This is an optimization exercise on Yosys and OpenROAD, whose aim is small area, not a production implementation.
Where RTL was checked, it was by simulation tests only, not by an equivalence proof against the original.
Some runs may be left out. An edit can pass the tests and still lose a function that they never use.
Only the layout flow was run in runs 7 to 9; the RTL was not checked for function there.
Power and IR drop assume default switching activity.

==> run_1/cell_classes.png <==
Drawn at 3 px/um.
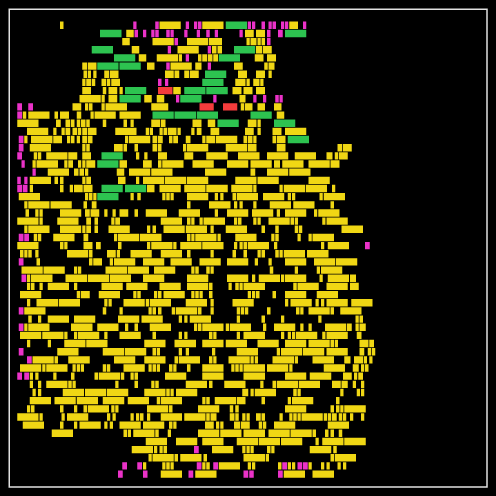
==> run_1/final_all.png <==
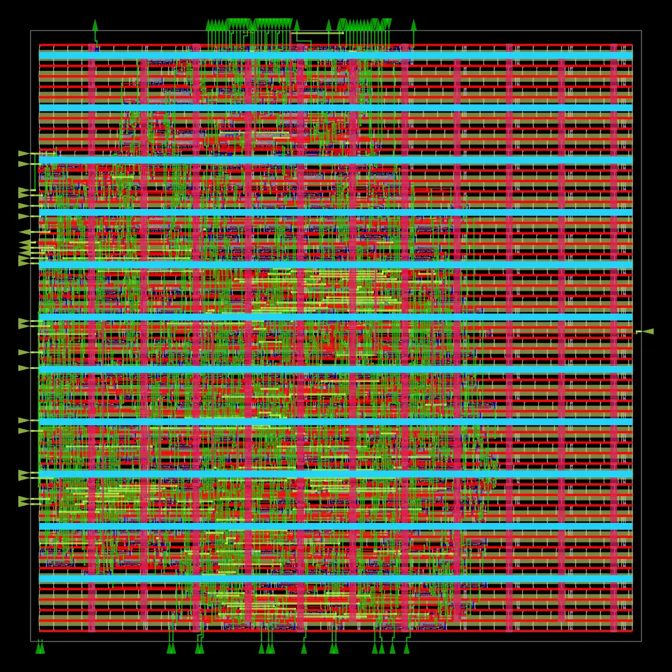
==> run_1/final_congestion.png <==
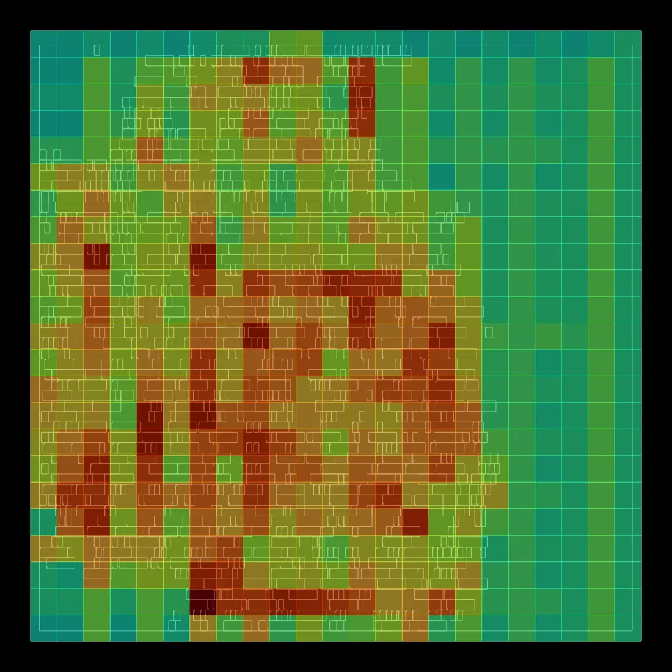
--- flow/design.v: outline only ---
// module FPExpAdder: 21 lines
// module FPExpDec: 26 lines
// module FloatingPointMultiplier: 1315 lines
// module FullAdder: 4 lines
// module HalfAdder: 4 lines
// module Or2: 3 lines
// module Aoi21: 3 lines
// module Aoi22: 3 lines
// module Oai21: 3 lines
// module Nand2: 3 lines
// module Nor2: 3 lines
// module Inv: 3 lines
// module Xor2: 3 lines
// module Xnor2: 3 lines
module FloatingPointMultiplier(
	input wire [26 : 0] in_1,
	input wire [26 : 0] in_2,
	input wire clk_pll,
	output wire [26 : 0] out
    );
  // ...
==> flow/flow/run.sh <==
#!/bin/bash
# Layout flow: the standard synthesis and layout, with
# - the smallest buffer cell for the port buffers instead of the one
#   buffer_ports picks by default,
# - every combinational cell sized down before global placement
#   (flow/downsize.tcl), so that timing repair sizes up only what it needs,
# - timing-driven global placement that does not keep the buffers its
#   virtual repair inserts (GPL_KEEP_OVERFLOW=0); timing is repaired later,
# - input port buffers with many loads sized up to buf_2 after global
#   placement (flow/portbuf.tcl),
# - clock tree synthesis without dummy loads.
set -euo pipefail
bash standard.sh synth > synth.log 2>&1
bash standard.sh 'BUFFER_PORTS_ARGS=-buffer_cell sky130_fd_sc_hd__buf_1' \
  "PRE_GLOBAL_PLACE_TCL=$PWD/flow/downsize.tcl" GPL_KEEP_OVERFLOW=0 \
  "POST_GLOBAL_PLACE_TCL=$PWD/flow/portbuf.tcl" \
  'CTS_ARGS=-sink_clustering_enable -repair_clock_nets -dont_use_dummy_load -buf_list {sky130_fd_sc_hd__clkbuf_4 sky130_fd_sc_hd__clkbuf_8}' \
  finish > layout.log 2>&1
==> flow/flow/downsize.tcl <==
# Before global placement: give every combinational cell the smallest-area
# variant of its own cell (same function and pins). Timing repair later sizes up only what needs it.
set db [ord::get_db]
set block [ord::get_db_block]
set swapped 0
foreach inst [$block getInsts] {
  set master [$inst getMaster]
  set name [$master getName]
  if {![regexp {^(sky130_fd_sc_hd__([a-z0-9]+))_([0-9]+)$} $name -> base kind size]} { continue }
  # leave sequential, clock, tap, fill and delay cells alone
  if {[regexp {^(df|dl|sdf|edf|sedf|clk|tap|fill|decap|conb|diode|lpflow|probe|dly|macro)} $kind]} { continue }
  set best $master
  foreach s {0 1 2 4 6 8 12 16} {
    set m [$db findMaster "${base}_$s"]
    if {$m == "NULL" || $m == ""} { continue }
    if {[$m getWidth] < [$best getWidth]} {
      set best $m
    }
  }
  if {$best != $master} {
    $inst swapMaster $best
    incr swapped
  }
}
puts "downsize.tcl: swapped $swapped instances to smaller cells"
==> flow/flow/portbuf.tcl <==
# After global placement: an input port buffer that drives many cells gets the
# next size up (buf_2) rather than having the timing repair pick a clock or
# delay buffer for it later.
set db [ord::get_db]
set block [ord::get_db_block]
set buf2 [$db findMaster sky130_fd_sc_hd__buf_2]
set n 0
foreach inst [$block getInsts] {
  if {[[$inst getMaster] getName] != "sky130_fd_sc_hd__buf_1"} { continue }
  foreach it [$inst getITerms] {
    if {[$it isOutputSignal]} {
      set net [$it getNet]
      if {$net != "NULL" && [llength [$net getITerms]] > 8} {
        $inst swapMaster $buf2
        incr n
      }
    }
  }
}
puts "portbuf.tcl: sized up $n buffers driving more than 7 cells"
==> flow/standard.sh <==
#!/bin/bash
# synth_recipe.tcl (not shown) runs the flow's synth.tcl, then flattens the netlist and writes it again
# the make line also repeats each setting of config.mk as NAME=value (left out here)
make -C /OpenROAD-flow-scripts/flow DESIGN_CONFIG=/design/flow/config.mk WORK_HOME=/design/flow/orfs CLKGATE_MAP_FILE= SYNTH_SCRIPT=/design/flow/synth_recipe.tcl "${@:-finish}"
==> flow/config.mk <==
export PLATFORM = sky130hd
export DESIGN_NAME = FloatingPointMultiplier
export DESIGN_NICKNAME = FloatingPointMultiplier
export VERILOG_FILES = /design/flow/design.v
export SDC_FILE = /design/flow/constraint.sdc
export NUM_CORES = 4
export LEC_CHECK = 0
export CAP_MARGIN = 20
export CORE_MARGIN = 2
export CORE_UTILIZATION = 40
export CTS_BUF_LIST = sky130_fd_sc_hd__clkbuf_4 sky130_fd_sc_hd__clkbuf_8
export SETUP_SLACK_MARGIN = -0.2
export SLEW_MARGIN = 20
export SYNTH_HIERARCHICAL = 1
==> flow/constraint.sdc <==
create_clock -name core_clock -period 6.8 [get_ports {clk_pll}]
set_input_delay 1.3600 -clock core_clock [delete_from_list [all_inputs] [get_ports {clk_pll}]]
set_output_delay 1.3600 -clock core_clock [all_outputs]
set_load 0.01 [all_outputs]
==> results.txt, run 1 <==
CTS buffer count 3; most common cell after layout, fill and taps aside nand2_1; starting density of the core 0.408; Hold Vio Cnt, Final 0; minimum clock period 6.67 ns; Vias/cell 5.13; Slew HR 0.537; DP Cell Count 1,265; Post-DP Area 9310 um2; Worst setup SP type input pin; worst hold slack 1.29 ns; status timing/DRC/antenna clean; total power per unit cell area 548 nW/um2; kind of critical path input pin to flop; core footprint 23,500 um2; Total Power 5.13 mW; CP cell instances buf_2 -> nand2_1 -> fa_1 -> fa_1 -> fa_1 -> fa_1 -> fa_1 -> fa_1 -> xnor2_1 -> nand2_1 -> a21oi_1 -> o21ai_1 -> a21oi_1 -> o21ai_2 -> a21oi_4 -> o21ai_1 -> a21oi_1 -> xnor2_1 -> inv_1; commonest non-fill, non-tap cells in the layout 323 x nand2_1, 269 x fa_1, 61 x inv_1; sw frac 0.545; largest family of logic cells by synthesized area adder cells; number of post-CTS setup repair buffers 0; post-synth net total 1,264; root buffer cell clkbuf_8; Gate power share 0.908; CTS tree done; fin worst setup slack 0.133 ns; Max IR drop VDD 0.451 mV; Syn Area/Cell 10.2 um2; Crit. End Element flop; share of cells above drive strength 1 0.0411; cts hold-fix bufs 0; post-synth top area share 0.562; xor/xnor share of the synthesized area 0.0521; largest net degree at the start of global routing 21; max FFs per register 18; Buffers & Inverters on Critical Path 2; Sink Count 28; clock-pin slew on the worst setup and hold paths 0.10 ns; Cell Area, Synth 9580 um2
Back to the opening pictures, cell_classes.png:
green -> flip-flops  # cells 28, share of their area 6.3%
red -> cells driving clock nets  # cells 3, share of their area 0.46%
magenta -> other buffers and delay cells  # cells 78, share of their area 3.7%
yellow -> all other logic  # cells 840, share of their area 90%
end-of-flow core utilization: 0.399
design area: 9360 um2
row count: 56
sequential cell area share: 0.0599

Back to the opening pictures, final_all.png:
Die Y: 159 um
Layout Cells excl Fill: 1,268
WL final: 23.2 mm
die width: 159 um

Back to the opening pictures, final_congestion.png:
met1 Resource Use GR: 0.245
met3 Resource Use GR: 0.0219
gr usage total: 0.194
met2 Use GR: 0.356
DR WL/cell: 18.3 um

## run 1: power groups by stage
stage,sequential (mW),clock [mW],combinational [mW]
after floorplan,0.392,0,4.09
after CTS,0.383,0.0900,4.67
after global placement,0.385,0,4.56
final,0.384,0.0862,4.66
after detailed placement,0.385,0,4.64
after global routing,0.394,0.0982,5.38
## run 1: routing by layer
metal / routed length, um / up-vias / track usage
met5: 0 / - / 0
met2: 12200 / 263 / 0.356
met1: 9010 / 3400 / 0.245
met3: 1480 / 31 / 0.0219
li1: - / 2813 / -
met4: 452 / 0 / 0.0471
## run 1: final cells by class
type | count | area, um2
multi-input cells | 779 | 7800
inverters | 61 | 229
repair buffers | 78 | 335
flip-flops and latches | 28 | 561
clock buffers | 3 | 41.3
fillers | 2332 | 14100
well taps | 319 | 399
## run 1: logic make-up (layout without fill, tap and decap cells)
logic type      Yosys count  count (layout)
flops                    28              28
simple gates            381             381
other cells               1               1
compound gates           70              70
fa+ha+maj               270             270
buf+inv                 132             142
xor+xnor                 57              57
==> run_1/met4.png <==
Drawn at 4 px/um. Cells faint in the background.
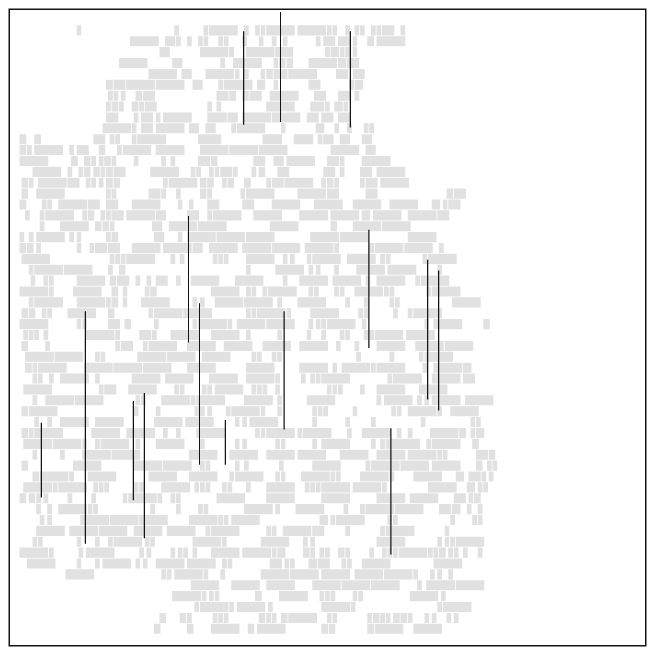

--- run 2 (diff from run 1) ---
--- a/flow/config.mk
+++ b/flow/config.mk
@@ -11,3 +11,2 @@
 export CTS_BUF_LIST = sky130_fd_sc_hd__clkbuf_4 sky130_fd_sc_hd__clkbuf_8
-export SETUP_SLACK_MARGIN = -0.2
 export SLEW_MARGIN = 20
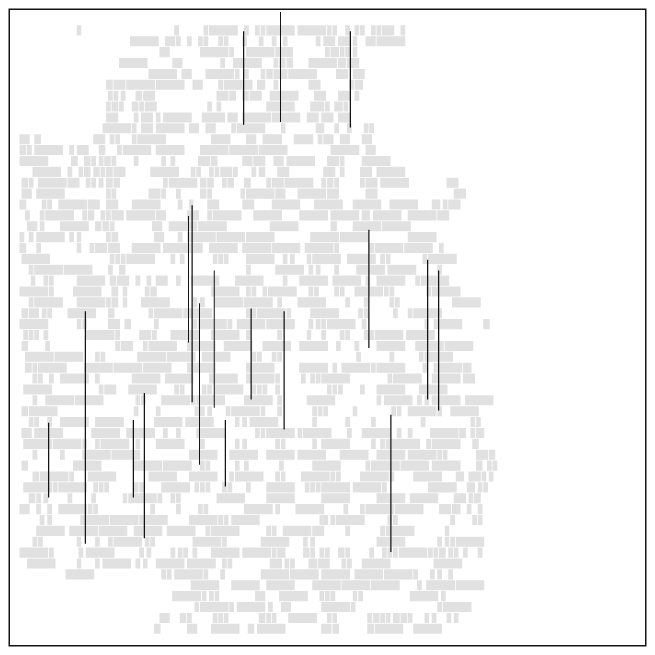
(run_2/met4.png)
Drawn at 4 px/um. Cells faint in the background.
main direction = vertical
longest straight run = 57.8 um
share of all routed wire = 2.4%
nets with wire on the layer = 16
WL final: 23.3 mm
DR vias: 6,501

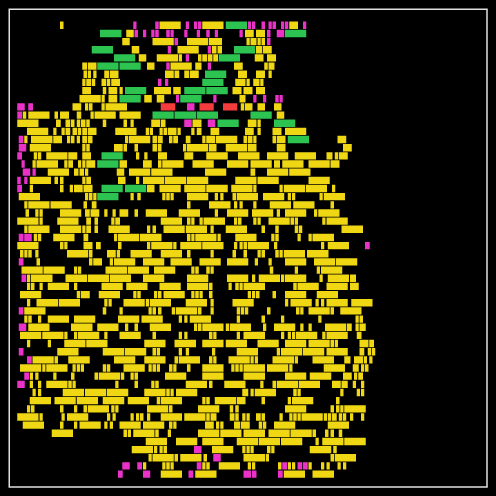
(run_2/cell_classes.png)
Drawn at 3 px/um.
yellow -> all other logic  # cells 840, share of their area 89%
red -> cells driving clock nets  # cells 3, share of their area 0.46%
green -> flip-flops  # cells 28, share of their area 6.2%
magenta -> other buffers and delay cells  # cells 81, share of their area 4.3%
design area: 9420 um2
end-of-flow core utilization: 0.401
core footprint: 23,500 um2
sequential cell area share: 0.0595

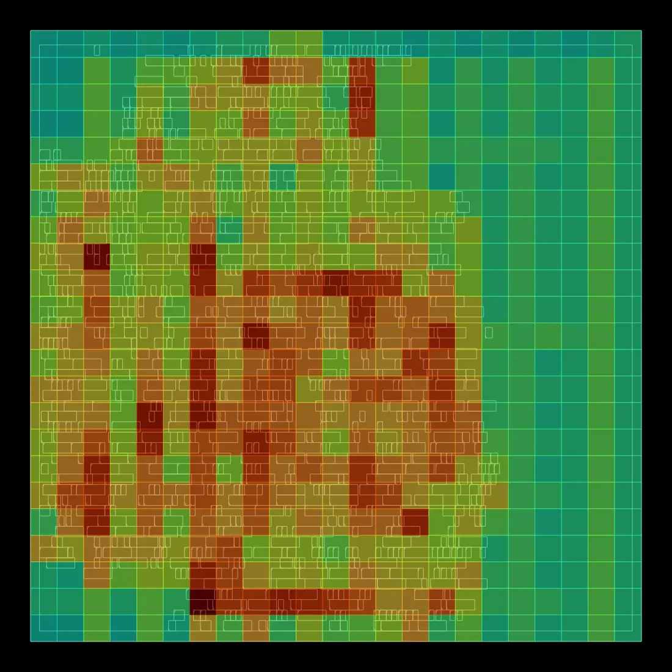
(run_2/final_congestion.png)
met2 Use GR: 0.357
DR WL/cell: 18.3 um
grt peak-use layer: met2
gr usage total: 0.195

==> run 2 against run 1 <==
Still clean. Worst setup slack better by 0.18 ns. Total power up 3.8%. First-iteration DRC count up 1.8%.
==> results.txt, run 2 <==
status timing/DRC/antenna clean; Max IR drop VDD 0.564 mV; Compound-Gate Fraction of Synth Area 0.0606; Syn Area/Cell 10.2 um2; Crit. End Element flop; CP most frequent cell fa_1; Slew HR 0.525; fin worst setup slack 0.308 ns; kind of critical path input pin to flop; row count 56; xor/xnor share of the synthesized area 0.0521; Hold Vio Cnt, Final 0; minimum clock period 6.49 ns; IO Pins 82; commonest non-fill, non-tap cells in the layout 323 x nand2_1, 269 x fa_1, 61 x inv_1; Die Y 159 um; starting density of the core 0.408; clock-pin slew on the worst setup and hold paths 0.09 ns; DP Cell Count 1,265; cts hold-fix bufs 0; share of cells above drive strength 1 0.0452; Post-DP Area 9310 um2; max FFs per register 18; largest family of logic cells by synthesized area adder cells; most common cell after layout, fill and taps aside nand2_1; nets 1,279; Total Power 5.33 mW; Worst-Margin Slew 0.712 ns; CTS buffer count 3; Layout Cells excl Fill 1,271; root buffer cell clkbuf_8; post-synth top area share 0.562; Cell Area, Synth 9580 um2; post-synth net total 1,264; worst hold slack 1.28 ns; Worst setup SP type input pin; total power per unit cell area 566 nW/um2; Max Transition Viols Final 0; Sink Count 28; largest net degree at the start of global routing 21; die width 159 um; CP cell instances buf_2 -> nand2_1 -> fa_1 -> fa_1 -> fa_1 -> fa_1 -> fa_1 -> fa_1 -> fa_1 -> xor2_1 -> nand2_1 -> o21ai_2 -> a21oi_4 -> o21ai_1 -> a21oi_1 -> xnor2_1 -> inv_1; Vias/cell 5.11; Buffers & Inverters on Critical Path 2; Layout fillers 2,334; Post-Syn Instances 939
-- run 2: cell counts after synthesis --
No cell type changed its count.
-- run 2: per-layer routing --
layer  part of all wire  global-route usage  wire (um)  vias up
met5                  0                   0          0        -
met4              0.024              0.0471        560        0
met3              0.070              0.0219       1640       38
met2               0.53               0.357      12200      271
met1               0.38               0.245       8850     3374
li1                   -                   -          -     2818
-- run 2: cell families after synthesis --
kind of cell / count (synthesis)
compound gates: 70
other cells: 1
xor+xnor: 57
flops: 28
simple gates: 381
fa+ha+maj: 270
buf+inv: 132
-- run 2: cell type report --
type / count / area (um2) / area share
clock buffer: 3 / 41.3 / 0.00438
inverter: 61 / 229 / 0.0243
multi-input combinational: 779 / 7800 / 0.828
sequential: 28 / 561 / 0.0595
tap: 319 / 399 / 0.0424
timing repair buffer: 81 / 388 / 0.0412
-- run 2: what timing repair did --
item	CTS	global route
endpoints found under the setup margin	6	4
buffers inserted	0	3
cloned	0	0
pin swaps	0	1
gates resized for setup	2	14
-- run 2: power by group --
part	switching [mW]	internal, mW	leakage (nW)
Clock	0.0463	0.0396	0.0216
Sequential	0.0618	0.323	0.236
Combinational	2.76	2.10	3.15
==> run_2/final_all.png <==
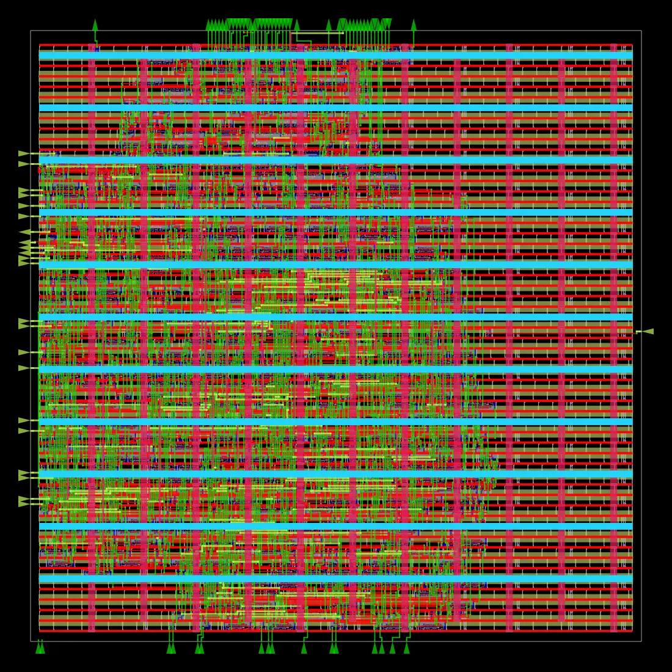

--- run 3 (diff from run 2) ---
--- a/flow/config.mk
+++ b/flow/config.mk
@@ -11,2 +11,3 @@
 export CTS_BUF_LIST = sky130_fd_sc_hd__clkbuf_4 sky130_fd_sc_hd__clkbuf_8
+export SETUP_SLACK_MARGIN = -0.1
 export SLEW_MARGIN = 20
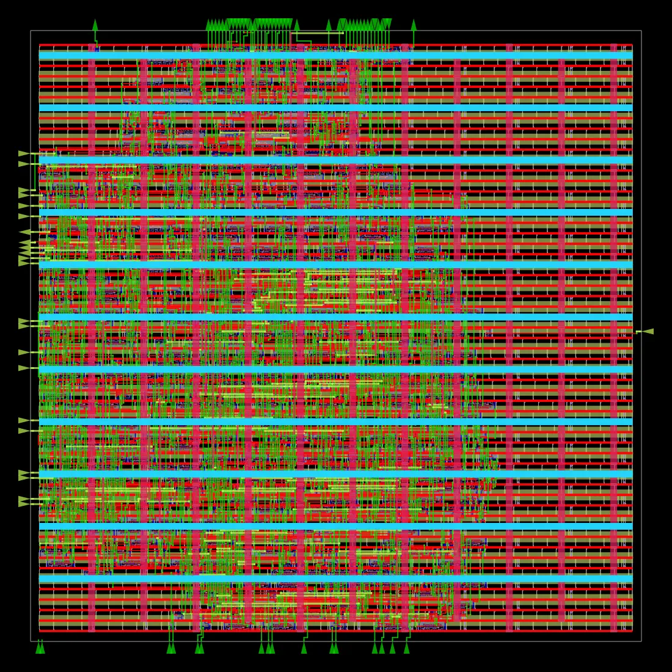
(run_3/final_all.png)
IO Pins: 82
end-of-flow core utilization: 0.400

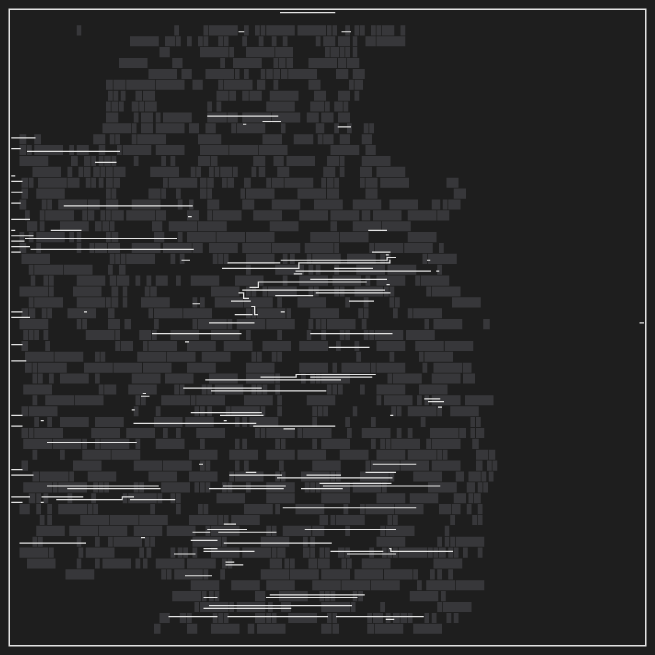
(run_3/met3.png)
Drawn at 4 px/um. Cells faint in the background.
share of all routed wire = 6.4%
longest straight run = 40.5 um
wire length on this layer = 1,470 um
WL final: 23.1 mm
DR vias: 6,477

==> run 3 against run 2 <==
Wire length is 0.76% lower. Sequential share of layout area barely moved. Highest routed layer unchanged. Area after synthesis unchanged. Critical path depth unchanged. Clock-buffer cell count did not move. Still clean on timing, DRC and antenna.
==> results.txt, run 3 <==
EDFF count, synth 0; gr usage total 0.194; seq pwr 0.383 mW; DR WL/cell 18.2 um; root buffer cell clkbuf_8; Hold Vio Cnt, Final 0; Max clock buf depth 2; kind of critical path input pin to flop; clock-pin slew on the worst setup and hold paths 0.09 ns; DP Cell Count 1,265; commonest non-fill, non-tap cells in the layout 323 x nand2_1, 269 x fa_1, 61 x inv_1; DRC 0; First DRT Iteration DRCs 414; Syn Area/Cell 10.2 um2; via count of the first global-routing pass 7,376; Worst-Margin Slew 0.686 ns; die width 159 um; P_comb 4.70 mW; post-synth net total 1,264; top power group combinational logic; total power per unit cell area 550 nW/um2; Buffers & Inverters on Critical Path 2; sw power 2.82 mW; Max IR drop VDD 0.451 mV; CP most frequent cell fa_1; clock share of power 0.017; CTS tree done; cell-internal power 2.34 mW; Gate power share 0.909; Flop pwr share 0.074; fin worst setup slack 0.238 ns; post-synth top area share 0.562; Crit. End Element flop; status timing/DRC/antenna clean; Slew HR 0.542; CP cell instances buf_2 -> nand2_1 -> fa_1 -> fa_1 -> fa_1 -> fa_1 -> fa_1 -> fa_1 -> fa_1 -> xor2_1 -> nand2_1 -> o21ai_2 -> a21oi_4 -> o21ai_1 -> a21oi_1 -> xnor2_1 -> inv_1; power in the clock group 0.0856 mW; Leak 3.39 nW; sw frac 0.546; xor/xnor share of the synthesized area 0.0521; Max Transition Viols Final 0; Post-Syn Instances 939; share of cells above drive strength 1 0.0421; CTS buffer count 3; nets 1,276; row count 56; Layout Cells excl Fill 1,268; core footprint 23,500 um2; largest net degree at the start of global routing 21; ys async rst share 0; most common cell after layout, fill and taps aside nand2_1; minimum clock period 6.56 ns; Die Y 159 um; max FFs per register 18; starting density of the core 0.408; Compound-Gate Fraction of Synth Area 0.0606; Cell Area, Synth 9580 um2; largest family of logic cells by synthesized area adder cells; Worst setup SP type input pin
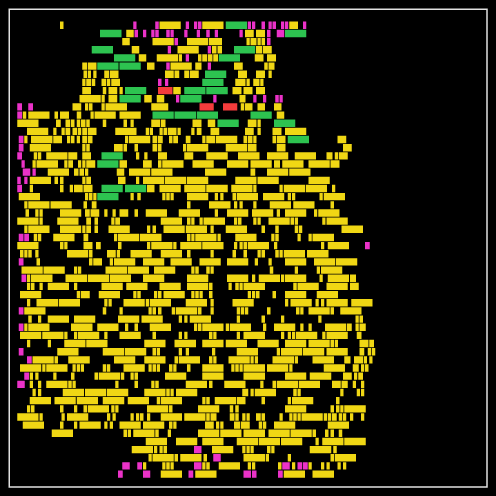
(run_3/cell_classes.png)
Drawn at 3 px/um.
yellow -> all other logic  # cells 840, share of their area 89%
red -> cells driving clock nets  # cells 3, share of their area 0.46%
magenta -> other buffers and delay cells  # cells 78, share of their area 4.0%
green -> flip-flops  # cells 28, share of their area 6.2%
sequential cell area share: 0.0597
design area: 9390 um2

-- run 3: cell types whose count changed in the layout (fill, tap and decap cells not counted) --
cell      previous run  this run
buf_4                3         0
clkbuf_4            12        10
buf_2               22        24
-- run 3: routing by layer --
layer	track usage	part of all wire	routed length, um	vias to the layer above
met3	0.0219	0.064	1470	40
met4	0.0471	0.024	554	0
li1	-	-	-	2813
met2	0.356	0.53	12100	245
met5	0	0	0	-
met1	0.245	0.39	8950	3379
-- run 3: timing repair --
| item | in CTS | in global routing |
|---|---|---|
| hold buffers | 0 | 0 |
| endpoints found under the setup margin | 4 | 6 |
| gates resized for setup | 1 | 13 |
| gates cloned | 0 | 0 |
-- run 3: cell type report --
| type | instances | area, um2 |
|---|---|---|
| Timing Repair Buffer | 78 | 360 |
| Tap cell | 319 | 399 |
| Inverter | 61 | 229 |
| Clock buffer | 3 | 41.3 |
| Fill cell | 2337 | 14100 |
| Sequential cell | 28 | 561 |
| Multi-Input combinational cell | 779 | 7800 |
-- run 3: stage by stage --
stage | cell area, um2 | hold WS [ns]
after global routing | 9390 | 1.28
final | 9390 | 1.29
after global placement | 9260 | 1.55
after detailed placement | 9310 | 1.56
after CTS | 9350 | 1.28
after floorplan | 9580 | 1.45
==> run_3/gate_families.png <==
Drawn at 4 px/um.
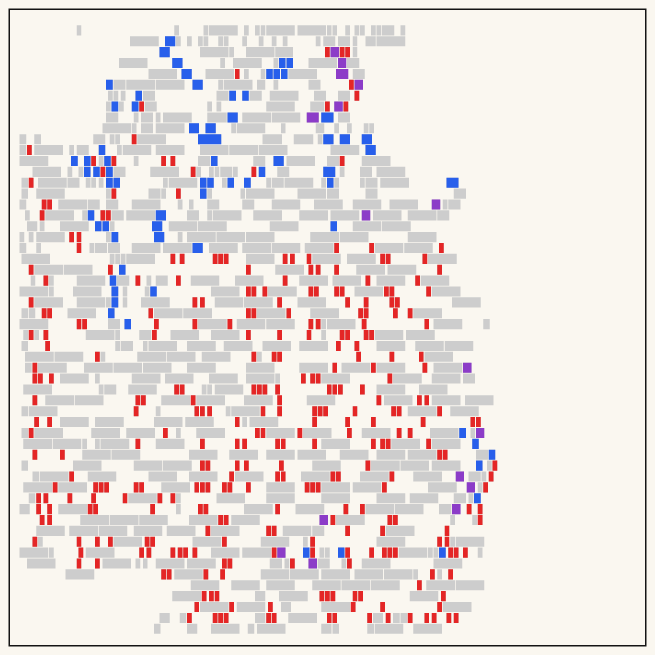

--- run 4 (diff from run 3) ---
--- a/flow/flow/run.sh
+++ b/flow/flow/run.sh
@@ -16,3 +16,3 @@
   "POST_GLOBAL_PLACE_TCL=$PWD/flow/portbuf.tcl" \
-  'CTS_ARGS=-sink_clustering_enable -repair_clock_nets -dont_use_dummy_load -buf_list {sky130_fd_sc_hd__clkbuf_4 sky130_fd_sc_hd__clkbuf_8}' \
+  'CTS_ARGS=-sink_clustering_enable -sink_clustering_size 30 -sink_clustering_max_diameter 400 -repair_clock_nets -dont_use_dummy_load -buf_list {sky130_fd_sc_hd__clkbuf_4 sky130_fd_sc_hd__clkbuf_8}' \
   finish > layout.log 2>&1
--- a/flow/config.mk
+++ b/flow/config.mk
@@ -11,3 +11,2 @@
 export CTS_BUF_LIST = sky130_fd_sc_hd__clkbuf_4 sky130_fd_sc_hd__clkbuf_8
-export SETUP_SLACK_MARGIN = -0.1
 export SLEW_MARGIN = 20
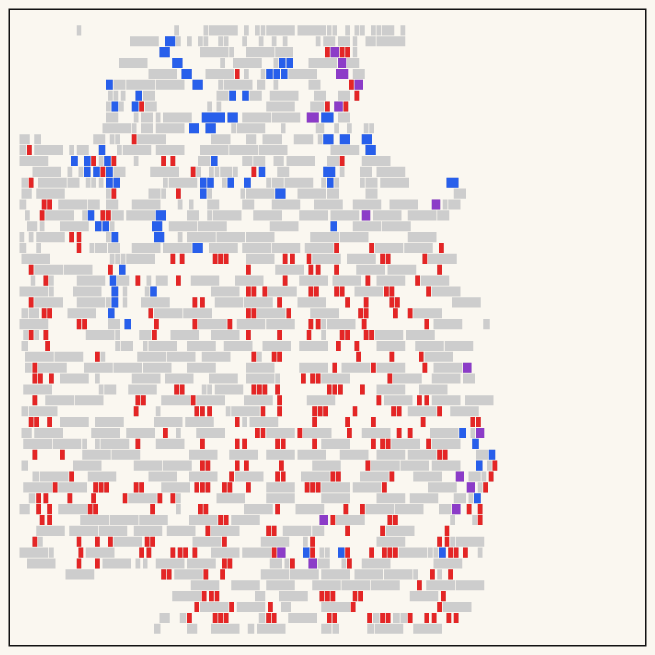
(run_4/gate_families.png)
Drawn at 4 px/um.
blue -> inverting AOI/OAI gates  # cells 69
purple -> AND and OR gates  # cells 16
red -> NAND gates  # cells 323
Layout Cells excl Fill: 1,271
most common cell after layout, fill and taps aside: nand2_1
multi-input combinational area share: 0.828

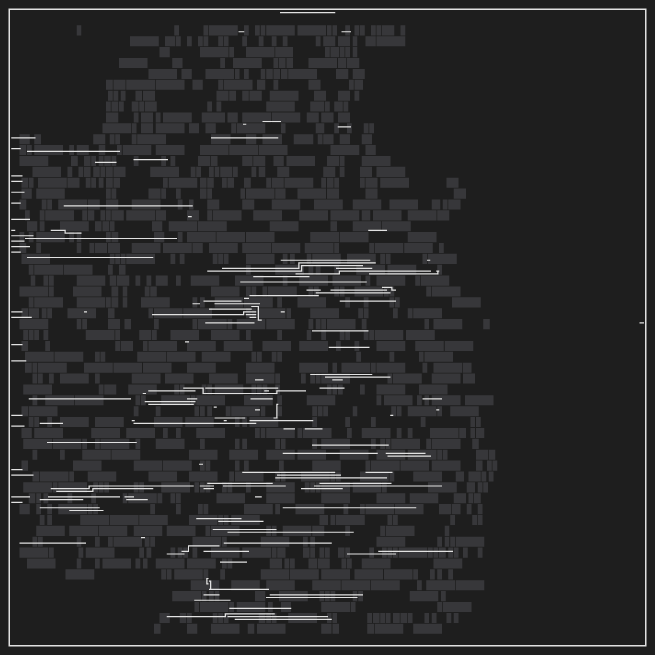
(run_4/met3.png)
Drawn at 4 px/um. Cells faint in the background.
main direction = horizontal
wire length on this layer = 1,640 um
nets with wire on the layer = 81
longest straight run = 37.7 um
DR vias: 6,501
WL final: 23.3 mm

==> run 4 against run 3 <==
Still clean. Die area unchanged. Wire length grew 0.77%. Total power up 3.2%. Sequential share of layout area is essentially flat. Non-clock buffer count increased by 3. Critical endpoint unchanged. Largest power group unchanged. Highest routed layer unchanged.
==> results.txt, run 4 <==
status timing/DRC/antenna clean; post-synth top area share 0.562; via count of the first global-routing pass 7,372; kind of critical path input pin to flop; sw frac 0.537; core footprint 23,500 um2; minimum clock period 6.49 ns; root buffer cell clkbuf_8; CP cell instances buf_2 -> nand2_1 -> fa_1 -> fa_1 -> fa_1 -> fa_1 -> fa_1 -> fa_1 -> fa_1 -> xor2_1 -> nand2_1 -> o21ai_2 -> a21oi_4 -> o21ai_1 -> a21oi_1 -> xnor2_1 -> inv_1; Cell Area, Synth 9580 um2; starting density of the core 0.408; P_comb 4.86 mW; row count 56; nets 1,279; total power per unit cell area 566 nW/um2; CTS buffer count 3; Worst-Margin Slew 0.712 ns; CP most frequent cell fa_1; Slew HR 0.525; IO Pins 82; Vias/cell 5.11; Max IR drop VDD 0.564 mV; fin worst setup slack 0.308 ns; worst hold slack 1.28 ns; Flop pwr share 0.072; max FFs per register 18; share of cells above drive strength 1 0.0452; Die Y 159 um; seq pwr 0.385 mW; Max Transition Viols Final 0; Buffers & Inverters on Critical Path 2; commonest non-fill, non-tap cells in the layout 323 x nand2_1, 269 x fa_1, 61 x inv_1; clock-pin slew on the worst setup and hold paths 0.09 ns; Post-DP Area 9310 um2; power in the clock group 0.0859 mW; cell-internal power 2.46 mW; Syn Area/Cell 10.2 um2; First DRT Iteration DRCs 398; top power group combinational logic; DRC 0; Hold Vio Cnt, Final 0; ys async rst share 0; Post-Syn Instances 939; Worst setup SP type input pin; Total Power 5.33 mW; die width 159 um; end-of-flow core utilization 0.401; largest net degree at the start of global routing 21; Layout fillers 2,334; clock share of power 0.016; Leak 3.40 nW; Crit. End Element flop; design area 9420 um2; sw power 2.86 mW; CTS tree done
## run 4: metrics by stage
step / cells / setup TNS, ns
after floorplan: 939 / 0
after global placement: 1265 / -10.55
after detailed placement: 1265 / -4.71
after CTS: 1268 / 0
after global routing: 1271 / -0.0134
final: 1271 / 0
## run 4: routing by layer
metal	wire length (um)	vias to the layer above	track usage
li1	-	2818	-
met5	0	-	0
met2	12200	271	0.357
met3	1640	38	0.0219
met4	560	0	0.0471
met1	8850	3374	0.245
## run 4: timing repair
| item | 4_1_cts | 5_1_grt |
|---|---|---|
| setup endpoints to repair | 6 | 4 |
| buffers inserted | 0 | 3 |
| pin swaps | 0 | 1 |
| resized for setup | 2 | 14 |
## run 4: cell families (layout without fill, tap and decap cells)
logic type,Yosys count,in the layout,synth area share
and+or+nand+nor,381,381,0.157
adders and majority gates,270,270,0.563
buffers and inverters,132,145,0.108
AOI/OAI and AO/OA,70,70,0.0606
xor gates and xnor gates,57,57,0.0521
DFF,28,28,0.0585
other,1,1,0.000391
## run 4: final cells by class
cell class	instances	area, um2	area share
well taps	319	399	0.0424
multi-input cells	779	7800	0.828
flip-flops and latches	28	561	0.0595
repair buffers	81	388	0.0412
clock buffers	3	41.3	0.00438
inverters	61	229	0.0243
--- run 5 (diff from run 4) ---
--- a/flow/flow/run.sh
+++ b/flow/flow/run.sh
@@ -10,3 +10,5 @@
 #   placement (flow/portbuf.tcl),
-# - clock tree synthesis without dummy loads.
+# - clock tree synthesis without dummy loads,
+# - cells on paths with timing slack sized down after global routing
+#   (RECOVER_POWER=100).
 set -euo pipefail
@@ -15,4 +17,4 @@
   "PRE_GLOBAL_PLACE_TCL=$PWD/flow/downsize.tcl" GPL_KEEP_OVERFLOW=0 \
-  "POST_GLOBAL_PLACE_TCL=$PWD/flow/portbuf.tcl" \
-  'CTS_ARGS=-sink_clustering_enable -sink_clustering_size 30 -sink_clustering_max_diameter 400 -repair_clock_nets -dont_use_dummy_load -buf_list {sky130_fd_sc_hd__clkbuf_4 sky130_fd_sc_hd__clkbuf_8}' \
+  "POST_GLOBAL_PLACE_TCL=$PWD/flow/portbuf.tcl" RECOVER_POWER=100 \
+  'CTS_ARGS=-sink_clustering_enable -repair_clock_nets -dont_use_dummy_load -buf_list {sky130_fd_sc_hd__clkbuf_4 sky130_fd_sc_hd__clkbuf_8}' \
   finish > layout.log 2>&1
==> run 5 against run 4 <==
Still clean. Total power stayed put. Utilization stayed put. Combinational power hardly changed. Fmax stayed put. Via count stayed put. Sequential power hardly changed. Clock-buffer cell count stayed put.
==> results.txt, run 5 <==
status timing/DRC/antenna clean; Worst setup SP type input pin; end-of-flow core utilization 0.401; share of cells above drive strength 1 0.0452; Post-DP Area 9310 um2; Flop pwr share 0.072; Layout fillers 2,334; multi-input logic area 7800 um2; cts hold-fix bufs 0; met1 Resource Use GR 0.245; FF/Latch Area 561 um2; Routed met2 length 12.2 mm; seq pwr 0.385 mW; IO Pins 82; grt peak-use layer met2; fin worst setup slack 0.308 ns; Cell Area, Synth 9580 um2; clock share of power 0.016; CTS tree done; Leak 3.40 nW; EDFF count, synth 0; most common cell after layout, fill and taps aside nand2_1; P_comb 4.86 mW; die width 159 um; sw frac 0.537; setup TNS 0 ns; CTS buffer count 3; CP most frequent cell fa_1; gr usage total 0.195; Max Transition Viols Final 0; via count of the first global-routing pass 7,372; minimum clock period 6.49 ns; met2 Use GR 0.357; DR WL/cell 18.3 um; DP Cell Count 1,265; Post-Syn Instances 939; Layout Cells excl Fill 1,271; post-synth top area share 0.562; largest net degree at the start of global routing 21; total power per unit cell area 566 nW/um2; Gate power share 0.912; max FFs per register 18; First DRT Iteration DRCs 398; nets 1,279; Hold Vio Cnt, Final 0
[run 5: cell counts in the layout (fill, tap and decap cells not counted)]
Identical to the previous run, type by type.
[run 5: cell type report]
type	count	share of cell area
well taps	319	0.0424
inverters	61	0.0243
flip-flops and latches	28	0.0595
multi-input cells	779	0.828
clock buffers	3	0.00438
repair buffers	81	0.0412
[run 5: critical path: cells and delay by family]
family / cells / cell delay [ns]
buffers and inverters: 2 / 0.45
and+or+nand+nor: 2 / 0.28
AOI/OAI and AO/OA: 4 / 0.91
xor gates and xnor gates: 2 / 0.45
adders and majority gates: 7 / 3.19
[run 5: what timing repair did]
action	CTS	global route
gates resized for setup	2	14
setup endpoints to repair	6	4
buffers inserted	0	3
pin swaps	0	1
endpoints found under the hold margin	0	0
[run 5: cells by family (layout without fill, tap and decap cells)]
logic type	Yosys count	in the layout	synth area share
buffers and inverters	132	145	0.108
other	1	1	0.000391
adder cells (fa/ha/maj)	270	270	0.563
flip-flops	28	28	0.0585
XOR/XNOR	57	57	0.0521
AND/OR/NAND/NOR	381	381	0.157
AO/OA/AOI/OAI	70	70	0.0606
--- run 6 (diff from run 5) ---
--- a/flow/design.v
+++ b/flow/design.v
@@ -1173,158 +1173,126 @@
 	wire n119;
-	Inv u_inv_5 (.a(n42), .y(n119));
+	Oai21 u_oai21_4 (.a(n103), .b(n104), .c(n102), .y(n119));
 	wire n120;
-	Inv u_inv_6 (.a(n43), .y(n120));
+	Oai21 u_oai21_5 (.a(n107), .b(n108), .c(n105), .y(n120));
 	wire n121;
-	Oai21 u_oai21_4 (.a(n119), .b(n120), .c(n102), .y(n121));
+	Nor2 u_nor2_35 (.a(n108), .b(n106), .y(n121));
 	wire n122;
-	Oai21 u_oai21_5 (.a(n103), .b(n104), .c(n102), .y(n122));
+	Oai21 u_oai21_6 (.a(n111), .b(n112), .c(n109), .y(n122));
 	wire n123;
-	Inv u_inv_7 (.a(n50), .y(n123));
+	Nor2 u_nor2_36 (.a(n112), .b(n110), .y(n123));
 	wire n124;
-	Inv u_inv_8 (.a(n51), .y(n124));
+	Oai21 u_oai21_7 (.a(n115), .b(n116), .c(n113), .y(n124));
 	wire n125;
-	Oai21 u_oai21_6 (.a(n123), .b(n124), .c(n105), .y(n125));
+	Nor2 u_nor2_37 (.a(n116), .b(n114), .y(n125));
 	wire n126;
-	Nor2 u_nor2_35 (.a(n124), .b(n106), .y(n126));
+	Nor2 u_nor2_38 (.a(n21), .b(n117), .y(n126));
 	wire n127;
-	Oai21 u_oai21_7 (.a(n107), .b(n108), .c(n105), .y(n127));
+	Nor2 u_nor2_39 (.a(n21), .b(n118), .y(n127));
 	wire n128;
-	Nor2 u_nor2_36 (.a(n108), .b(n106), .y(n128));
+	Inv u_inv_5 (.a(n105), .y(n128));
 	wire n129;
-	Inv u_inv_9 (.a(n58), .y(n129));
+	Inv u_inv_6 (.a(n106), .y(n129));
 	wire n130;
-	Inv u_inv_10 (.a(n59), .y(n130));
+	Aoi21 u_aoi21_15 (.a(n128), .b(n129), .c(n119), .y(n130));
 	wire n131;
-	Oai21 u_oai21_8 (.a(n129), .b(n130), .c(n109), .y(n131));
+	Aoi21 u_aoi21_16 (.a(n120), .b(n121), .c(n119), .y(n131));
 	wire n132;
-	Nor2 u_nor2_37 (.a(n130), .b(n110), .y(n132));
+	Inv u_inv_7 (.a(n113), .y(n132));
 	wire n133;
-	Oai21 u_oai21_9 (.a(n111), .b(n112), .c(n109), .y(n133));
+	Inv u_inv_8 (.a(n114), .y(n133));
 	wire n134;
-	Nor2 u_nor2_38 (.a(n112), .b(n110), .y(n134));
+	Aoi21 u_aoi21_17 (.a(n132), .b(n133), .c(n122), .y(n134));
 	wire n135;
-	Inv u_inv_11 (.a(n66), .y(n135));
+	Nand2 u_nand2_27 (.a(n133), .b(n123), .y(n135));
 	wire n136;
-	Inv u_inv_12 (.a(n67), .y(n136));
+	Aoi21 u_aoi21_18 (.a(n124), .b(n125), .c(n122), .y(n136));
 	wire n137;
-	Oai21 u_oai21_10 (.a(n135), .b(n136), .c(n113), .y(n137));
+	Nand2 u_nand2_28 (.a(n125), .b(n123), .y(n137));
 	wire n138;
-	Nor2 u_nor2_39 (.a(n136), .b(n114), .y(n138));
+	Oai21 u_oai21_8 (.a(n109), .b(n110), .c(n131), .y(n138));
 	wire n139;
-	Oai21 u_oai21_11 (.a(n115), .b(n116), .c(n113), .y(n139));
+	Inv u_inv_9 (.a(n122), .y(n139));
 	wire n140;
-	Nor2 u_nor2_40 (.a(n116), .b(n114), .y(n140));
+	Inv u_inv_10 (.a(n123), .y(n140));
 	wire n141;
-	Nor2 u_nor2_41 (.a(n21), .b(n117), .y(n141));
+	Oai21 u_oai21_9 (.a(n139), .b(n140), .c(n131), .y(n141));
 	wire n142;
-	Nor2 u_nor2_42 (.a(n21), .b(n118), .y(n142));
+	Oai21 u_oai21_10 (.a(n134), .b(n135), .c(n131), .y(n142));
 	wire n143;
-	Aoi21 u_aoi21_15 (.a(n46), .b(n47), .c(n122), .y(n143));
+	Oai21 u_oai21_11 (.a(n136), .b(n137), .c(n131), .y(n143));
 	wire n144;
-	Inv u_inv_13 (.a(n105), .y(n144));
+	Inv u_inv_11 (.a(n117), .y(n144));
 	wire n145;
-	Inv u_inv_14 (.a(n106), .y(n145));
+	Inv u_inv_12 (.a(n118), .y(n145));
 	wire n146;
-	Aoi21 u_aoi21_16 (.a(n144), .b(n145), .c(n122), .y(n146));
+	Aoi21 u_aoi21_19 (.a(n144), .b(n145), .c(n143), .y(n146));
 	wire n147;
-	Aoi21 u_aoi21_17 (.a(n125), .b(n126), .c(n122), .y(n147));
+	Aoi21 u_aoi21_20 (.a(n126), .b(n127), .c(n143), .y(n147));
 	wire n148;
-	Aoi21 u_aoi21_18 (.a(n127), .b(n128), .c(n122), .y(n148));
+	Inv u_inv_13 (.a(n42), .y(n148));
 	wire n149;
-	Aoi21 u_aoi21_19 (.a(n62), .b(n63), .c(n133), .y(n149));
+	Inv u_inv_14 (.a(n43), .y(n149));
 	wire n150;
-	Nand2 u_nand2_27 (.a(n63), .b(n134), .y(n150));
+	Oai21 u_oai21_12 (.a(n148), .b(n149), .c(n102), .y(n150));
 	wire n151;
-	Inv u_inv_15 (.a(n113), .y(n151));
+	Aoi21 u_aoi21_21 (.a(n46), .b(n47), .c(n119), .y(n151));
 	wire n152;
-	Inv u_inv_16 (.a(n114), .y(n152));
+	Inv u_inv_15 (.a(n50), .y(n152));
 	wire n153;
-	Aoi21 u_aoi21_20 (.a(n151), .b(n152), .c(n133), .y(n153));
+	Inv u_inv_16 (.a(n51), .y(n153));
 	wire n154;
-	Nand2 u_nand2_28 (.a(n152), .b(n134), .y(n154));
+	Oai21 u_oai21_13 (.a(n152), .b(n153), .c(n130), .y(n154));
 	wire n155;
-	Aoi21 u_aoi21_21 (.a(n137), .b(n138), .c(n133), .y(n155));
+	Inv u_inv_17 (.a(n54), .y(n155));
 	wire n156;
-	Nand2 u_nand2_29 (.a(n138), .b(n134), .y(n156));
+	Inv u_inv_18 (.a(n55), .y(n156));
 	wire n157;
-	Aoi21 u_aoi21_22 (.a(n139), .b(n140), .c(n133), .y(n157));
+	Oai21 u_oai21_14 (.a(n155), .b(n156), .c(n131), .y(n157));
 	wire n158;
-	Nand2 u_nand2_30 (.a(n140), .b(n134), .y(n158));
+	Aoi21 u_aoi21_22 (.a(n58), .b(n59), .c(n138), .y(n158));
 	wire n159;
-	Inv u_inv_17 (.a(n54), .y(n159));
+	Aoi21 u_aoi21_23 (.a(n62), .b(n63), .c(n141), .y(n159));
 	wire n160;
-	Inv u_inv_18 (.a(n55), .y(n160));
+	Aoi21 u_aoi21_24 (.a(n66), .b(n67), .c(n142), .y(n160));
 	wire n161;
-	Oai21 u_oai21_12 (.a(n159), .b(n160), .c(n148), .y(n161));
+	Aoi21 u_aoi21_25 (.a(n70), .b(n71), .c(n143), .y(n161));
 	wire n162;
-	Oai21 u_oai21_13 (.a(n109), .b(n110), .c(n148), .y(n162));
+	Xnor2 u_xnor2_11 (.a(n41), .b(n100), .y(n162));
 	wire n163;
-	Inv u_inv_19 (.a(n131), .y(n163));
+	Xor2 u_xor2_18 (.a(n43), .b(n102), .y(n163));
 	wire n164;
-	Inv u_inv_20 (.a(n132), .y(n164));
+	Xnor2 u_xnor2_12 (.a(n45), .b(n150), .y(n164));
 	wire n165;
-	Oai21 u_oai21_14 (.a(n163), .b(n164), .c(n148), .y(n165));
+	Xnor2 u_xnor2_13 (.a(n47), .b(n119), .y(n165));
 	wire n166;
-	Inv u_inv_21 (.a(n133), .y(n166));
+	Xor2 u_xor2_19 (.a(n49), .b(n151), .y(n166));
 	wire n167;
-	Inv u_inv_22 (.a(n134), .y(n167));
+	Xor2 u_xor2_20 (.a(n51), .b(n130), .y(n167));
 	wire n168;
-	Oai21 u_oai21_15 (.a(n166), .b(n167), .c(n148), .y(n168));
+	Xnor2 u_xnor2_14 (.a(n53), .b(n154), .y(n168));
 	wire n169;
-	Oai21 u_oai21_16 (.a(n149), .b(n150), .c(n148), .y(n169));
+	Xor2 u_xor2_21 (.a(n55), .b(n131), .y(n169));
 	wire n170;
-	Oai21 u_oai21_17 (.a(n153), .b(n154), .c(n148), .y(n170));
+	Xnor2 u_xnor2_15 (.a(n57), .b(n157), .y(n170));
 	wire n171;
-	Oai21 u_oai21_18 (.a(n155), .b(n156), .c(n148), .y(n171));
+	Xnor2 u_xnor2_16 (.a(n59), .b(n138), .y(n171));
 	wire n172;
-	Oai21 u_oai21_19 (.a(n157), .b(n158), .c(n148), .y(n172));
+	Xor2 u_xor2_22 (.a(n61), .b(n158), .y(n172));
 	wire n173;
-	Aoi21 u_aoi21_23 (.a(n70), .b(n71), .c(n172), .y(n173));
+	Xnor2 u_xnor2_17 (.a(n63), .b(n141), .y(n173));
 	wire n174;
-	Inv u_inv_23 (.a(n117), .y(n174));
+	Xor2 u_xor2_23 (.a(n65), .b(n159), .y(n174));
 	wire n175;
-	Inv u_inv_24 (.a(n118), .y(n175));
+	Xnor2 u_xnor2_18 (.a(n67), .b(n142), .y(n175));
 	wire n176;
-	Aoi21 u_aoi21_24 (.a(n174), .b(n175), .c(n172), .y(n176));
+	Xor2 u_xor2_24 (.a(n69), .b(n160), .y(n176));
 	wire n177;
-	Aoi21 u_aoi21_25 (.a(n141), .b(n142), .c(n172), .y(n177));
+	Xnor2 u_xnor2_19 (.a(n71), .b(n143), .y(n177));
 	wire n178;
-	Xnor2 u_xnor2_11 (.a(n41), .b(n100), .y(n178));
+	Xor2 u_xor2_25 (.a(n73), .b(n161), .y(n178));
 	wire n179;
-	Xor2 u_xor2_18 (.a(n43), .b(n102), .y(n179));
+	Xnor2 u_xnor2_20 (.a(n21), .b(n146), .y(n179));
 	wire n180;
-	Xnor2 u_xnor2_12 (.a(n45), .b(n121), .y(n180));
-	wire n181;
-	Xnor2 u_xnor2_13 (.a(n47), .b(n122), .y(n181));
-	wire n182;
-	Xor2 u_xor2_19 (.a(n49), .b(n143), .y(n182));
-	wire n183;
-	Xor2 u_xor2_20 (.a(n51), .b(n146), .y(n183));
-	wire n184;
-	Xor2 u_xor2_21 (.a(n53), .b(n147), .y(n184));
-	wire n185;
-	Xor2 u_xor2_22 (.a(n55), .b(n148), .y(n185));
-	wire n186;
-	Xnor2 u_xnor2_14 (.a(n57), .b(n161), .y(n186));
-	wire n187;
-	Xnor2 u_xnor2_15 (.a(n59), .b(n162), .y(n187));
-	wire n188;
-	Xnor2 u_xnor2_16 (.a(n61), .b(n165), .y(n188));
-	wire n189;
-	Xnor2 u_xnor2_17 (.a(n63), .b(n168), .y(n189));
-	wire n190;
-	Xnor2 u_xnor2_18 (.a(n65), .b(n169), .y(n190));
-	wire n191;
-	Xnor2 u_xnor2_19 (.a(n67), .b(n170), .y(n191));
-	wire n192;
-	Xnor2 u_xnor2_20 (.a(n69), .b(n171), .y(n192));
-	wire n193;
-	Xnor2 u_xnor2_21 (.a(n71), .b(n172), .y(n193));
-	wire n194;
-	Xor2 u_xor2_23 (.a(n73), .b(n173), .y(n194));
-	wire n195;
-	Xnor2 u_xnor2_22 (.a(n21), .b(n176), .y(n195));
-	wire n196;
-	Xnor2 u_xnor2_23 (.a(f524), .b(n177), .y(n196));
-	wire [35 : 17] nprod = {n196, n195, n194, n193, n192, n191, n190, n189, n188, n187, n186, n185, n184, n183, n182, n181, n180, n179, n178};
+	Xnor2 u_xnor2_21 (.a(f524), .b(n147), .y(n180));
+	wire [35 : 17] nprod = {n180, n179, n178, n177, n176, n175, n174, n173, n172, n171, n170, n169, n168, n167, n166, n165, n164, n163, n162};
 	wire [7 : 0] nexp_sum;
--- a/flow/flow/run.sh
+++ b/flow/flow/run.sh
@@ -10,5 +10,3 @@
 #   placement (flow/portbuf.tcl),
-# - clock tree synthesis without dummy loads,
-# - cells on paths with timing slack sized down after global routing
-#   (RECOVER_POWER=100).
+# - clock tree synthesis without dummy loads.
 set -euo pipefail
@@ -17,3 +15,3 @@
   "PRE_GLOBAL_PLACE_TCL=$PWD/flow/downsize.tcl" GPL_KEEP_OVERFLOW=0 \
-  "POST_GLOBAL_PLACE_TCL=$PWD/flow/portbuf.tcl" RECOVER_POWER=100 \
+  "POST_GLOBAL_PLACE_TCL=$PWD/flow/portbuf.tcl" \
   'CTS_ARGS=-sink_clustering_enable -repair_clock_nets -dont_use_dummy_load -buf_list {sky130_fd_sc_hd__clkbuf_4 sky130_fd_sc_hd__clkbuf_8}' \
--- a/flow/config.mk
+++ b/flow/config.mk
@@ -11,2 +11,3 @@
 export CTS_BUF_LIST = sky130_fd_sc_hd__clkbuf_4 sky130_fd_sc_hd__clkbuf_8
+export SETUP_SLACK_MARGIN = -0.1
 export SLEW_MARGIN = 20
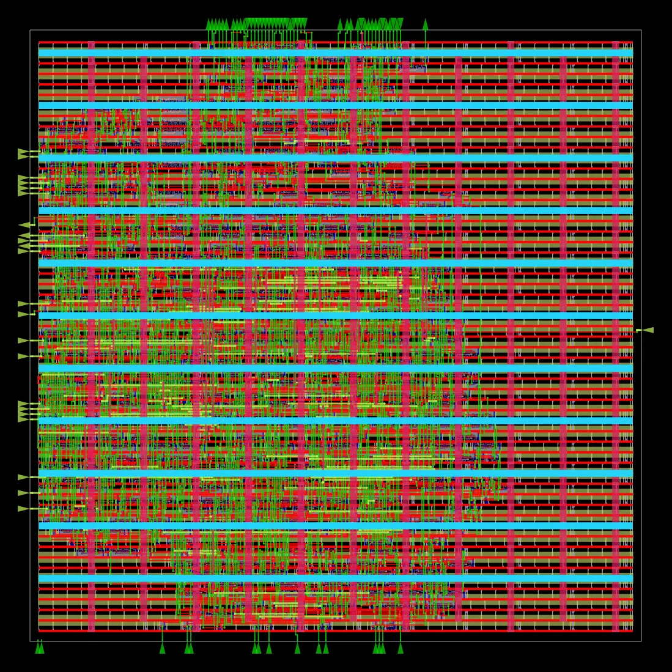
(run_6/final_all.png)
WL final: 23.0 mm
design area: 9300 um2

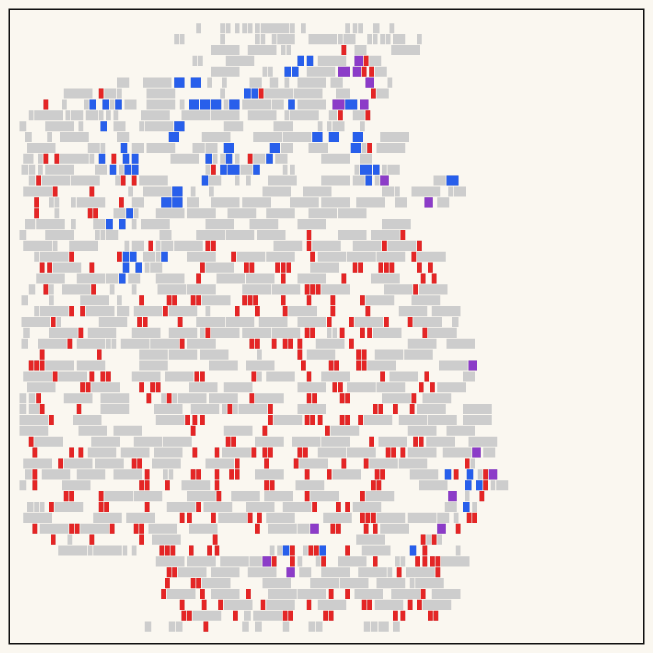
(run_6/gate_families.png)
Drawn at 4 px/um.
red -> NAND gates  # cells 321
purple -> AND and OR gates  # cells 16
blue -> inverting AOI/OAI gates  # cells 64
Layout Cells excl Fill: 1,252
multi-input combinational area share: 0.833

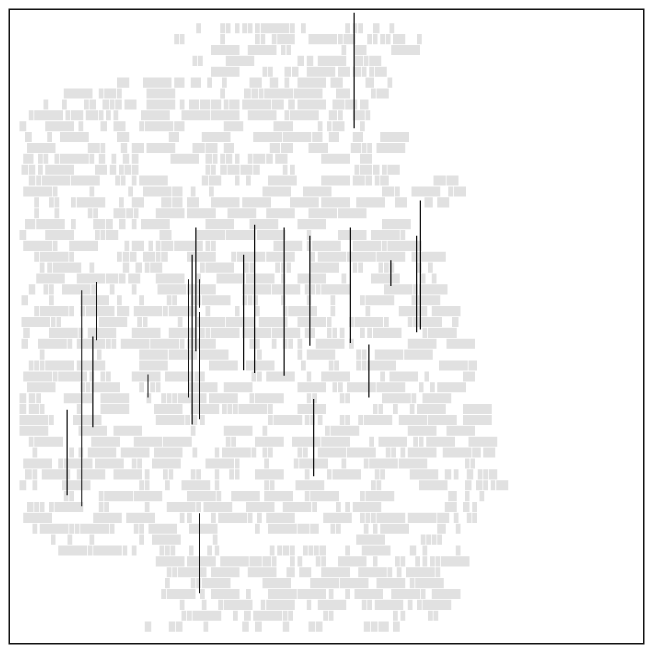
(run_6/met4.png)
Drawn at 4 px/um. Cells faint in the background.
main direction = vertical
share of all routed wire = 2.4%
nets with wire on the layer = 20
DR vias: 6,440

==> run 6 against run 5 <==
Fmax is 0.21% lower. Global-route usage is 0.16 points higher. Non-clock buffer count is 3 lower. Via count is 0.94% lower. Flip-flop and latch count stayed put.
==> results.txt, run 6 <==
Cell Area, Synth 9520 um2; ys async rst share 0; die width 158 um; Max clock buf depth 2; Hold Vio Cnt, Final 0; Layout fillers 2,361; core footprint 23,400 um2; multiplexer share of the synthesized area 0; CP cell instances buf_2 -> nand2_1 -> fa_1 -> fa_1 -> fa_1 -> fa_1 -> fa_1 -> fa_1 -> fa_1 -> xor2_1 -> nand2_1 -> o21ai_2 -> a21oi_2 -> o21ai_1 -> a21oi_1 -> xnor2_1 -> inv_1; met3 Resource Use GR 0.0246; largest family of logic cells by synthesized area adder cells; Worst-Margin Slew 0.665 ns; Total Power 4.98 mW; Post-Syn Instances 923; clock-pin slew on the worst setup and hold paths 0.09 ns; via count of the first global-routing pass 7,271; Syn Area/Cell 10.3 um2; DP Cell Count 1,249; xor/xnor share of the synthesized area 0.0525; most common cell after layout, fill and taps aside nand2_1; Slew HR 0.556; met1 Resource Use GR 0.252; starting density of the core 0.407; Die Y 158 um; post-synth net total 1,248; share of cells above drive strength 1 0.0429; met2 Use GR 0.353; post-synthesis adder-cell area fraction 0.567; worst hold slack 1.28 ns; Post-DP Area 9240 um2; Compound-Gate Fraction of Synth Area 0.0584; fin worst setup slack 0.294 ns; end-of-flow core utilization 0.398; minimum clock period 6.51 ns; DR WL/cell 18.3 um; IO Pins 82; grt peak-use layer met2; CTS buffer count 3; root buffer cell clkbuf_8; status timing/DRC/antenna clean; cts hold-fix bufs 0; setup TNS 0 ns; kind of critical path input pin to flop; Max Transition Viols Final 0; CTS tree done; EDFF count, synth 0; Max IR drop VDD 0.503 mV; gr usage total 0.196; CP most frequent cell fa_1
-- run 6: layout make-up --
class	count	area, um2	share of cell area
clock buffers	3	41.3	0.00444
well taps	319	399	0.0429
multi-input cells	769	7750	0.833
inverters	55	206	0.0222
repair buffers	78	345	0.0371
flip-flops and latches	28	561	0.0603
-- run 6: what timing repair did --
action	CTS	global route
setup endpoints to repair	1	6
hold endpoints to repair	0	0
pin swaps	0	0
gates resized for setup	1	6
-- run 6: logic make-up after synthesis --
group,Yosys count
buffers and inverters,126
xor gates and xnor gates,57
other,1
and+or+nand+nor,376
adders and majority gates,270
AOI/OAI and AO/OA,65
DFF,28
-- run 6: where the power goes --
| part | leakage [nW] | internal (mW) | switching [mW] |
|---|---|---|---|
| sequential | 0.236 | 0.323 | 0.0587 |
| combinational | 3.09 | 1.92 | 2.60 |
| clock | 0.0216 | 0.0396 | 0.0444 |
-- run 6: routing by layer --
metal  share of wire  vias up
met5               0        -
met4           0.024        0
met3           0.061       47
met2            0.52      229
met1            0.39     3402
li1                -     2762
==> run_6/met3.png <==
Drawn at 4 px/um. Cells faint in the background.
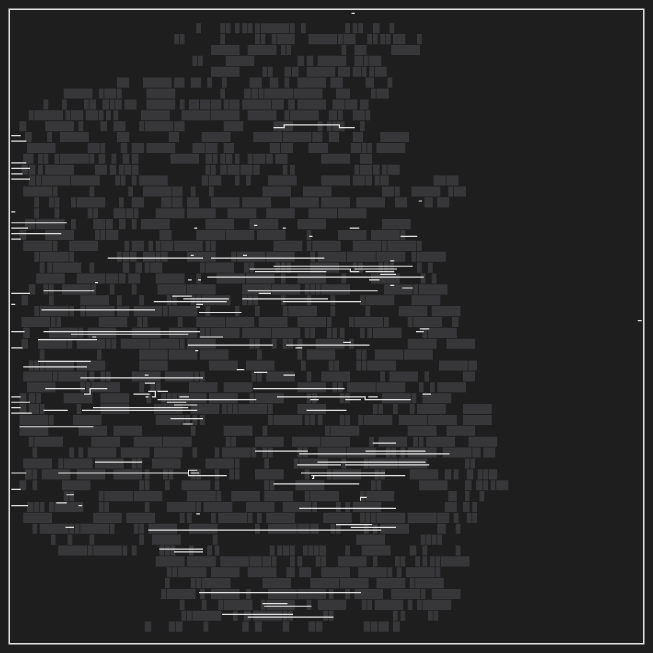

--- run 7 (diff from run 6) ---
--- a/flow/design.v
+++ b/flow/design.v
@@ -1139,160 +1139,266 @@
 	wire n102;
-	Aoi21 u_aoi21_6 (.a(n40), .b(n41), .c(n100), .y(n102));
+	Aoi21 u_aoi21_6 (.a(n42), .b(n43), .c(n40), .y(n102));
 	wire n103;
-	Aoi21 u_aoi21_7 (.a(n44), .b(n45), .c(n42), .y(n103));
+	Nand2 u_nand2_19 (.a(n43), .b(n41), .y(n103));
 	wire n104;
-	Nand2 u_nand2_19 (.a(n45), .b(n43), .y(n104));
+	Aoi21 u_aoi21_7 (.a(n46), .b(n47), .c(n44), .y(n104));
 	wire n105;
-	Aoi21 u_aoi21_8 (.a(n48), .b(n49), .c(n46), .y(n105));
+	Nand2 u_nand2_20 (.a(n47), .b(n45), .y(n105));
 	wire n106;
-	Nand2 u_nand2_20 (.a(n49), .b(n47), .y(n106));
+	Aoi21 u_aoi21_8 (.a(n50), .b(n51), .c(n48), .y(n106));
 	wire n107;
-	Aoi21 u_aoi21_9 (.a(n52), .b(n53), .c(n50), .y(n107));
+	Nand2 u_nand2_21 (.a(n51), .b(n49), .y(n107));
 	wire n108;
-	Nand2 u_nand2_21 (.a(n53), .b(n51), .y(n108));
+	Aoi21 u_aoi21_9 (.a(n54), .b(n55), .c(n52), .y(n108));
 	wire n109;
-	Aoi21 u_aoi21_10 (.a(n56), .b(n57), .c(n54), .y(n109));
+	Nand2 u_nand2_22 (.a(n55), .b(n53), .y(n109));
 	wire n110;
-	Nand2 u_nand2_22 (.a(n57), .b(n55), .y(n110));
+	Aoi21 u_aoi21_10 (.a(n58), .b(n59), .c(n56), .y(n110));
 	wire n111;
-	Aoi21 u_aoi21_11 (.a(n60), .b(n61), .c(n58), .y(n111));
+	Nand2 u_nand2_23 (.a(n59), .b(n57), .y(n111));
 	wire n112;
-	Nand2 u_nand2_23 (.a(n61), .b(n59), .y(n112));
+	Aoi21 u_aoi21_11 (.a(n62), .b(n63), .c(n60), .y(n112));
 	wire n113;
-	Aoi21 u_aoi21_12 (.a(n64), .b(n65), .c(n62), .y(n113));
+	Nand2 u_nand2_24 (.a(n63), .b(n61), .y(n113));
 	wire n114;
-	Nand2 u_nand2_24 (.a(n65), .b(n63), .y(n114));
+	Aoi21 u_aoi21_12 (.a(n66), .b(n67), .c(n64), .y(n114));
 	wire n115;
-	Aoi21 u_aoi21_13 (.a(n68), .b(n69), .c(n66), .y(n115));
+	Nand2 u_nand2_25 (.a(n67), .b(n65), .y(n115));
 	wire n116;
-	Nand2 u_nand2_25 (.a(n69), .b(n67), .y(n116));
+	Aoi21 u_aoi21_13 (.a(n70), .b(n71), .c(n68), .y(n116));
 	wire n117;
-	Aoi21 u_aoi21_14 (.a(n72), .b(n73), .c(n70), .y(n117));
+	Nand2 u_nand2_26 (.a(n71), .b(n69), .y(n117));
 	wire n118;
-	Nand2 u_nand2_26 (.a(n73), .b(n71), .y(n118));
+	Inv u_inv_5 (.a(n72), .y(n118));
 	wire n119;
-	Oai21 u_oai21_4 (.a(n103), .b(n104), .c(n102), .y(n119));
+	Nor2 u_nor2_35 (.a(n21), .b(n118), .y(n119));
 	wire n120;
-	Oai21 u_oai21_5 (.a(n107), .b(n108), .c(n105), .y(n120));
+	Inv u_inv_6 (.a(n21), .y(n120));
 	wire n121;
-	Nor2 u_nor2_35 (.a(n108), .b(n106), .y(n121));
+	Nand2 u_nand2_27 (.a(n120), .b(n73), .y(n121));
 	wire n122;
-	Oai21 u_oai21_6 (.a(n111), .b(n112), .c(n109), .y(n122));
+	Inv u_inv_7 (.a(n44), .y(n122));
 	wire n123;
-	Nor2 u_nor2_36 (.a(n112), .b(n110), .y(n123));
+	Inv u_inv_8 (.a(n45), .y(n123));
 	wire n124;
-	Oai21 u_oai21_7 (.a(n115), .b(n116), .c(n113), .y(n124));
+	Oai21 u_oai21_4 (.a(n122), .b(n123), .c(n102), .y(n124));
 	wire n125;
-	Nor2 u_nor2_37 (.a(n116), .b(n114), .y(n125));
+	Inv u_inv_9 (.a(n103), .y(n125));
 	wire n126;
-	Nor2 u_nor2_38 (.a(n21), .b(n117), .y(n126));
+	Nand2 u_nand2_28 (.a(n45), .b(n125), .y(n126));
 	wire n127;
-	Nor2 u_nor2_39 (.a(n21), .b(n118), .y(n127));
+	Oai21 u_oai21_5 (.a(n104), .b(n105), .c(n102), .y(n127));
 	wire n128;
-	Inv u_inv_5 (.a(n105), .y(n128));
+	Nor2 u_nor2_36 (.a(n105), .b(n103), .y(n128));
 	wire n129;
-	Inv u_inv_6 (.a(n106), .y(n129));
+	Inv u_inv_10 (.a(n52), .y(n129));
 	wire n130;
-	Aoi21 u_aoi21_15 (.a(n128), .b(n129), .c(n119), .y(n130));
+	Inv u_inv_11 (.a(n53), .y(n130));
 	wire n131;
-	Aoi21 u_aoi21_16 (.a(n120), .b(n121), .c(n119), .y(n131));
+	Oai21 u_oai21_6 (.a(n129), .b(n130), .c(n106), .y(n131));
 	wire n132;
-	Inv u_inv_7 (.a(n113), .y(n132));
+	Nor2 u_nor2_37 (.a(n130), .b(n107), .y(n132));
 	wire n133;
-	Inv u_inv_8 (.a(n114), .y(n133));
+	Oai21 u_oai21_7 (.a(n108), .b(n109), .c(n106), .y(n133));
 	wire n134;
-	Aoi21 u_aoi21_17 (.a(n132), .b(n133), .c(n122), .y(n134));
+	Nor2 u_nor2_38 (.a(n109), .b(n107), .y(n134));
 	wire n135;
-	Nand2 u_nand2_27 (.a(n133), .b(n123), .y(n135));
+	Inv u_inv_12 (.a(n60), .y(n135));
 	wire n136;
-	Aoi21 u_aoi21_18 (.a(n124), .b(n125), .c(n122), .y(n136));
+	Inv u_inv_13 (.a(n61), .y(n136));
 	wire n137;
-	Nand2 u_nand2_28 (.a(n125), .b(n123), .y(n137));
+	Oai21 u_oai21_8 (.a(n135), .b(n136), .c(n110), .y(n137));
 	wire n138;
-	Oai21 u_oai21_8 (.a(n109), .b(n110), .c(n131), .y(n138));
+	Nor2 u_nor2_39 (.a(n136), .b(n111), .y(n138));
 	wire n139;
-	Inv u_inv_9 (.a(n122), .y(n139));
+	Oai21 u_oai21_9 (.a(n112), .b(n113), .c(n110), .y(n139));
 	wire n140;
-	Inv u_inv_10 (.a(n123), .y(n140));
+	Nor2 u_nor2_40 (.a(n113), .b(n111), .y(n140));
 	wire n141;
-	Oai21 u_oai21_9 (.a(n139), .b(n140), .c(n131), .y(n141));
+	Inv u_inv_14 (.a(n68), .y(n141));
 	wire n142;
-	Oai21 u_oai21_10 (.a(n134), .b(n135), .c(n131), .y(n142));
+	Inv u_inv_15 (.a(n69), .y(n142));
 	wire n143;
-	Oai21 u_oai21_11 (.a(n136), .b(n137), .c(n131), .y(n143));
+	Oai21 u_oai21_10 (.a(n141), .b(n142), .c(n114), .y(n143));
 	wire n144;
-	Inv u_inv_11 (.a(n117), .y(n144));
+	Nor2 u_nor2_41 (.a(n142), .b(n115), .y(n144));
 	wire n145;
-	Inv u_inv_12 (.a(n118), .y(n145));
+	Oai21 u_oai21_11 (.a(n116), .b(n117), .c(n114), .y(n145));
 	wire n146;
-	Aoi21 u_aoi21_19 (.a(n144), .b(n145), .c(n143), .y(n146));
+	Nor2 u_nor2_42 (.a(n117), .b(n115), .y(n146));
 	wire n147;
-	Aoi21 u_aoi21_20 (.a(n126), .b(n127), .c(n143), .y(n147));
+	Aoi21 u_aoi21_14 (.a(n48), .b(n49), .c(n127), .y(n147));
 	wire n148;
-	Inv u_inv_13 (.a(n42), .y(n148));
+	Nand2 u_nand2_29 (.a(n49), .b(n128), .y(n148));
 	wire n149;
-	Inv u_inv_14 (.a(n43), .y(n149));
+	Inv u_inv_16 (.a(n106), .y(n149));
 	wire n150;
-	Oai21 u_oai21_12 (.a(n148), .b(n149), .c(n102), .y(n150));
+	Inv u_inv_17 (.a(n107), .y(n150));
 	wire n151;
-	Aoi21 u_aoi21_21 (.a(n46), .b(n47), .c(n119), .y(n151));
+	Aoi21 u_aoi21_15 (.a(n149), .b(n150), .c(n127), .y(n151));
 	wire n152;
-	Inv u_inv_15 (.a(n50), .y(n152));
+	Nand2 u_nand2_30 (.a(n150), .b(n128), .y(n152));
 	wire n153;
-	Inv u_inv_16 (.a(n51), .y(n153));
+	Aoi21 u_aoi21_16 (.a(n131), .b(n132), .c(n127), .y(n153));
 	wire n154;
-	Oai21 u_oai21_13 (.a(n152), .b(n153), .c(n130), .y(n154));
+	Nand2 u_nand2_31 (.a(n132), .b(n128), .y(n154));
 	wire n155;
-	Inv u_inv_17 (.a(n54), .y(n155));
+	Aoi21 u_aoi21_17 (.a(n133), .b(n134), .c(n127), .y(n155));
 	wire n156;
-	Inv u_inv_18 (.a(n55), .y(n156));
+	Nand2 u_nand2_32 (.a(n134), .b(n128), .y(n156));
 	wire n157;
-	Oai21 u_oai21_14 (.a(n155), .b(n156), .c(n131), .y(n157));
+	Aoi21 u_aoi21_18 (.a(n64), .b(n65), .c(n139), .y(n157));
 	wire n158;
-	Aoi21 u_aoi21_22 (.a(n58), .b(n59), .c(n138), .y(n158));
+	Nand2 u_nand2_33 (.a(n65), .b(n140), .y(n158));
 	wire n159;
-	Aoi21 u_aoi21_23 (.a(n62), .b(n63), .c(n141), .y(n159));
+	Inv u_inv_18 (.a(n114), .y(n159));
 	wire n160;
-	Aoi21 u_aoi21_24 (.a(n66), .b(n67), .c(n142), .y(n160));
+	Inv u_inv_19 (.a(n115), .y(n160));
 	wire n161;
-	Aoi21 u_aoi21_25 (.a(n70), .b(n71), .c(n143), .y(n161));
+	Aoi21 u_aoi21_19 (.a(n159), .b(n160), .c(n139), .y(n161));
 	wire n162;
-	Xnor2 u_xnor2_11 (.a(n41), .b(n100), .y(n162));
+	Nand2 u_nand2_34 (.a(n160), .b(n140), .y(n162));
 	wire n163;
-	Xor2 u_xor2_18 (.a(n43), .b(n102), .y(n163));
+	Aoi21 u_aoi21_20 (.a(n143), .b(n144), .c(n139), .y(n163));
 	wire n164;
-	Xnor2 u_xnor2_12 (.a(n45), .b(n150), .y(n164));
+	Nand2 u_nand2_35 (.a(n144), .b(n140), .y(n164));
 	wire n165;
-	Xnor2 u_xnor2_13 (.a(n47), .b(n119), .y(n165));
+	Aoi21 u_aoi21_21 (.a(n145), .b(n146), .c(n139), .y(n165));
 	wire n166;
-	Xor2 u_xor2_19 (.a(n49), .b(n151), .y(n166));
+	Nand2 u_nand2_36 (.a(n146), .b(n140), .y(n166));
 	wire n167;
-	Xor2 u_xor2_20 (.a(n51), .b(n130), .y(n167));
+	Inv u_inv_20 (.a(n56), .y(n167));
 	wire n168;
-	Xnor2 u_xnor2_14 (.a(n53), .b(n154), .y(n168));
+	Inv u_inv_21 (.a(n57), .y(n168));
 	wire n169;
-	Xor2 u_xor2_21 (.a(n55), .b(n131), .y(n169));
+	Oai21 u_oai21_12 (.a(n167), .b(n168), .c(n155), .y(n169));
 	wire n170;
-	Xnor2 u_xnor2_15 (.a(n57), .b(n157), .y(n170));
+	Nor2 u_nor2_43 (.a(n168), .b(n156), .y(n170));
 	wire n171;
-	Xnor2 u_xnor2_16 (.a(n59), .b(n138), .y(n171));
+	Oai21 u_oai21_13 (.a(n110), .b(n111), .c(n155), .y(n171));
 	wire n172;
-	Xor2 u_xor2_22 (.a(n61), .b(n158), .y(n172));
+	Nor2 u_nor2_44 (.a(n111), .b(n156), .y(n172));
 	wire n173;
-	Xnor2 u_xnor2_17 (.a(n63), .b(n141), .y(n173));
+	Inv u_inv_22 (.a(n137), .y(n173));
 	wire n174;
-	Xor2 u_xor2_23 (.a(n65), .b(n159), .y(n174));
+	Inv u_inv_23 (.a(n138), .y(n174));
 	wire n175;
-	Xnor2 u_xnor2_18 (.a(n67), .b(n142), .y(n175));
+	Oai21 u_oai21_14 (.a(n173), .b(n174), .c(n155), .y(n175));
 	wire n176;
-	Xor2 u_xor2_24 (.a(n69), .b(n160), .y(n176));
+	Nor2 u_nor2_45 (.a(n174), .b(n156), .y(n176));
 	wire n177;
-	Xnor2 u_xnor2_19 (.a(n71), .b(n143), .y(n177));
+	Inv u_inv_24 (.a(n139), .y(n177));
 	wire n178;
-	Xor2 u_xor2_25 (.a(n73), .b(n161), .y(n178));
+	Inv u_inv_25 (.a(n140), .y(n178));
 	wire n179;
-	Xnor2 u_xnor2_20 (.a(n21), .b(n146), .y(n179));
+	Oai21 u_oai21_15 (.a(n177), .b(n178), .c(n155), .y(n179));
 	wire n180;
-	Xnor2 u_xnor2_21 (.a(f524), .b(n147), .y(n180));
-	wire [35 : 17] nprod = {n180, n179, n178, n177, n176, n175, n174, n173, n172, n171, n170, n169, n168, n167, n166, n165, n164, n163, n162};
+	Nor2 u_nor2_46 (.a(n178), .b(n156), .y(n180));
+	wire n181;
+	Oai21 u_oai21_16 (.a(n157), .b(n158), .c(n155), .y(n181));
+	wire n182;
+	Nor2 u_nor2_47 (.a(n158), .b(n156), .y(n182));
+	wire n183;
+	Oai21 u_oai21_17 (.a(n161), .b(n162), .c(n155), .y(n183));
+	wire n184;
+	Nor2 u_nor2_48 (.a(n162), .b(n156), .y(n184));
+	wire n185;
+	Oai21 u_oai21_18 (.a(n163), .b(n164), .c(n155), .y(n185));
+	wire n186;
+	Nor2 u_nor2_49 (.a(n164), .b(n156), .y(n186));
+	wire n187;
+	Oai21 u_oai21_19 (.a(n165), .b(n166), .c(n155), .y(n187));
+	wire n188;
+	Nor2 u_nor2_50 (.a(n166), .b(n156), .y(n188));
+	wire n189;
+	Aoi21 u_aoi21_22 (.a(n72), .b(n73), .c(n187), .y(n189));
+	wire n190;
+	Nand2 u_nand2_37 (.a(n73), .b(n188), .y(n190));
+	wire n191;
+	Inv u_inv_26 (.a(n121), .y(n191));
+	wire n192;
+	Aoi21 u_aoi21_23 (.a(n119), .b(n191), .c(n187), .y(n192));
+	wire n193;
+	Nand2 u_nand2_38 (.a(n191), .b(n188), .y(n193));
+	wire n194;
+	Aoi21 u_aoi21_24 (.a(n40), .b(n41), .c(n100), .y(n194));
+	wire n195;
+	Inv u_inv_27 (.a(n102), .y(n195));
+	wire n196;
+	Aoi21 u_aoi21_25 (.a(n195), .b(n125), .c(n100), .y(n196));
+	wire n197;
+	Inv u_inv_28 (.a(n126), .y(n197));
+	wire n198;
+	Aoi21 u_aoi21_26 (.a(n124), .b(n197), .c(n100), .y(n198));
+	wire n199;
+	Aoi21 u_aoi21_27 (.a(n127), .b(n128), .c(n100), .y(n199));
+	wire n200;
+	Inv u_inv_29 (.a(n100), .y(n200));
+	wire n201;
+	Oai21 u_oai21_20 (.a(n147), .b(n148), .c(n200), .y(n201));
+	wire n202;
+	Oai21 u_oai21_21 (.a(n151), .b(n152), .c(n200), .y(n202));
+	wire n203;
+	Oai21 u_oai21_22 (.a(n153), .b(n154), .c(n200), .y(n203));
+	wire n204;
+	Oai21 u_oai21_23 (.a(n155), .b(n156), .c(n200), .y(n204));
+	wire n205;
+	Aoi21 u_aoi21_28 (.a(n169), .b(n170), .c(n100), .y(n205));
+	wire n206;
+	Aoi21 u_aoi21_29 (.a(n171), .b(n172), .c(n100), .y(n206));
+	wire n207;
+	Aoi21 u_aoi21_30 (.a(n175), .b(n176), .c(n100), .y(n207));
+	wire n208;
+	Aoi21 u_aoi21_31 (.a(n179), .b(n180), .c(n100), .y(n208));
+	wire n209;
+	Aoi21 u_aoi21_32 (.a(n181), .b(n182), .c(n100), .y(n209));
+	wire n210;
+	Aoi21 u_aoi21_33 (.a(n183), .b(n184), .c(n100), .y(n210));
+	wire n211;
+	Aoi21 u_aoi21_34 (.a(n185), .b(n186), .c(n100), .y(n211));
+	wire n212;
+	Aoi21 u_aoi21_35 (.a(n187), .b(n188), .c(n100), .y(n212));
+	wire n213;
+	Oai21 u_oai21_24 (.a(n189), .b(n190), .c(n200), .y(n213));
+	wire n214;
+	Oai21 u_oai21_25 (.a(n192), .b(n193), .c(n200), .y(n214));
+	wire n215;
+	Xnor2 u_xnor2_11 (.a(n41), .b(n100), .y(n215));
+	wire n216;
+	Xor2 u_xor2_18 (.a(n43), .b(n194), .y(n216));
+	wire n217;
+	Xor2 u_xor2_19 (.a(n45), .b(n196), .y(n217));
+	wire n218;
+	Xor2 u_xor2_20 (.a(n47), .b(n198), .y(n218));
+	wire n219;
+	Xor2 u_xor2_21 (.a(n49), .b(n199), .y(n219));
+	wire n220;
+	Xnor2 u_xnor2_12 (.a(n51), .b(n201), .y(n220));
+	wire n221;
+	Xnor2 u_xnor2_13 (.a(n53), .b(n202), .y(n221));
+	wire n222;
+	Xnor2 u_xnor2_14 (.a(n55), .b(n203), .y(n222));
+	wire n223;
+	Xnor2 u_xnor2_15 (.a(n57), .b(n204), .y(n223));
+	wire n224;
+	Xor2 u_xor2_22 (.a(n59), .b(n205), .y(n224));
+	wire n225;
+	Xor2 u_xor2_23 (.a(n61), .b(n206), .y(n225));
+	wire n226;
+	Xor2 u_xor2_24 (.a(n63), .b(n207), .y(n226));
+	wire n227;
+	Xor2 u_xor2_25 (.a(n65), .b(n208), .y(n227));
+	wire n228;
+	Xor2 u_xor2_26 (.a(n67), .b(n209), .y(n228));
+	wire n229;
+	Xor2 u_xor2_27 (.a(n69), .b(n210), .y(n229));
+	wire n230;
+	Xor2 u_xor2_28 (.a(n71), .b(n211), .y(n230));
+	wire n231;
+	Xor2 u_xor2_29 (.a(n73), .b(n212), .y(n231));
+	wire n232;
+	Xor2 u_xor2_30 (.a(n21), .b(n213), .y(n232));
+	wire n233;
+	Xor2 u_xor2_31 (.a(f524), .b(n214), .y(n233));
+	wire [35 : 17] nprod = {n233, n232, n231, n230, n229, n228, n227, n226, n225, n224, n223, n222, n221, n220, n219, n218, n217, n216, n215};
 	wire [7 : 0] nexp_sum;
--- a/flow/config.mk
+++ b/flow/config.mk
@@ -11,3 +11,2 @@
 export CTS_BUF_LIST = sky130_fd_sc_hd__clkbuf_4 sky130_fd_sc_hd__clkbuf_8
-export SETUP_SLACK_MARGIN = -0.1
 export SLEW_MARGIN = 20
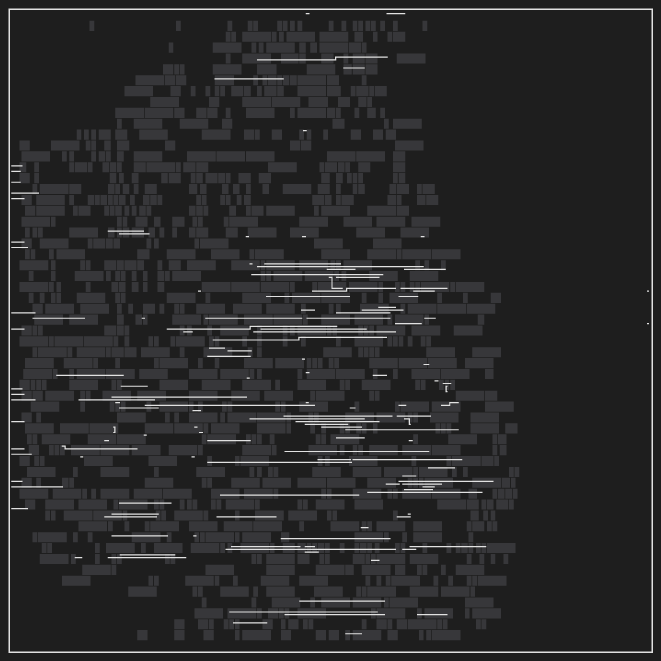
(run_7/met3.png)
Drawn at 4 px/um. Cells faint in the background.
share of all routed wire = 6.3%
longest straight run = 42.3 um
main direction = horizontal
nets with wire on the layer = 84
wire length on this layer = 1,490 um
DR vias: 6,719
WL final: 23.5 mm
met3 Resource Use GR: 0.0170

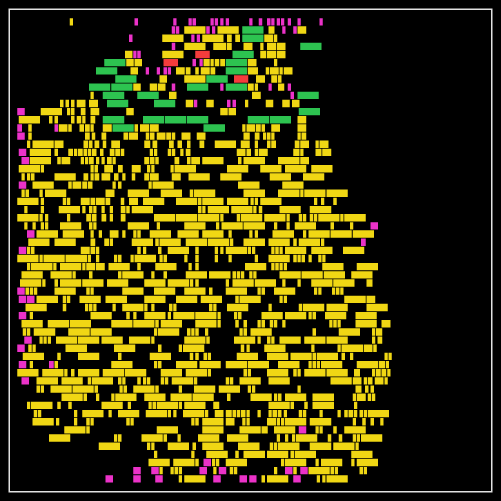
(run_7/cell_classes.png)
Drawn at 3 px/um.
magenta -> other buffers and delay cells  # cells 78, share of their area 4.5%
yellow -> all other logic  # cells 877, share of their area 89%
red -> cells driving clock nets  # cells 3, share of their area 0.45%
green -> flip-flops  # cells 28, share of their area 6.1%
end-of-flow core utilization: 0.397
row count: 57

==> run 7 against run 6 <==
Still clean on timing, DRC and antenna. Final cell count increased by 4.6%. Die area increased by 2.7%. Wire length increased by 2.4%. Worst setup slack improved by 0.086 ns. Hold slack improved by 0.00064 ns. Via count increased by 4.3%. Area after synthesis increased by 2.8%. First-iteration DRC count increased by 12%. Clock power increased by 1%. Sequential share of layout area decreased by 0.19 points. Flip-flop and latch count unchanged. Critical path type unchanged.
==> results.txt, run 7 <==
max FFs per register 18; sw frac 0.568; kind of critical path input pin to flop; DP Cell Count 1,307; worst hold slack 1.28 ns; fin worst setup slack 0.380 ns; sw power 3.16 mW; Worst-Margin Slew 0.836 ns; root buffer cell clkbuf_8; First DRT Iteration DRCs 415; ys async rst share 0; DRC 0; Sink Count 28; design area 9610 um2; Crit. End Element flop; total power per unit cell area 579 nW/um2; Vias/cell 5.13; gr usage total 0.194; Worst path top cell family by delay adder cells; setup TNS 0 ns; Die Y 160 um; Cell Area, Synth 9780 um2; cts hold-fix bufs 0; Post-DP Area 9480 um2; Syn Area/Cell 10.0 um2; Max IR drop VDD 0.581 mV; multi-input logic area 7940 um2; Worst setup SP type input pin; share of cells above drive strength 1 0.0426; CP Depth 18; clock share of power 0.015; die width 160 um; cell-internal power 2.41 mW; nets 1,313; Buffers & Inverters on Critical Path 2; post-synth net total 1,301; EDFF count, synth 0; status timing/DRC/antenna clean; largest net degree at the start of global routing 21; via count of the first global-routing pass 7,608; top power group combinational logic; CP most frequent cell fa_1; DR WL/cell 18.0 um; Post-Syn Instances 976; minimum clock period 6.42 ns; starting density of the core 0.404; Max clock buf depth 2; most common cell after layout, fill and taps aside nand2_1
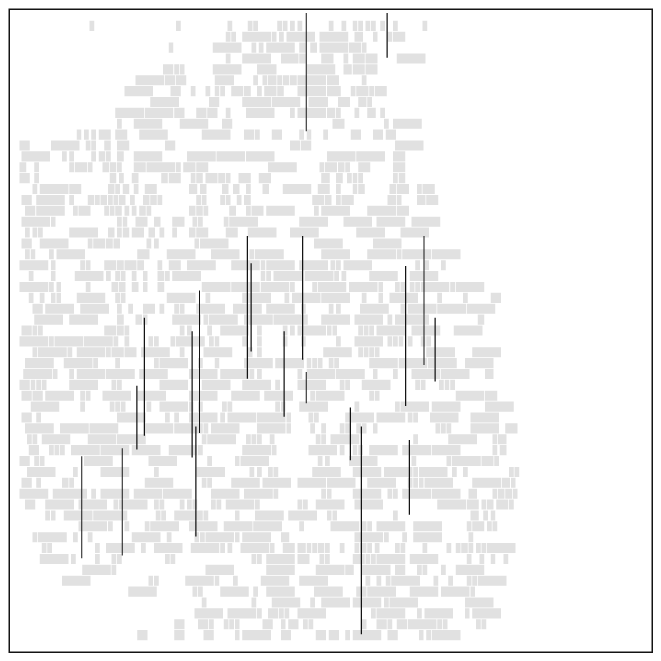
(run_7/met4.png)
Drawn at 4 px/um. Cells faint in the background.
share of all routed wire = 2.2%
longest straight run = 51.7 um
wire length on this layer = 512 um
nets with wire on the layer = 16
main direction = vertical

[run 7: changes by cell type after synthesis, moves of 10 or more]
cell	before	now
inv_1	55	66
o21ai_1	14	25
a21oi_2	25	35
nand2_1	314	324
nor2_1	37	48
[run 7: area by class of cell]
type,instances,share of cell area
Sequential cell,28,0.0583
Timing Repair Buffer,78,0.0430
Tap cell,324,0.0422
Inverter,66,0.0258
Multi-Input combinational cell,811,0.826
Clock buffer,3,0.00430
[run 7: logic make-up after synthesis]
kind of cell             count (synthesis)  synth area share
XOR/XNOR                                57            0.0510
AND/OR/NAND/NOR                        397             0.160
buffers and inverters                  137             0.107
other                                    1          0.000383
adder cells (fa/ha/maj)                270             0.552
AO/OA/AOI/OAI                           86            0.0714
flip-flops                              28            0.0573
[run 7: layer usage]
layer / global-route usage / vias to the layer above / part of all wire
met5: 0 / - / 0
met4: 0.0467 / 0 / 0.022
met3: 0.0170 / 41 / 0.063
met2: 0.356 / 252 / 0.52
met1: 0.249 / 3484 / 0.40
li1: - / 2942 / -
[run 7: repair_timing]
item / CTS / global route
resized for setup: 1 / 34
gates cloned: 0 / 0
endpoints found under the setup margin: 1 / 11
==> run_7/gate_families.png <==
Drawn at 4 px/um.
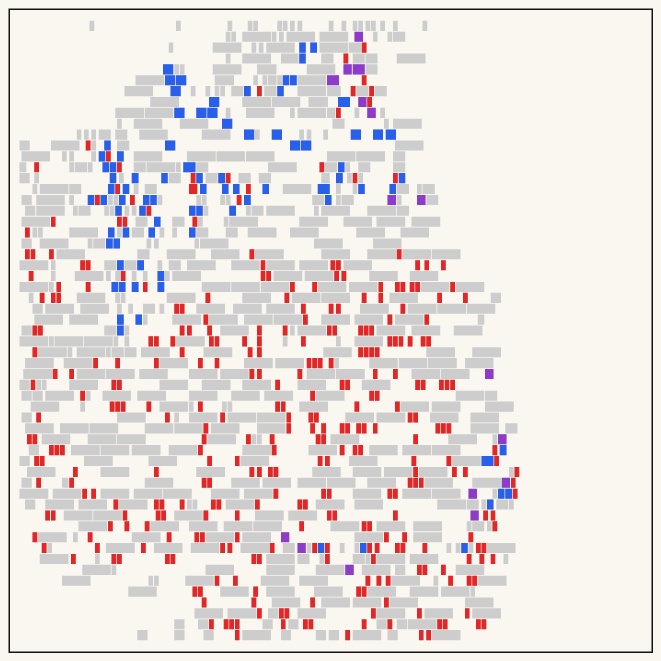

--- run 8: outline of the changes from run 7 ---
flow/design.v: 1473 -> 1355 lines; modules unchanged: 13
  FloatingPointMultiplier: edited, 1389 -> 1271 lines
--- a/flow/config.mk
+++ b/flow/config.mk
@@ -10,4 +10,5 @@
 export CORE_UTILIZATION = 40
 export CTS_BUF_LIST = sky130_fd_sc_hd__clkbuf_4 sky130_fd_sc_hd__clkbuf_8
+export SETUP_SLACK_MARGIN = -0.1
 export SLEW_MARGIN = 20
 export SYNTH_HIERARCHICAL = 1
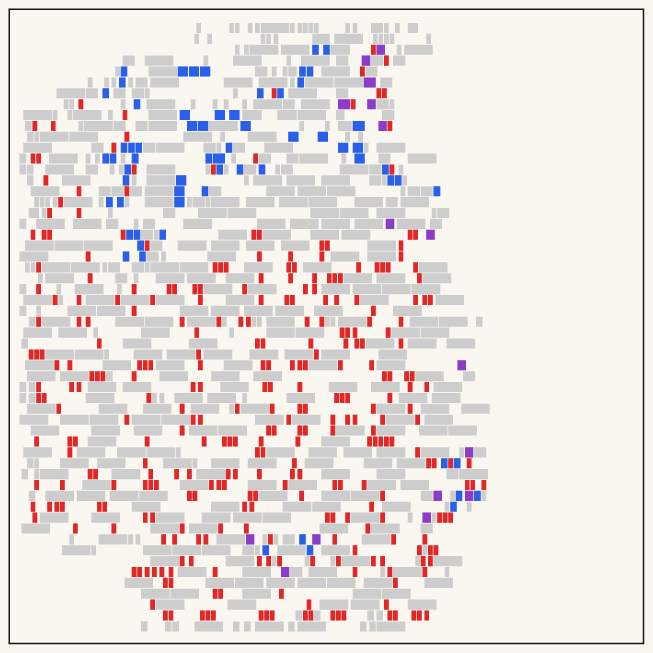
(run_8/gate_families.png)
Drawn at 4 px/um.
purple -> AND and OR gates  # cells 16
blue -> inverting AOI/OAI gates  # cells 64
red -> NAND gates  # cells 320
multi-input combinational area share: 0.834
Layout Cells excl Fill: 1,250

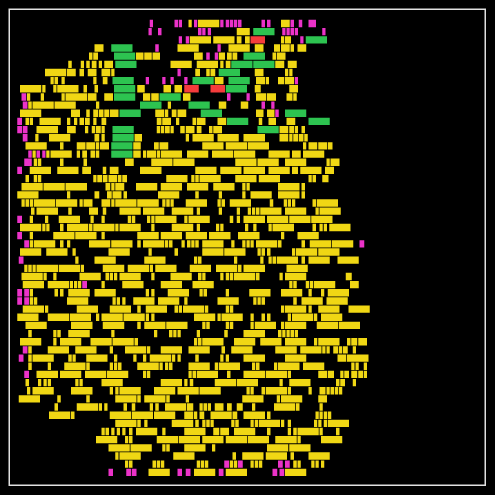
(run_8/cell_classes.png)
Drawn at 3 px/um.
red -> cells driving clock nets  # cells 3, share of their area 0.46%
magenta -> other buffers and delay cells  # cells 78, share of their area 3.8%
green -> flip-flops  # cells 28, share of their area 6.3%
yellow -> all other logic  # cells 822, share of their area 89%
core footprint: 23,400 um2
design area: 9280 um2
row count: 56

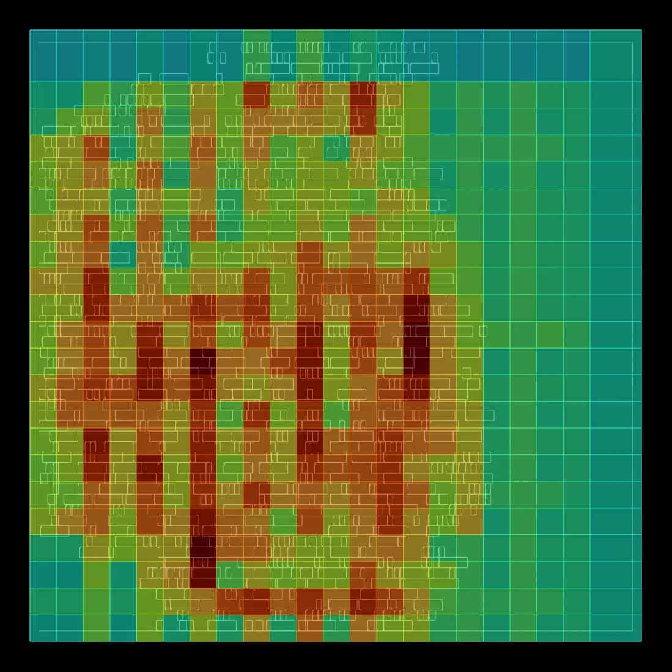
(run_8/final_congestion.png)
met2 Use GR: 0.353
met3 Resource Use GR: 0.0197
gr usage total: 0.192
met1 Resource Use GR: 0.242

==> run 8 against run 7 <==
Largest cell class unchanged. Largest power group unchanged. Still clean. Clock-buffer cell count is the same. Wire length shrank 2.3%. Critical path type unchanged. Final area shrank 3.4%.
==> results.txt, run 8 <==
DR WL/cell 18.4 um; multiplexer share of the synthesized area 0; Sink Count 28; Die Y 158 um; Flop pwr share 0.078; Worst path top cell family by delay adder cells; Max Transition Viols Final 0; Worst setup SP type input pin; Max clock buf depth 2; Gate power share 0.905; Post-DP Area 9230 um2; starting density of the core 0.406; Hold Vio Cnt, Final 0; Worst-Margin Slew 0.632 ns; Syn Area/Cell 10.3 um2; cell-internal power 2.26 mW; Slew HR 0.578; Compound-Gate Fraction of Synth Area 0.0584; WL final 23.0 mm; CTS buffer count 3; P_comb 4.43 mW; Buffers & Inverters on Critical Path 2; clock-pin slew on the worst setup and hold paths 0.09 ns; Cell Area, Synth 9510 um2; cts hold-fix bufs 0; most common cell after layout, fill and taps aside nand2_1; status timing/DRC/antenna clean
==> run 8: changes by cell type after synthesis <==
cell	before	now
a21oi_2	35	25
inv_1	66	54
nand2_1	324	313
nor2_1	48	37
o21ai_1	25	14
xor2_1	41	35
xnor2_1	16	22
==> run 8: final cells by class <==
| type | count | area [um2] | share of cell area |
|---|---|---|---|
| multi-input combinational | 768 | 7740 | 0.834 |
| sequential | 28 | 561 | 0.0604 |
| tap | 319 | 399 | 0.0430 |
| timing repair buffer | 78 | 340 | 0.0367 |
| inverter | 54 | 203 | 0.0218 |
| clock buffer | 3 | 41.3 | 0.00445 |
==> run 8: logic make-up after synthesis <==
kind of cell | count (synthesis)
AO/OA/AOI/OAI | 65
other | 1
XOR/XNOR | 57
adder cells (fa/ha/maj) | 270
buffers and inverters | 125
AND/OR/NAND/NOR | 375
flip-flops | 28
==> run 8: metal layers <==
| metal | track usage | up-vias | wire, um |
|---|---|---|---|
| li1 | - | 2760 | - |
| met1 | 0.242 | 3443 | 8830 |
| met2 | 0.353 | 261 | 12300 |
| met3 | 0.0197 | 46 | 1440 |
| met4 | 0.0511 | 0 | 478 |
| met5 | 0 | - | 0 |
==> run_8/met4.png <==
Drawn at 4 px/um. Cells faint in the background.
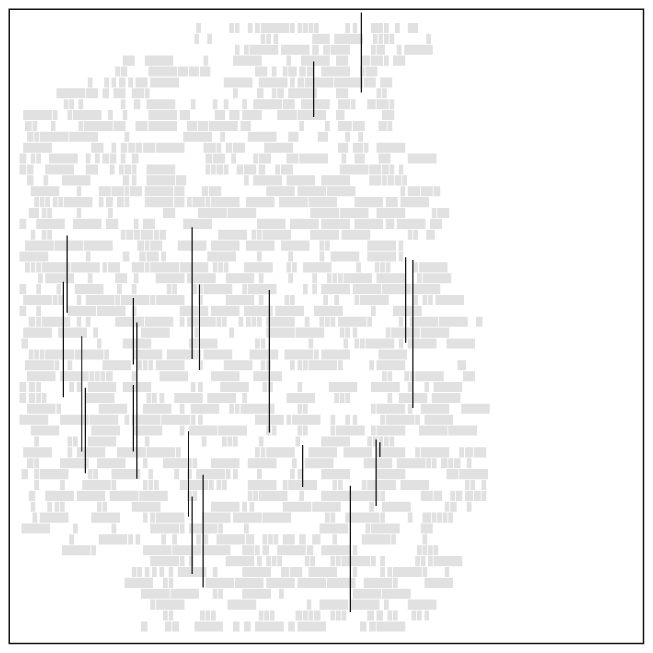

--- run 9 (diff from run 8) ---
--- a/flow/config.mk
+++ b/flow/config.mk
@@ -11,3 +11,2 @@
 export CTS_BUF_LIST = sky130_fd_sc_hd__clkbuf_4 sky130_fd_sc_hd__clkbuf_8
-export SETUP_SLACK_MARGIN = -0.1
 export SLEW_MARGIN = 20
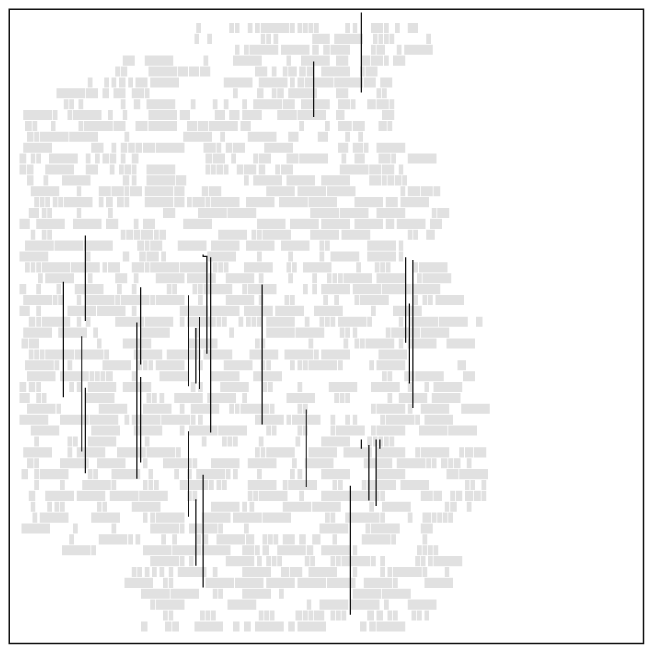
(run_9/met4.png)
Drawn at 4 px/um. Cells faint in the background.
share of all routed wire = 2.6%
longest straight run = 43.5 um
nets with wire on the layer = 22
main direction = vertical
wire length on this layer = 597 um
WL final: 23.1 mm
DR vias: 6,515

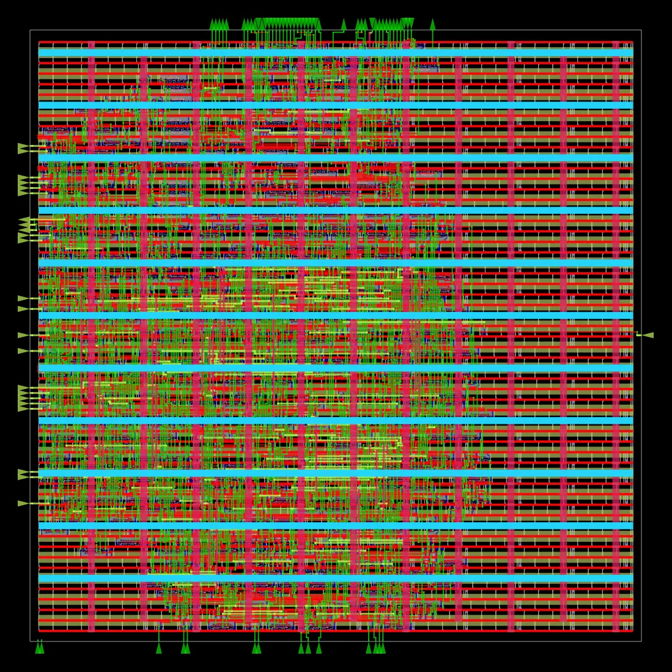
(run_9/final_all.png)
die width: 158 um
Die Area: 25,000 um2
design area: 9300 um2
Die Y: 158 um

==> run 9 against run 8 <==
Final cell count is the same. Clock power barely moved. Utilization increased by 0.070 points. Total power is 0.67% higher. Wire length grew 0.50%.
==> results.txt, run 9 <==
status timing/DRC/antenna clean; Post-Syn Instances 921; Leak 3.35 nW; multi-input logic area 7740 um2; setup TNS 0 ns; via count of the first global-routing pass 7,094; cell-internal power 2.27 mW; Post-DP Area 9230 um2; post-synth top area share 0.566; Cell Area, Synth 9510 um2; Sink Count 28; Non-clock buffering overhead 0.0379; sw power 2.65 mW; P_comb 4.46 mW; Syn Area/Cell 10.3 um2; ys async rst share 0; clk cell area share 0.00444; post-synth net total 1,246; gr usage total 0.192; Vias/cell 5.21; number of post-CTS setup repair buffers 0; nets 1,258; total power per unit cell area 530 nW/um2; clk_buf instances 3; FF/Latch Area 561 um2; CTS tree done; multi-input gates 768; Gates resized, CTS repair 1; CP cell instances buf_2 -> nand2_1 -> fa_1 -> fa_1 -> fa_1 -> fa_1 -> fa_1 -> fa_1 -> xnor2_1 -> nand2_1 -> a21oi_1 -> o21ai_1 -> a21oi_1 -> o21ai_2 -> a21oi_2 -> o21ai_1 -> a21oi_1 -> xnor2_1 -> inv_1; num tapcells 319; Gate power share 0.905; Crit. End Element flop; largest cell class by area multi-input gates; top power group combinational logic; cts hold-fix bufs 0; EDFF count, synth 0; Worst setup SP type input pin; bufs w/o clock 78; clock-pin slew on the worst setup and hold paths 0.09 ns; DR WL/cell 18.5 um; Max Transition Viols Final 0; root buffer cell clkbuf_8; kind of critical path input pin to flop; Hold Vio Cnt, Final 0; max FFs per register 18; DRC 0; most common cell after layout, fill and taps aside nand2_1; commonest non-fill, non-tap cells in the layout 320 x nand2_1, 269 x fa_1, 54 x inv_1; Flop pwr share 0.077; CP most frequent cell fa_1; row count 56; sequential cell area share 0.0603; Max IR drop VDD 0.536 mV; power in the clock group 0.0846 mW; Non-clk invs 54; Worst-Margin Slew 0.640 ns
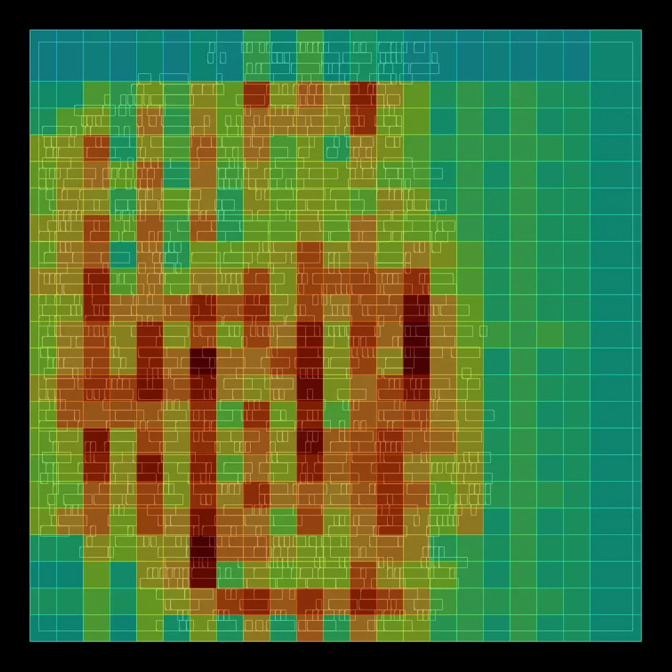
(run_9/final_congestion.png)
met1 Resource Use GR: 0.242
met2 Use GR: 0.353
end-of-flow core utilization: 0.397

run 9: changes by cell type in the layout (fill, tap and decap cells not counted):
cell / before / now
clkbuf_4: 2 / 7
buf_2: 32 / 27
o21ai_2: 0 / 1
o21ai_1: 14 / 13
run 9: kinds of logic (layout without fill, tap and decap cells):
logic type	Yosys count	in the layout	share of synthesized area
AOI/OAI and AO/OA	65	65	0.0584
DFF	28	28	0.0589
adders and majority gates	270	270	0.568
buffers and inverters	125	135	0.106
other	1	1	0.000394
and+or+nand+nor	375	375	0.156
xor gates and xnor gates	57	57	0.0525
run 9: per-layer routing:
layer  track usage  wire length [um]  vias up
met4        0.0506               596        0
met3        0.0205              1510       60
li1              -                 -     2762
met2         0.353             12300      266
met1         0.242              8760     3427
met5             0                 0        -
run 9: per-stage QoR:
stage	utilization	worst slack (ns)	cells
2_1_floorplan	-	0.476	921
3_3_place_gp	0.393	-0.781	1247
3_5_place_dp	0.395	-0.368	1247
4_1_cts	0.396	0.101	1250
5_1_grt	0.397	0.00452	1250
6_report	0.397	0.241	1250
==> run_9/gate_families.png <==
Drawn at 4 px/um.
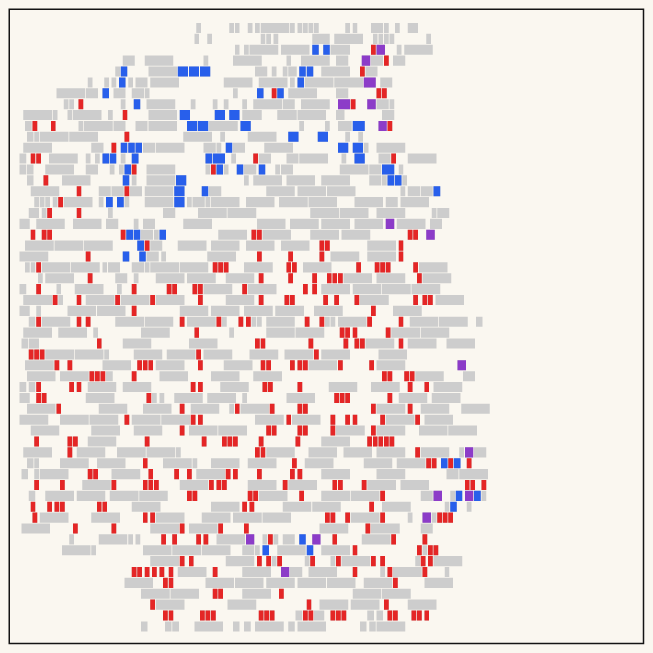

--- run 10 (diff from run 9) ---
--- a/flow/design.v
+++ b/flow/design.v
@@ -1283,4 +1283,5 @@
 	wire n174;
-	Xnor2 u_xnor2_21 (.a(f524), .b(n141), .y(n174));
-	wire [35 : 17] nprod = {n174, n173, n172, n171, n170, n169, n168, n167, n166, n165, n164, n163, n162, n161, n160, n159, n158, n157, n156};
+	Xor2 u_xor2_26 (.a(f524), .b(n141), .y(n174));
+	wire [34 : 17] nprod = {n173, n172, n171, n170, n169, n168, n167, n166, n165, n164, n163, n162, n161, n160, n159, n158, n157, n156};
+	wire prod35 = n174;
 	wire [7 : 0] nexp_sum;
@@ -1298,3 +1299,3 @@
 		pipe_sign <= in_1[26] ^ in_2[26];
-		pipe_norm <= ~nprod[35];
+		pipe_norm <= prod35;
 		pipe_nprod <= nprod[34 : 17];
--- a/flow/config.mk
+++ b/flow/config.mk
@@ -11,2 +11,3 @@
 export CTS_BUF_LIST = sky130_fd_sc_hd__clkbuf_4 sky130_fd_sc_hd__clkbuf_8
+export SETUP_SLACK_MARGIN = -0.1
 export SLEW_MARGIN = 20
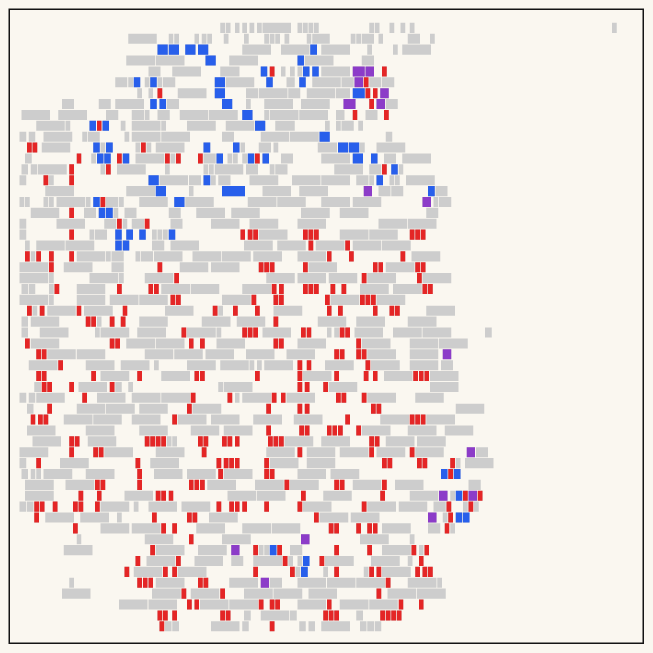
(run_10/gate_families.png)
Drawn at 4 px/um.
blue -> inverting AOI/OAI gates  # cells 64
purple -> AND and OR gates  # cells 16
red -> NAND gates  # cells 320
multi-input combinational area share: 0.835
Layout Cells excl Fill: 1,249

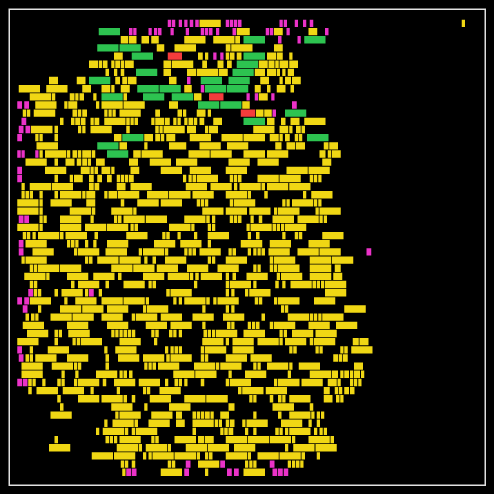
(run_10/cell_classes.png)
Drawn at 3 px/um.
magenta -> other buffers and delay cells  # cells 78, share of their area 3.8%
green -> flip-flops  # cells 28, share of their area 6.3%
yellow -> all other logic  # cells 821, share of their area 89%
red -> cells driving clock nets  # cells 3, share of their area 0.46%
design area: 9280 um2
end-of-flow core utilization: 0.397
sequential cell area share: 0.0604

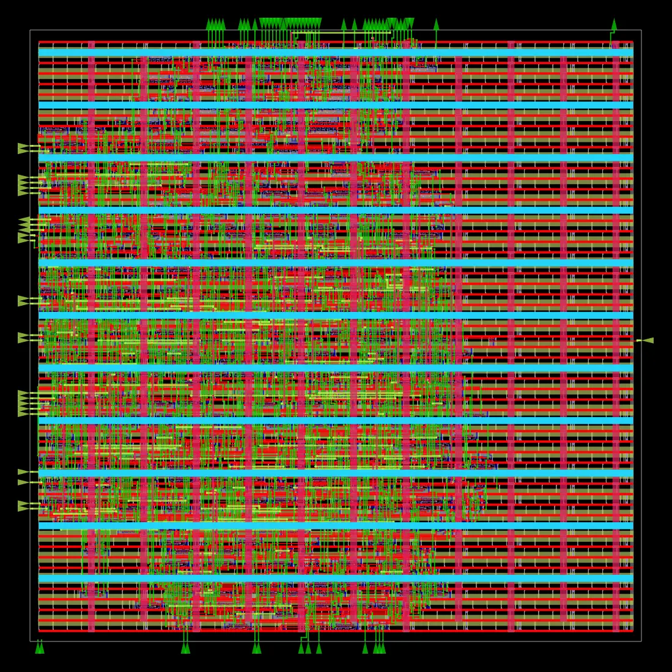
(run_10/final_all.png)
WL final: 23.2 mm
die width: 158 um
Die Y: 158 um
Die Area: 25,000 um2

==> run 10 against run 9 <==
Critical path type unchanged. Clock-buffer cell count unchanged. Sequential share of layout area about the same. First-iteration DRC count down 12%. Largest power group unchanged. Critical path depth down 1. Area after synthesis about the same. Synthesized cell count down 0.11%. Hold slack worse by 0.012 ns. Highest routed layer unchanged.
==> results.txt, run 10 <==
total power per unit cell area 538 nW/um2; row count 56; max FFs per register 18; IO Pins 82; Crit. End Element flop; Max Transition Viols Final 0; post-synth net total 1,245; kind of critical path input pin to flop; seq pwr 0.384 mW; Layout fillers 2,379; Slew HR 0.528; Vias/cell 5.16; cell-internal power 2.28 mW; Worst path top cell family by delay adder cells; First DRT Iteration DRCs 371; DRC 0; multi-input logic area 7750 um2; sw frac 0.542; DP Cell Count 1,246; Syn Area/Cell 10.3 um2; sw power 2.70 mW; Cell Area, Synth 9510 um2; status timing/DRC/antenna clean; number of post-CTS setup repair buffers 0; top power group combinational logic; ys async rst share 0; Hold Vio Cnt, Final 0; cts hold-fix bufs 0; Flop pwr share 0.077; clock share of power 0.018; EDFF count, synth 0; clock-pin slew on the worst setup and hold paths 0.09 ns; met3 WL 1.54 mm; largest net degree at the start of global routing 21; power in the clock group 0.0877 mW; Max clock buf depth 2; DR vias 6,450; share of cells above drive strength 1 0.0409; Worst setup SP type input pin
[run 10: changes by cell type in the layout (fill, tap and decap cells not counted), sizes merged]
cell | previous run | this run
xnor2 | 22 | 21
buf | 71 | 78
xor2 | 35 | 36
inv | 54 | 53
clkbuf | 10 | 3
[run 10: area by class of cell]
cell class,instances,area share
multi-input cells,768,0.835
flip-flops and latches,28,0.0604
well taps,319,0.0430
repair buffers,78,0.0361
inverters,53,0.0214
clock buffers,3,0.00445
[run 10: cells by family (layout without fill, tap and decap cells)]
logic type | Yosys count | count (layout) | synth area share
adders and majority gates | 270 | 270 | 0.568
and+or+nand+nor | 375 | 375 | 0.156
DFF | 28 | 28 | 0.0590
xor gates and xnor gates | 57 | 57 | 0.0525
AOI/OAI and AO/OA | 65 | 65 | 0.0584
buffers and inverters | 124 | 134 | 0.105
other | 1 | 1 | 0.000395
[run 10: per-stage QoR]
step	hold WS (ns)	area, um2	setup TNS (ns)	utilization
floorplan	1.45	9510	0	-
detailed placement	1.56	9230	-2.18	0.394
global route	1.27	9280	-0.241	0.397
finish	1.27	9280	0	0.397
CTS	1.27	9270	-0.0520	0.396
global placement	1.56	9190	-8.23	0.393
==> run_10/final_congestion.png <==
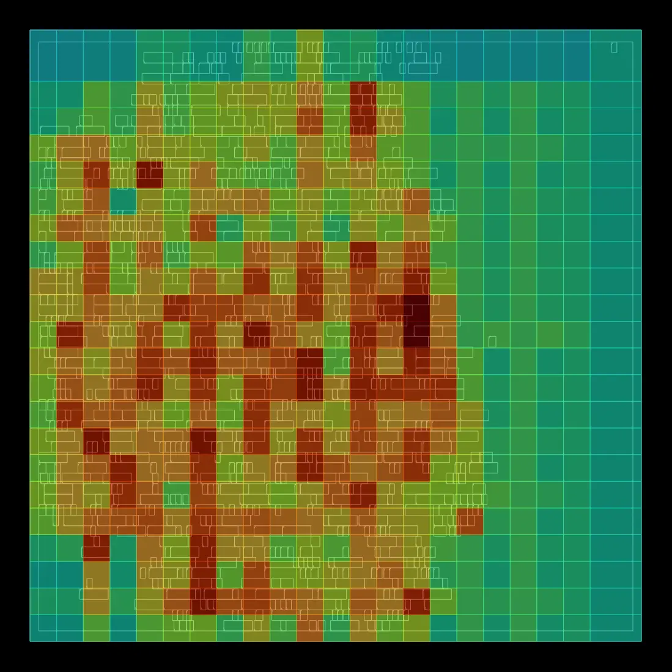

--- run 11 (diff from run 10) ---
--- a/flow/config.mk
+++ b/flow/config.mk
@@ -11,3 +11,2 @@
 export CTS_BUF_LIST = sky130_fd_sc_hd__clkbuf_4 sky130_fd_sc_hd__clkbuf_8
-export SETUP_SLACK_MARGIN = -0.1
 export SLEW_MARGIN = 20
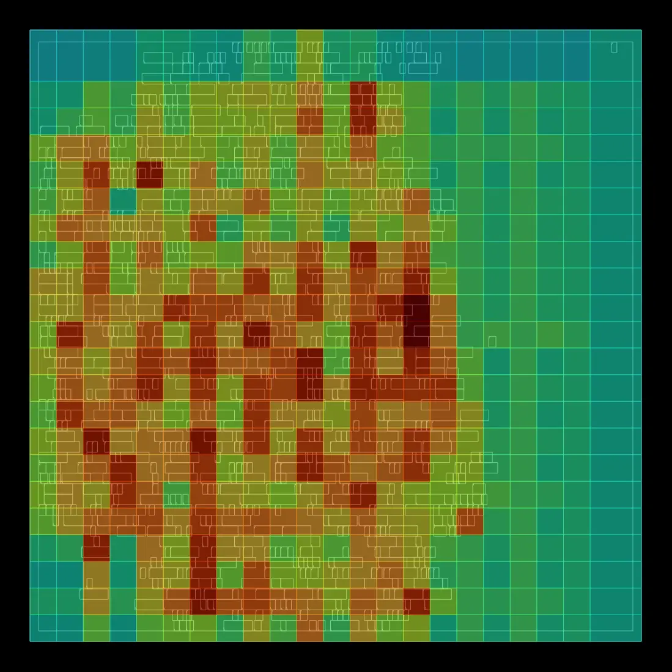
(run_11/final_congestion.png)
end-of-flow core utilization: 0.397
met1 Resource Use GR: 0.244
met3 Resource Use GR: 0.0290
DR WL/cell: 18.6 um
met2 Use GR: 0.353

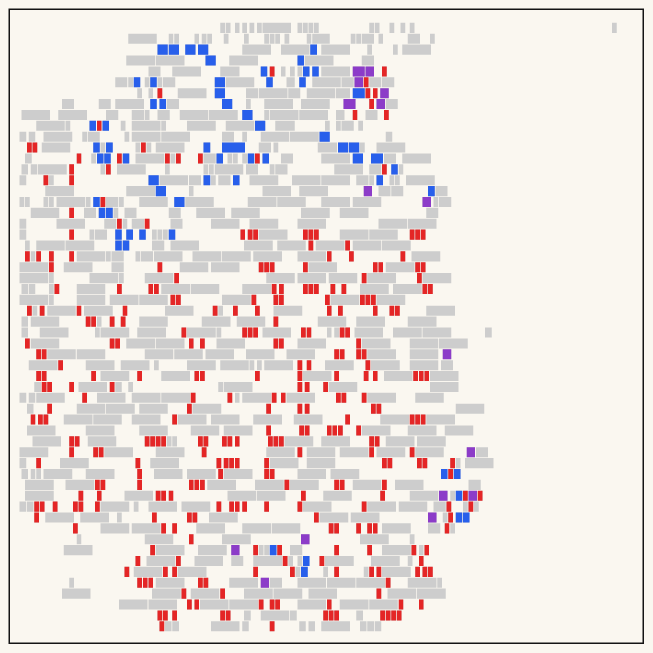
(run_11/gate_families.png)
Drawn at 4 px/um.
purple -> AND and OR gates  # cells 16
red -> NAND gates  # cells 320
blue -> inverting AOI/OAI gates  # cells 64
multi-input combinational area share: 0.835

==> run 11 against run 10 <==
Still clean on timing, DRC and antenna. First-iteration DRC count increased by 0.27%. Flip-flop and latch count unchanged. Clock-buffer cell count unchanged. Area after synthesis unchanged. Hold slack about the same. Largest cell class unchanged.
==> results.txt, run 11 <==
Vias/cell 5.15; clock-pin slew on the worst setup and hold paths 0.09 ns; M1 wire length 8.94 mm; cell-internal power 2.29 mW; Slew HR 0.535; row count 56; pre-CTS WS -0.315 ns; Worst path top cell family by delay adder cells; max FFs per register 18; post-synth net total 1,245; top layer in use met4; EDFF count, synth 0; core footprint 23,400 um2; status timing/DRC/antenna clean; minimum clock period 6.55 ns; die width 158 um; grt peak-use layer met2; CTS tree done; Syn Area/Cell 10.3 um2; post-synth top area share 0.567; Crit. End Element flop; setup TNS 0 ns; ys async rst share 0; Sink Count 28; CP Depth 18; Die Y 158 um; CTS buffer count 3; starting density of the core 0.406; most common cell after layout, fill and taps aside nand2_1; top power group combinational logic; Buffers & Inverters on Critical Path 1; P_comb 4.56 mW; power in the clock group 0.0876 mW; largest net degree at the start of global routing 21; Post-DP Area 9230 um2; met3 WL 1.44 mm; Worst-Margin Slew 0.697 ns; Flop pwr share 0.076; clock share of power 0.017; sw frac 0.544; Total Power 5.03 mW; Max IR drop VDD 0.510 mV; number of post-CTS setup repair buffers 0; gr usage total 0.199; Hold Vio Cnt, Final 0; commonest non-fill, non-tap cells in the layout 320 x nand2_1, 269 x fa_1, 53 x inv_1; First DRT Iteration DRCs 372; Gate power share 0.906; Routed met2 length 11.9 mm; Worst setup SP type input pin; Cell Area, Synth 9510 um2; fin worst setup slack 0.251 ns; via count of the first global-routing pass 7,279; cts hold-fix bufs 0
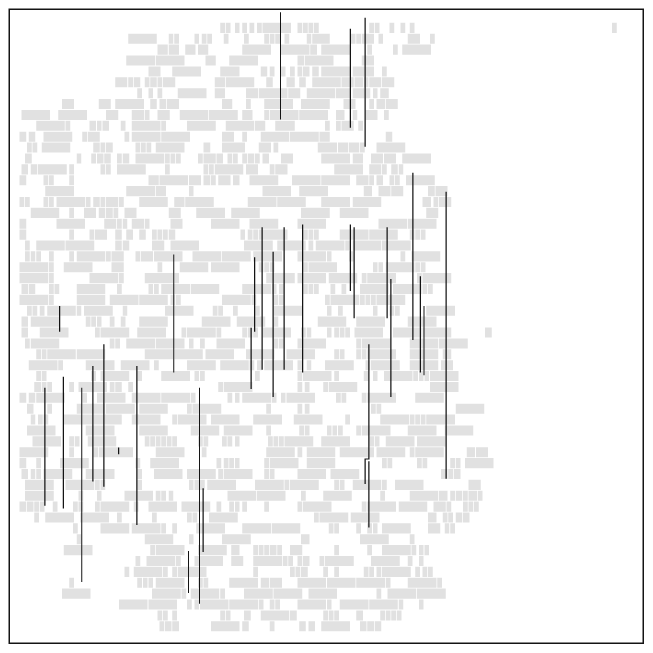
(run_11/met4.png)
Drawn at 4 px/um. Cells faint in the background.
wire length on this layer = 886 um
nets with wire on the layer = 24
longest straight run = 71.4 um
DR vias: 6,432
WL final: 23.2 mm

==> run 11: logic make-up (layout without fill, tap and decap cells) <==
| group | after synthesis | after routing | synth area share |
|---|---|---|---|
| and+or+nand+nor | 375 | 375 | 0.156 |
| adders and majority gates | 270 | 270 | 0.568 |
| DFF | 28 | 28 | 0.0590 |
| xor gates and xnor gates | 57 | 57 | 0.0525 |
| buffers and inverters | 124 | 134 | 0.105 |
| other | 1 | 1 | 0.000395 |
| AOI/OAI and AO/OA | 65 | 65 | 0.0584 |
==> run 11: layout make-up <==
cell class                 count  area, um2
inverter                      53        199
fill                        2377      14100
clock buffer                   3       41.3
tap                          319        399
timing repair buffer          78        335
sequential                    28        561
multi-input combinational    768       7750
==> run 11: metrics by stage <==
| step | cells | hold WS [ns] |
|---|---|---|
| 6_report | 1249 | 1.27 |
| 5_1_grt | 1249 | 1.27 |
| 4_1_cts | 1249 | 1.27 |
| 3_5_place_dp | 1246 | 1.56 |
| 3_3_place_gp | 1246 | 1.56 |
| 2_1_floorplan | 920 | 1.45 |
==> run 11: what timing repair did <==
action | in CTS | in global routing
pin swaps | 0 | 0
endpoints found under the setup margin | 3 | 7
resized for setup | 1 | 2
==> run_11/cell_classes.png <==
Drawn at 3 px/um.
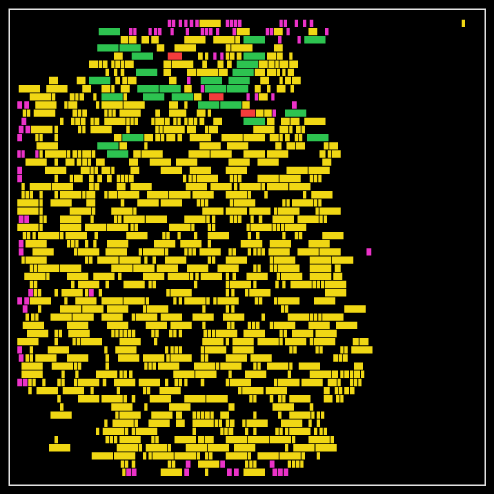

--- run 12 (diff from run 11) ---
--- a/flow/design.v
+++ b/flow/design.v
@@ -27,22 +27,15 @@
     );
-	wire [7 : 0] z;
-	assign z[0] = 1'b1;
-	genvar i;
-	generate
-		for (i = 1; i < 8; i = i + 1) begin : zero_chain
-			assign z[i] = z[i - 1] & nin[i - 1];
-		end
-	endgenerate
-	wire min_exp = ~nin[7] & z[7];
+	wire min_exp = ~nin[7] & (&nin[6 : 0]);
 	wire dec = ~(norm | min_exp);
-	wire [7 : 0] nflip;
-	assign nflip[0] = ~dec;
+	wire [7 : 0] b;
+	wire [6 : 0] nout;
+	assign b[0] = dec;
+	genvar i;
 	generate
-		for (i = 1; i < 8; i = i + 1) begin : flip_bit
-			Nand2 n_flip (.a(dec), .b(z[i]), .y(nflip[i]));
-		end
-		for (i = 0; i < 8; i = i + 1) begin : out_bit
-			Xor2 x_out (.a(nin[i]), .b(nflip[i]), .y(out[i]));
+		for (i = 0; i < 7; i = i + 1) begin : borrow
+			HalfAdder ha (.a(nin[i]), .b(b[i]), .s(nout[i]), .co(b[i + 1]));
+			Inv inv (.a(nout[i]), .y(out[i]));
 		end
 	endgenerate
+	Xnor2 x_top (.a(nin[7]), .b(b[7]), .y(out[7]));
 endmodule
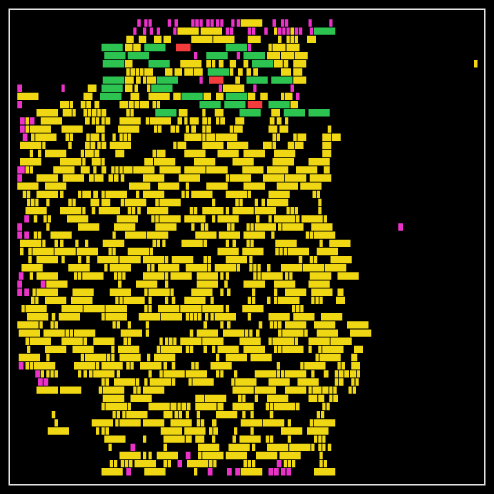
(run_12/cell_classes.png)
Drawn at 3 px/um.
magenta -> other buffers and delay cells  # cells 78, share of their area 3.8%
yellow -> all other logic  # cells 815, share of their area 89%
red -> cells driving clock nets  # cells 3, share of their area 0.47%
green -> flip-flops  # cells 28, share of their area 6.3%
design area: 9270 um2
end-of-flow core utilization: 0.396
sequential cell area share: 0.0604

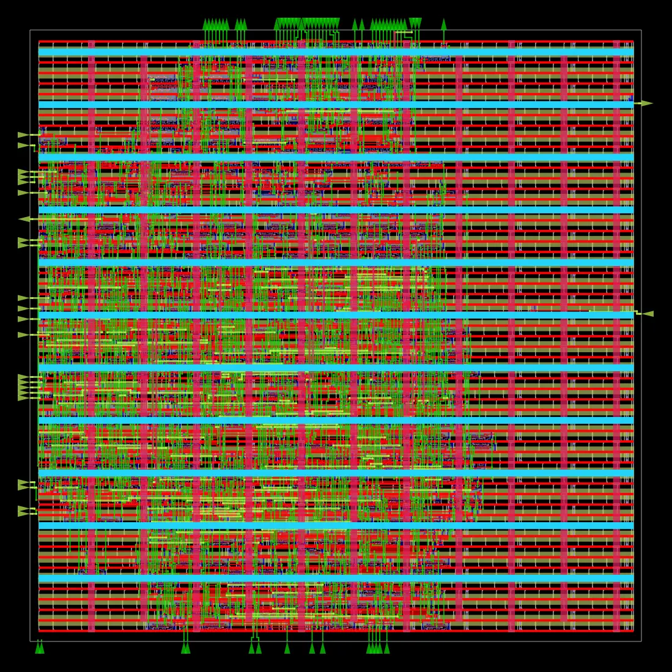
(run_12/final_all.png)
Die Area: 25,000 um2
Layout Cells excl Fill: 1,243
die width: 158 um
WL final: 23.0 mm

==> run 12 against run 11 <==
Worst setup slack improved by 0.072 ns. Final area fell by 0.12%. Area after synthesis fell by 0.18%. Hold slack improved by 0.0088 ns. Non-clock buffer count did not move. Fmax rose by 1.1%. Critical endpoint unchanged. Utilization barely moved. Total power fell by 0.67%. Clock power fell by 2.9%. Sequential share of layout area barely moved. Final cell count fell by 0.48%.
==> results.txt, run 12 <==
status timing/DRC/antenna clean; M1 wire length 8.79 mm; Slew HR 0.599; Post-Syn Instances 913; post-synthesis adder-cell area fraction 0.578; DR WL/cell 18.5 um; starting density of the core 0.405; root buffer cell clkbuf_8; P_comb 4.53 mW; DR vias 6,435; minimum clock period 6.48 ns; EDFF count, synth 0; Layout fillers 2,355; First DRT Iteration DRCs 425; cell-internal power 2.29 mW; DRC 0; via count of the first global-routing pass 7,146; cts hold-fix bufs 0; Worst setup SP type input pin; met2 Use GR 0.352; max FFs per register 18; share of cells above drive strength 1 0.0433; Flop pwr share 0.075; Leak 3.39 nW; CTS buffer count 3; Syn Area/Cell 10.4 um2; largest family of logic cells by synthesized area adder cells; Sink Count 28; top power group combinational logic; met1 Resource Use GR 0.252; core footprint 23,400 um2; Compound-Gate Fraction of Synth Area 0.0575; post-synth net total 1,245; ys async rst share 0; commonest non-fill, non-tap cells in the layout 313 x nand2_1, 269 x fa_1, 60 x inv_1
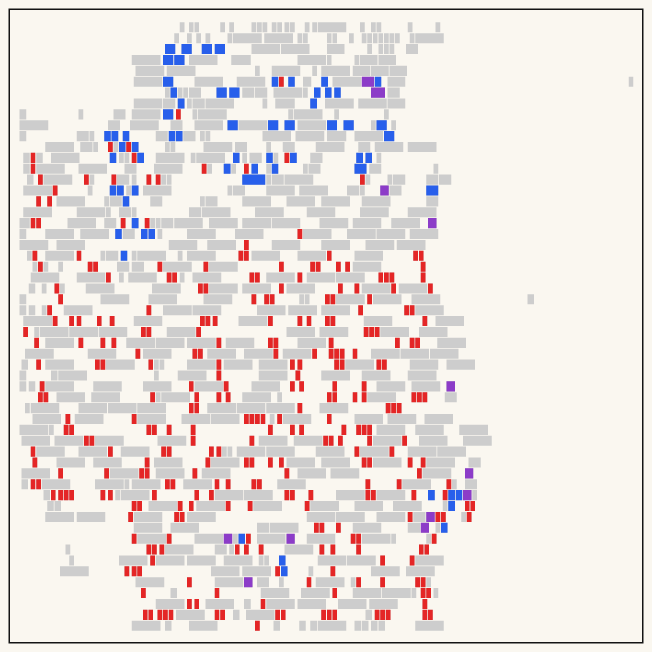
(run_12/gate_families.png)
Drawn at 4 px/um.
red -> NAND gates  # cells 313
purple -> AND and OR gates  # cells 12
blue -> inverting AOI/OAI gates  # cells 64
multi-input combinational area share: 0.831

[run 12: timing repair]
item                       CTS  global route
setup buffers                0             0
setup endpoints to repair    5            11
pin swaps                    0             0
gates resized for setup      1             4
[run 12: stage by stage]
stage	util	TNS, ns	std cells	power, mW	hold slack (ns)
floorplan	-	0	913	4.30	1.45
global placement	0.392	-8.21	1240	4.79	1.56
detailed placement	0.394	-2.86	1240	4.85	1.56
CTS	0.396	0	1243	4.99	1.27
global route	0.396	0	1243	5.66	1.27
finish	0.396	0	1243	4.99	1.28
[run 12: final cells by class]
type | instances | area, um2 | share of cell area
Timing Repair Buffer | 78 | 338 | 0.0364
Inverter | 60 | 225 | 0.0243
Tap cell | 319 | 399 | 0.0430
Sequential cell | 28 | 561 | 0.0604
Multi-Input combinational cell | 755 | 7710 | 0.831
Clock buffer | 3 | 41.3 | 0.00445
[run 12: critical path: stages]
cell and delay [ns]:
buf_2 0.39, nand2_1 0.16, fa_1 0.56, fa_1 0.46, fa_1 0.48, fa_1 0.40
fa_1 0.45, fa_1 0.39, fa_1 0.52, xor2_1 0.26, nand2_1 0.10, o21ai_2 0.27
a21oi_4 0.14, o21ai_1 0.35, a21oi_1 0.13, xor2_1 0.19

==> port drivers added, routing unchanged <==
How much do the figures lean on ideal ports? The routed layouts below were timed once more, with nothing changed but the port constraints.
Step 1 (the two cells are an assumption about what drives the block):
set clk [get_ports {clk_pll}]
set_driving_cell -lib_cell sky130_fd_sc_hd__clkbuf_16 $clk
set_driving_cell -lib_cell sky130_fd_sc_hd__buf_2 [delete_from_list [all_inputs] $clk]
Step 2 also shifts input and output timing later by t, the mid clock arrival at the registers, as if the neighbouring blocks saw the same clock.
a / b / c = ideal ports / drivers / drivers and shift; a / b = the first two.
run | t (ns) | setup WS [ns] | hold slack, ns | clock arrival spread, ns
run 1 | 0.288 | 0.133 / 0.135 / -0.153 | 1.285 / 1.285 / 1.573 | 0.015 / 0.016
run 2 | 0.287 | 0.308 / 0.312 / 0.025 | 1.284 / 1.285 / 1.572 | 0.012 / 0.012
run 3 | 0.287 | 0.238 / 0.238 / -0.050 | 1.285 / 1.286 / 1.573 | 0.013 / 0.013
run 4 | 0.287 | 0.308 / 0.312 / 0.025 | 1.284 / 1.285 / 1.572 | 0.012 / 0.012
run 5 | 0.287 | 0.308 / 0.312 / 0.025 | 1.284 / 1.285 / 1.572 | 0.012 / 0.012
run 6 | 0.286 | 0.294 / 0.299 / 0.012 | 1.282 / 1.277 / 1.564 | 0.007 / 0.007
run 7 | 0.289 | 0.380 / 0.362 / 0.073 | 1.282 / 1.281 / 1.570 | 0.006 / 0.007
run 8 | 0.289 | 0.153 / 0.158 / -0.131 | 1.286 / 1.293 / 1.582 | 0.007 / 0.006
run 9 | 0.289 | 0.241 / 0.247 / -0.043 | 1.286 / 1.293 / 1.582 | 0.007 / 0.007
run 10 | 0.294 | 0.128 / 0.134 / -0.160 | 1.274 / 1.272 / 1.566 | 0.008 / 0.008
run 11 | 0.294 | 0.251 / 0.257 / -0.037 | 1.274 / 1.272 / 1.566 | 0.008 / 0.008
run 12 | 0.292 | 0.323 / 0.329 / 0.037 | 1.283 / 1.280 / 1.572 | 0.012 / 0.012
Met with ideal ports but missed after step 2: setup timing in 6 of these runs. For run 7, which loses most, drivers alone change the setup slack by -0.018 ns; drivers and shift together by -0.307 ns.
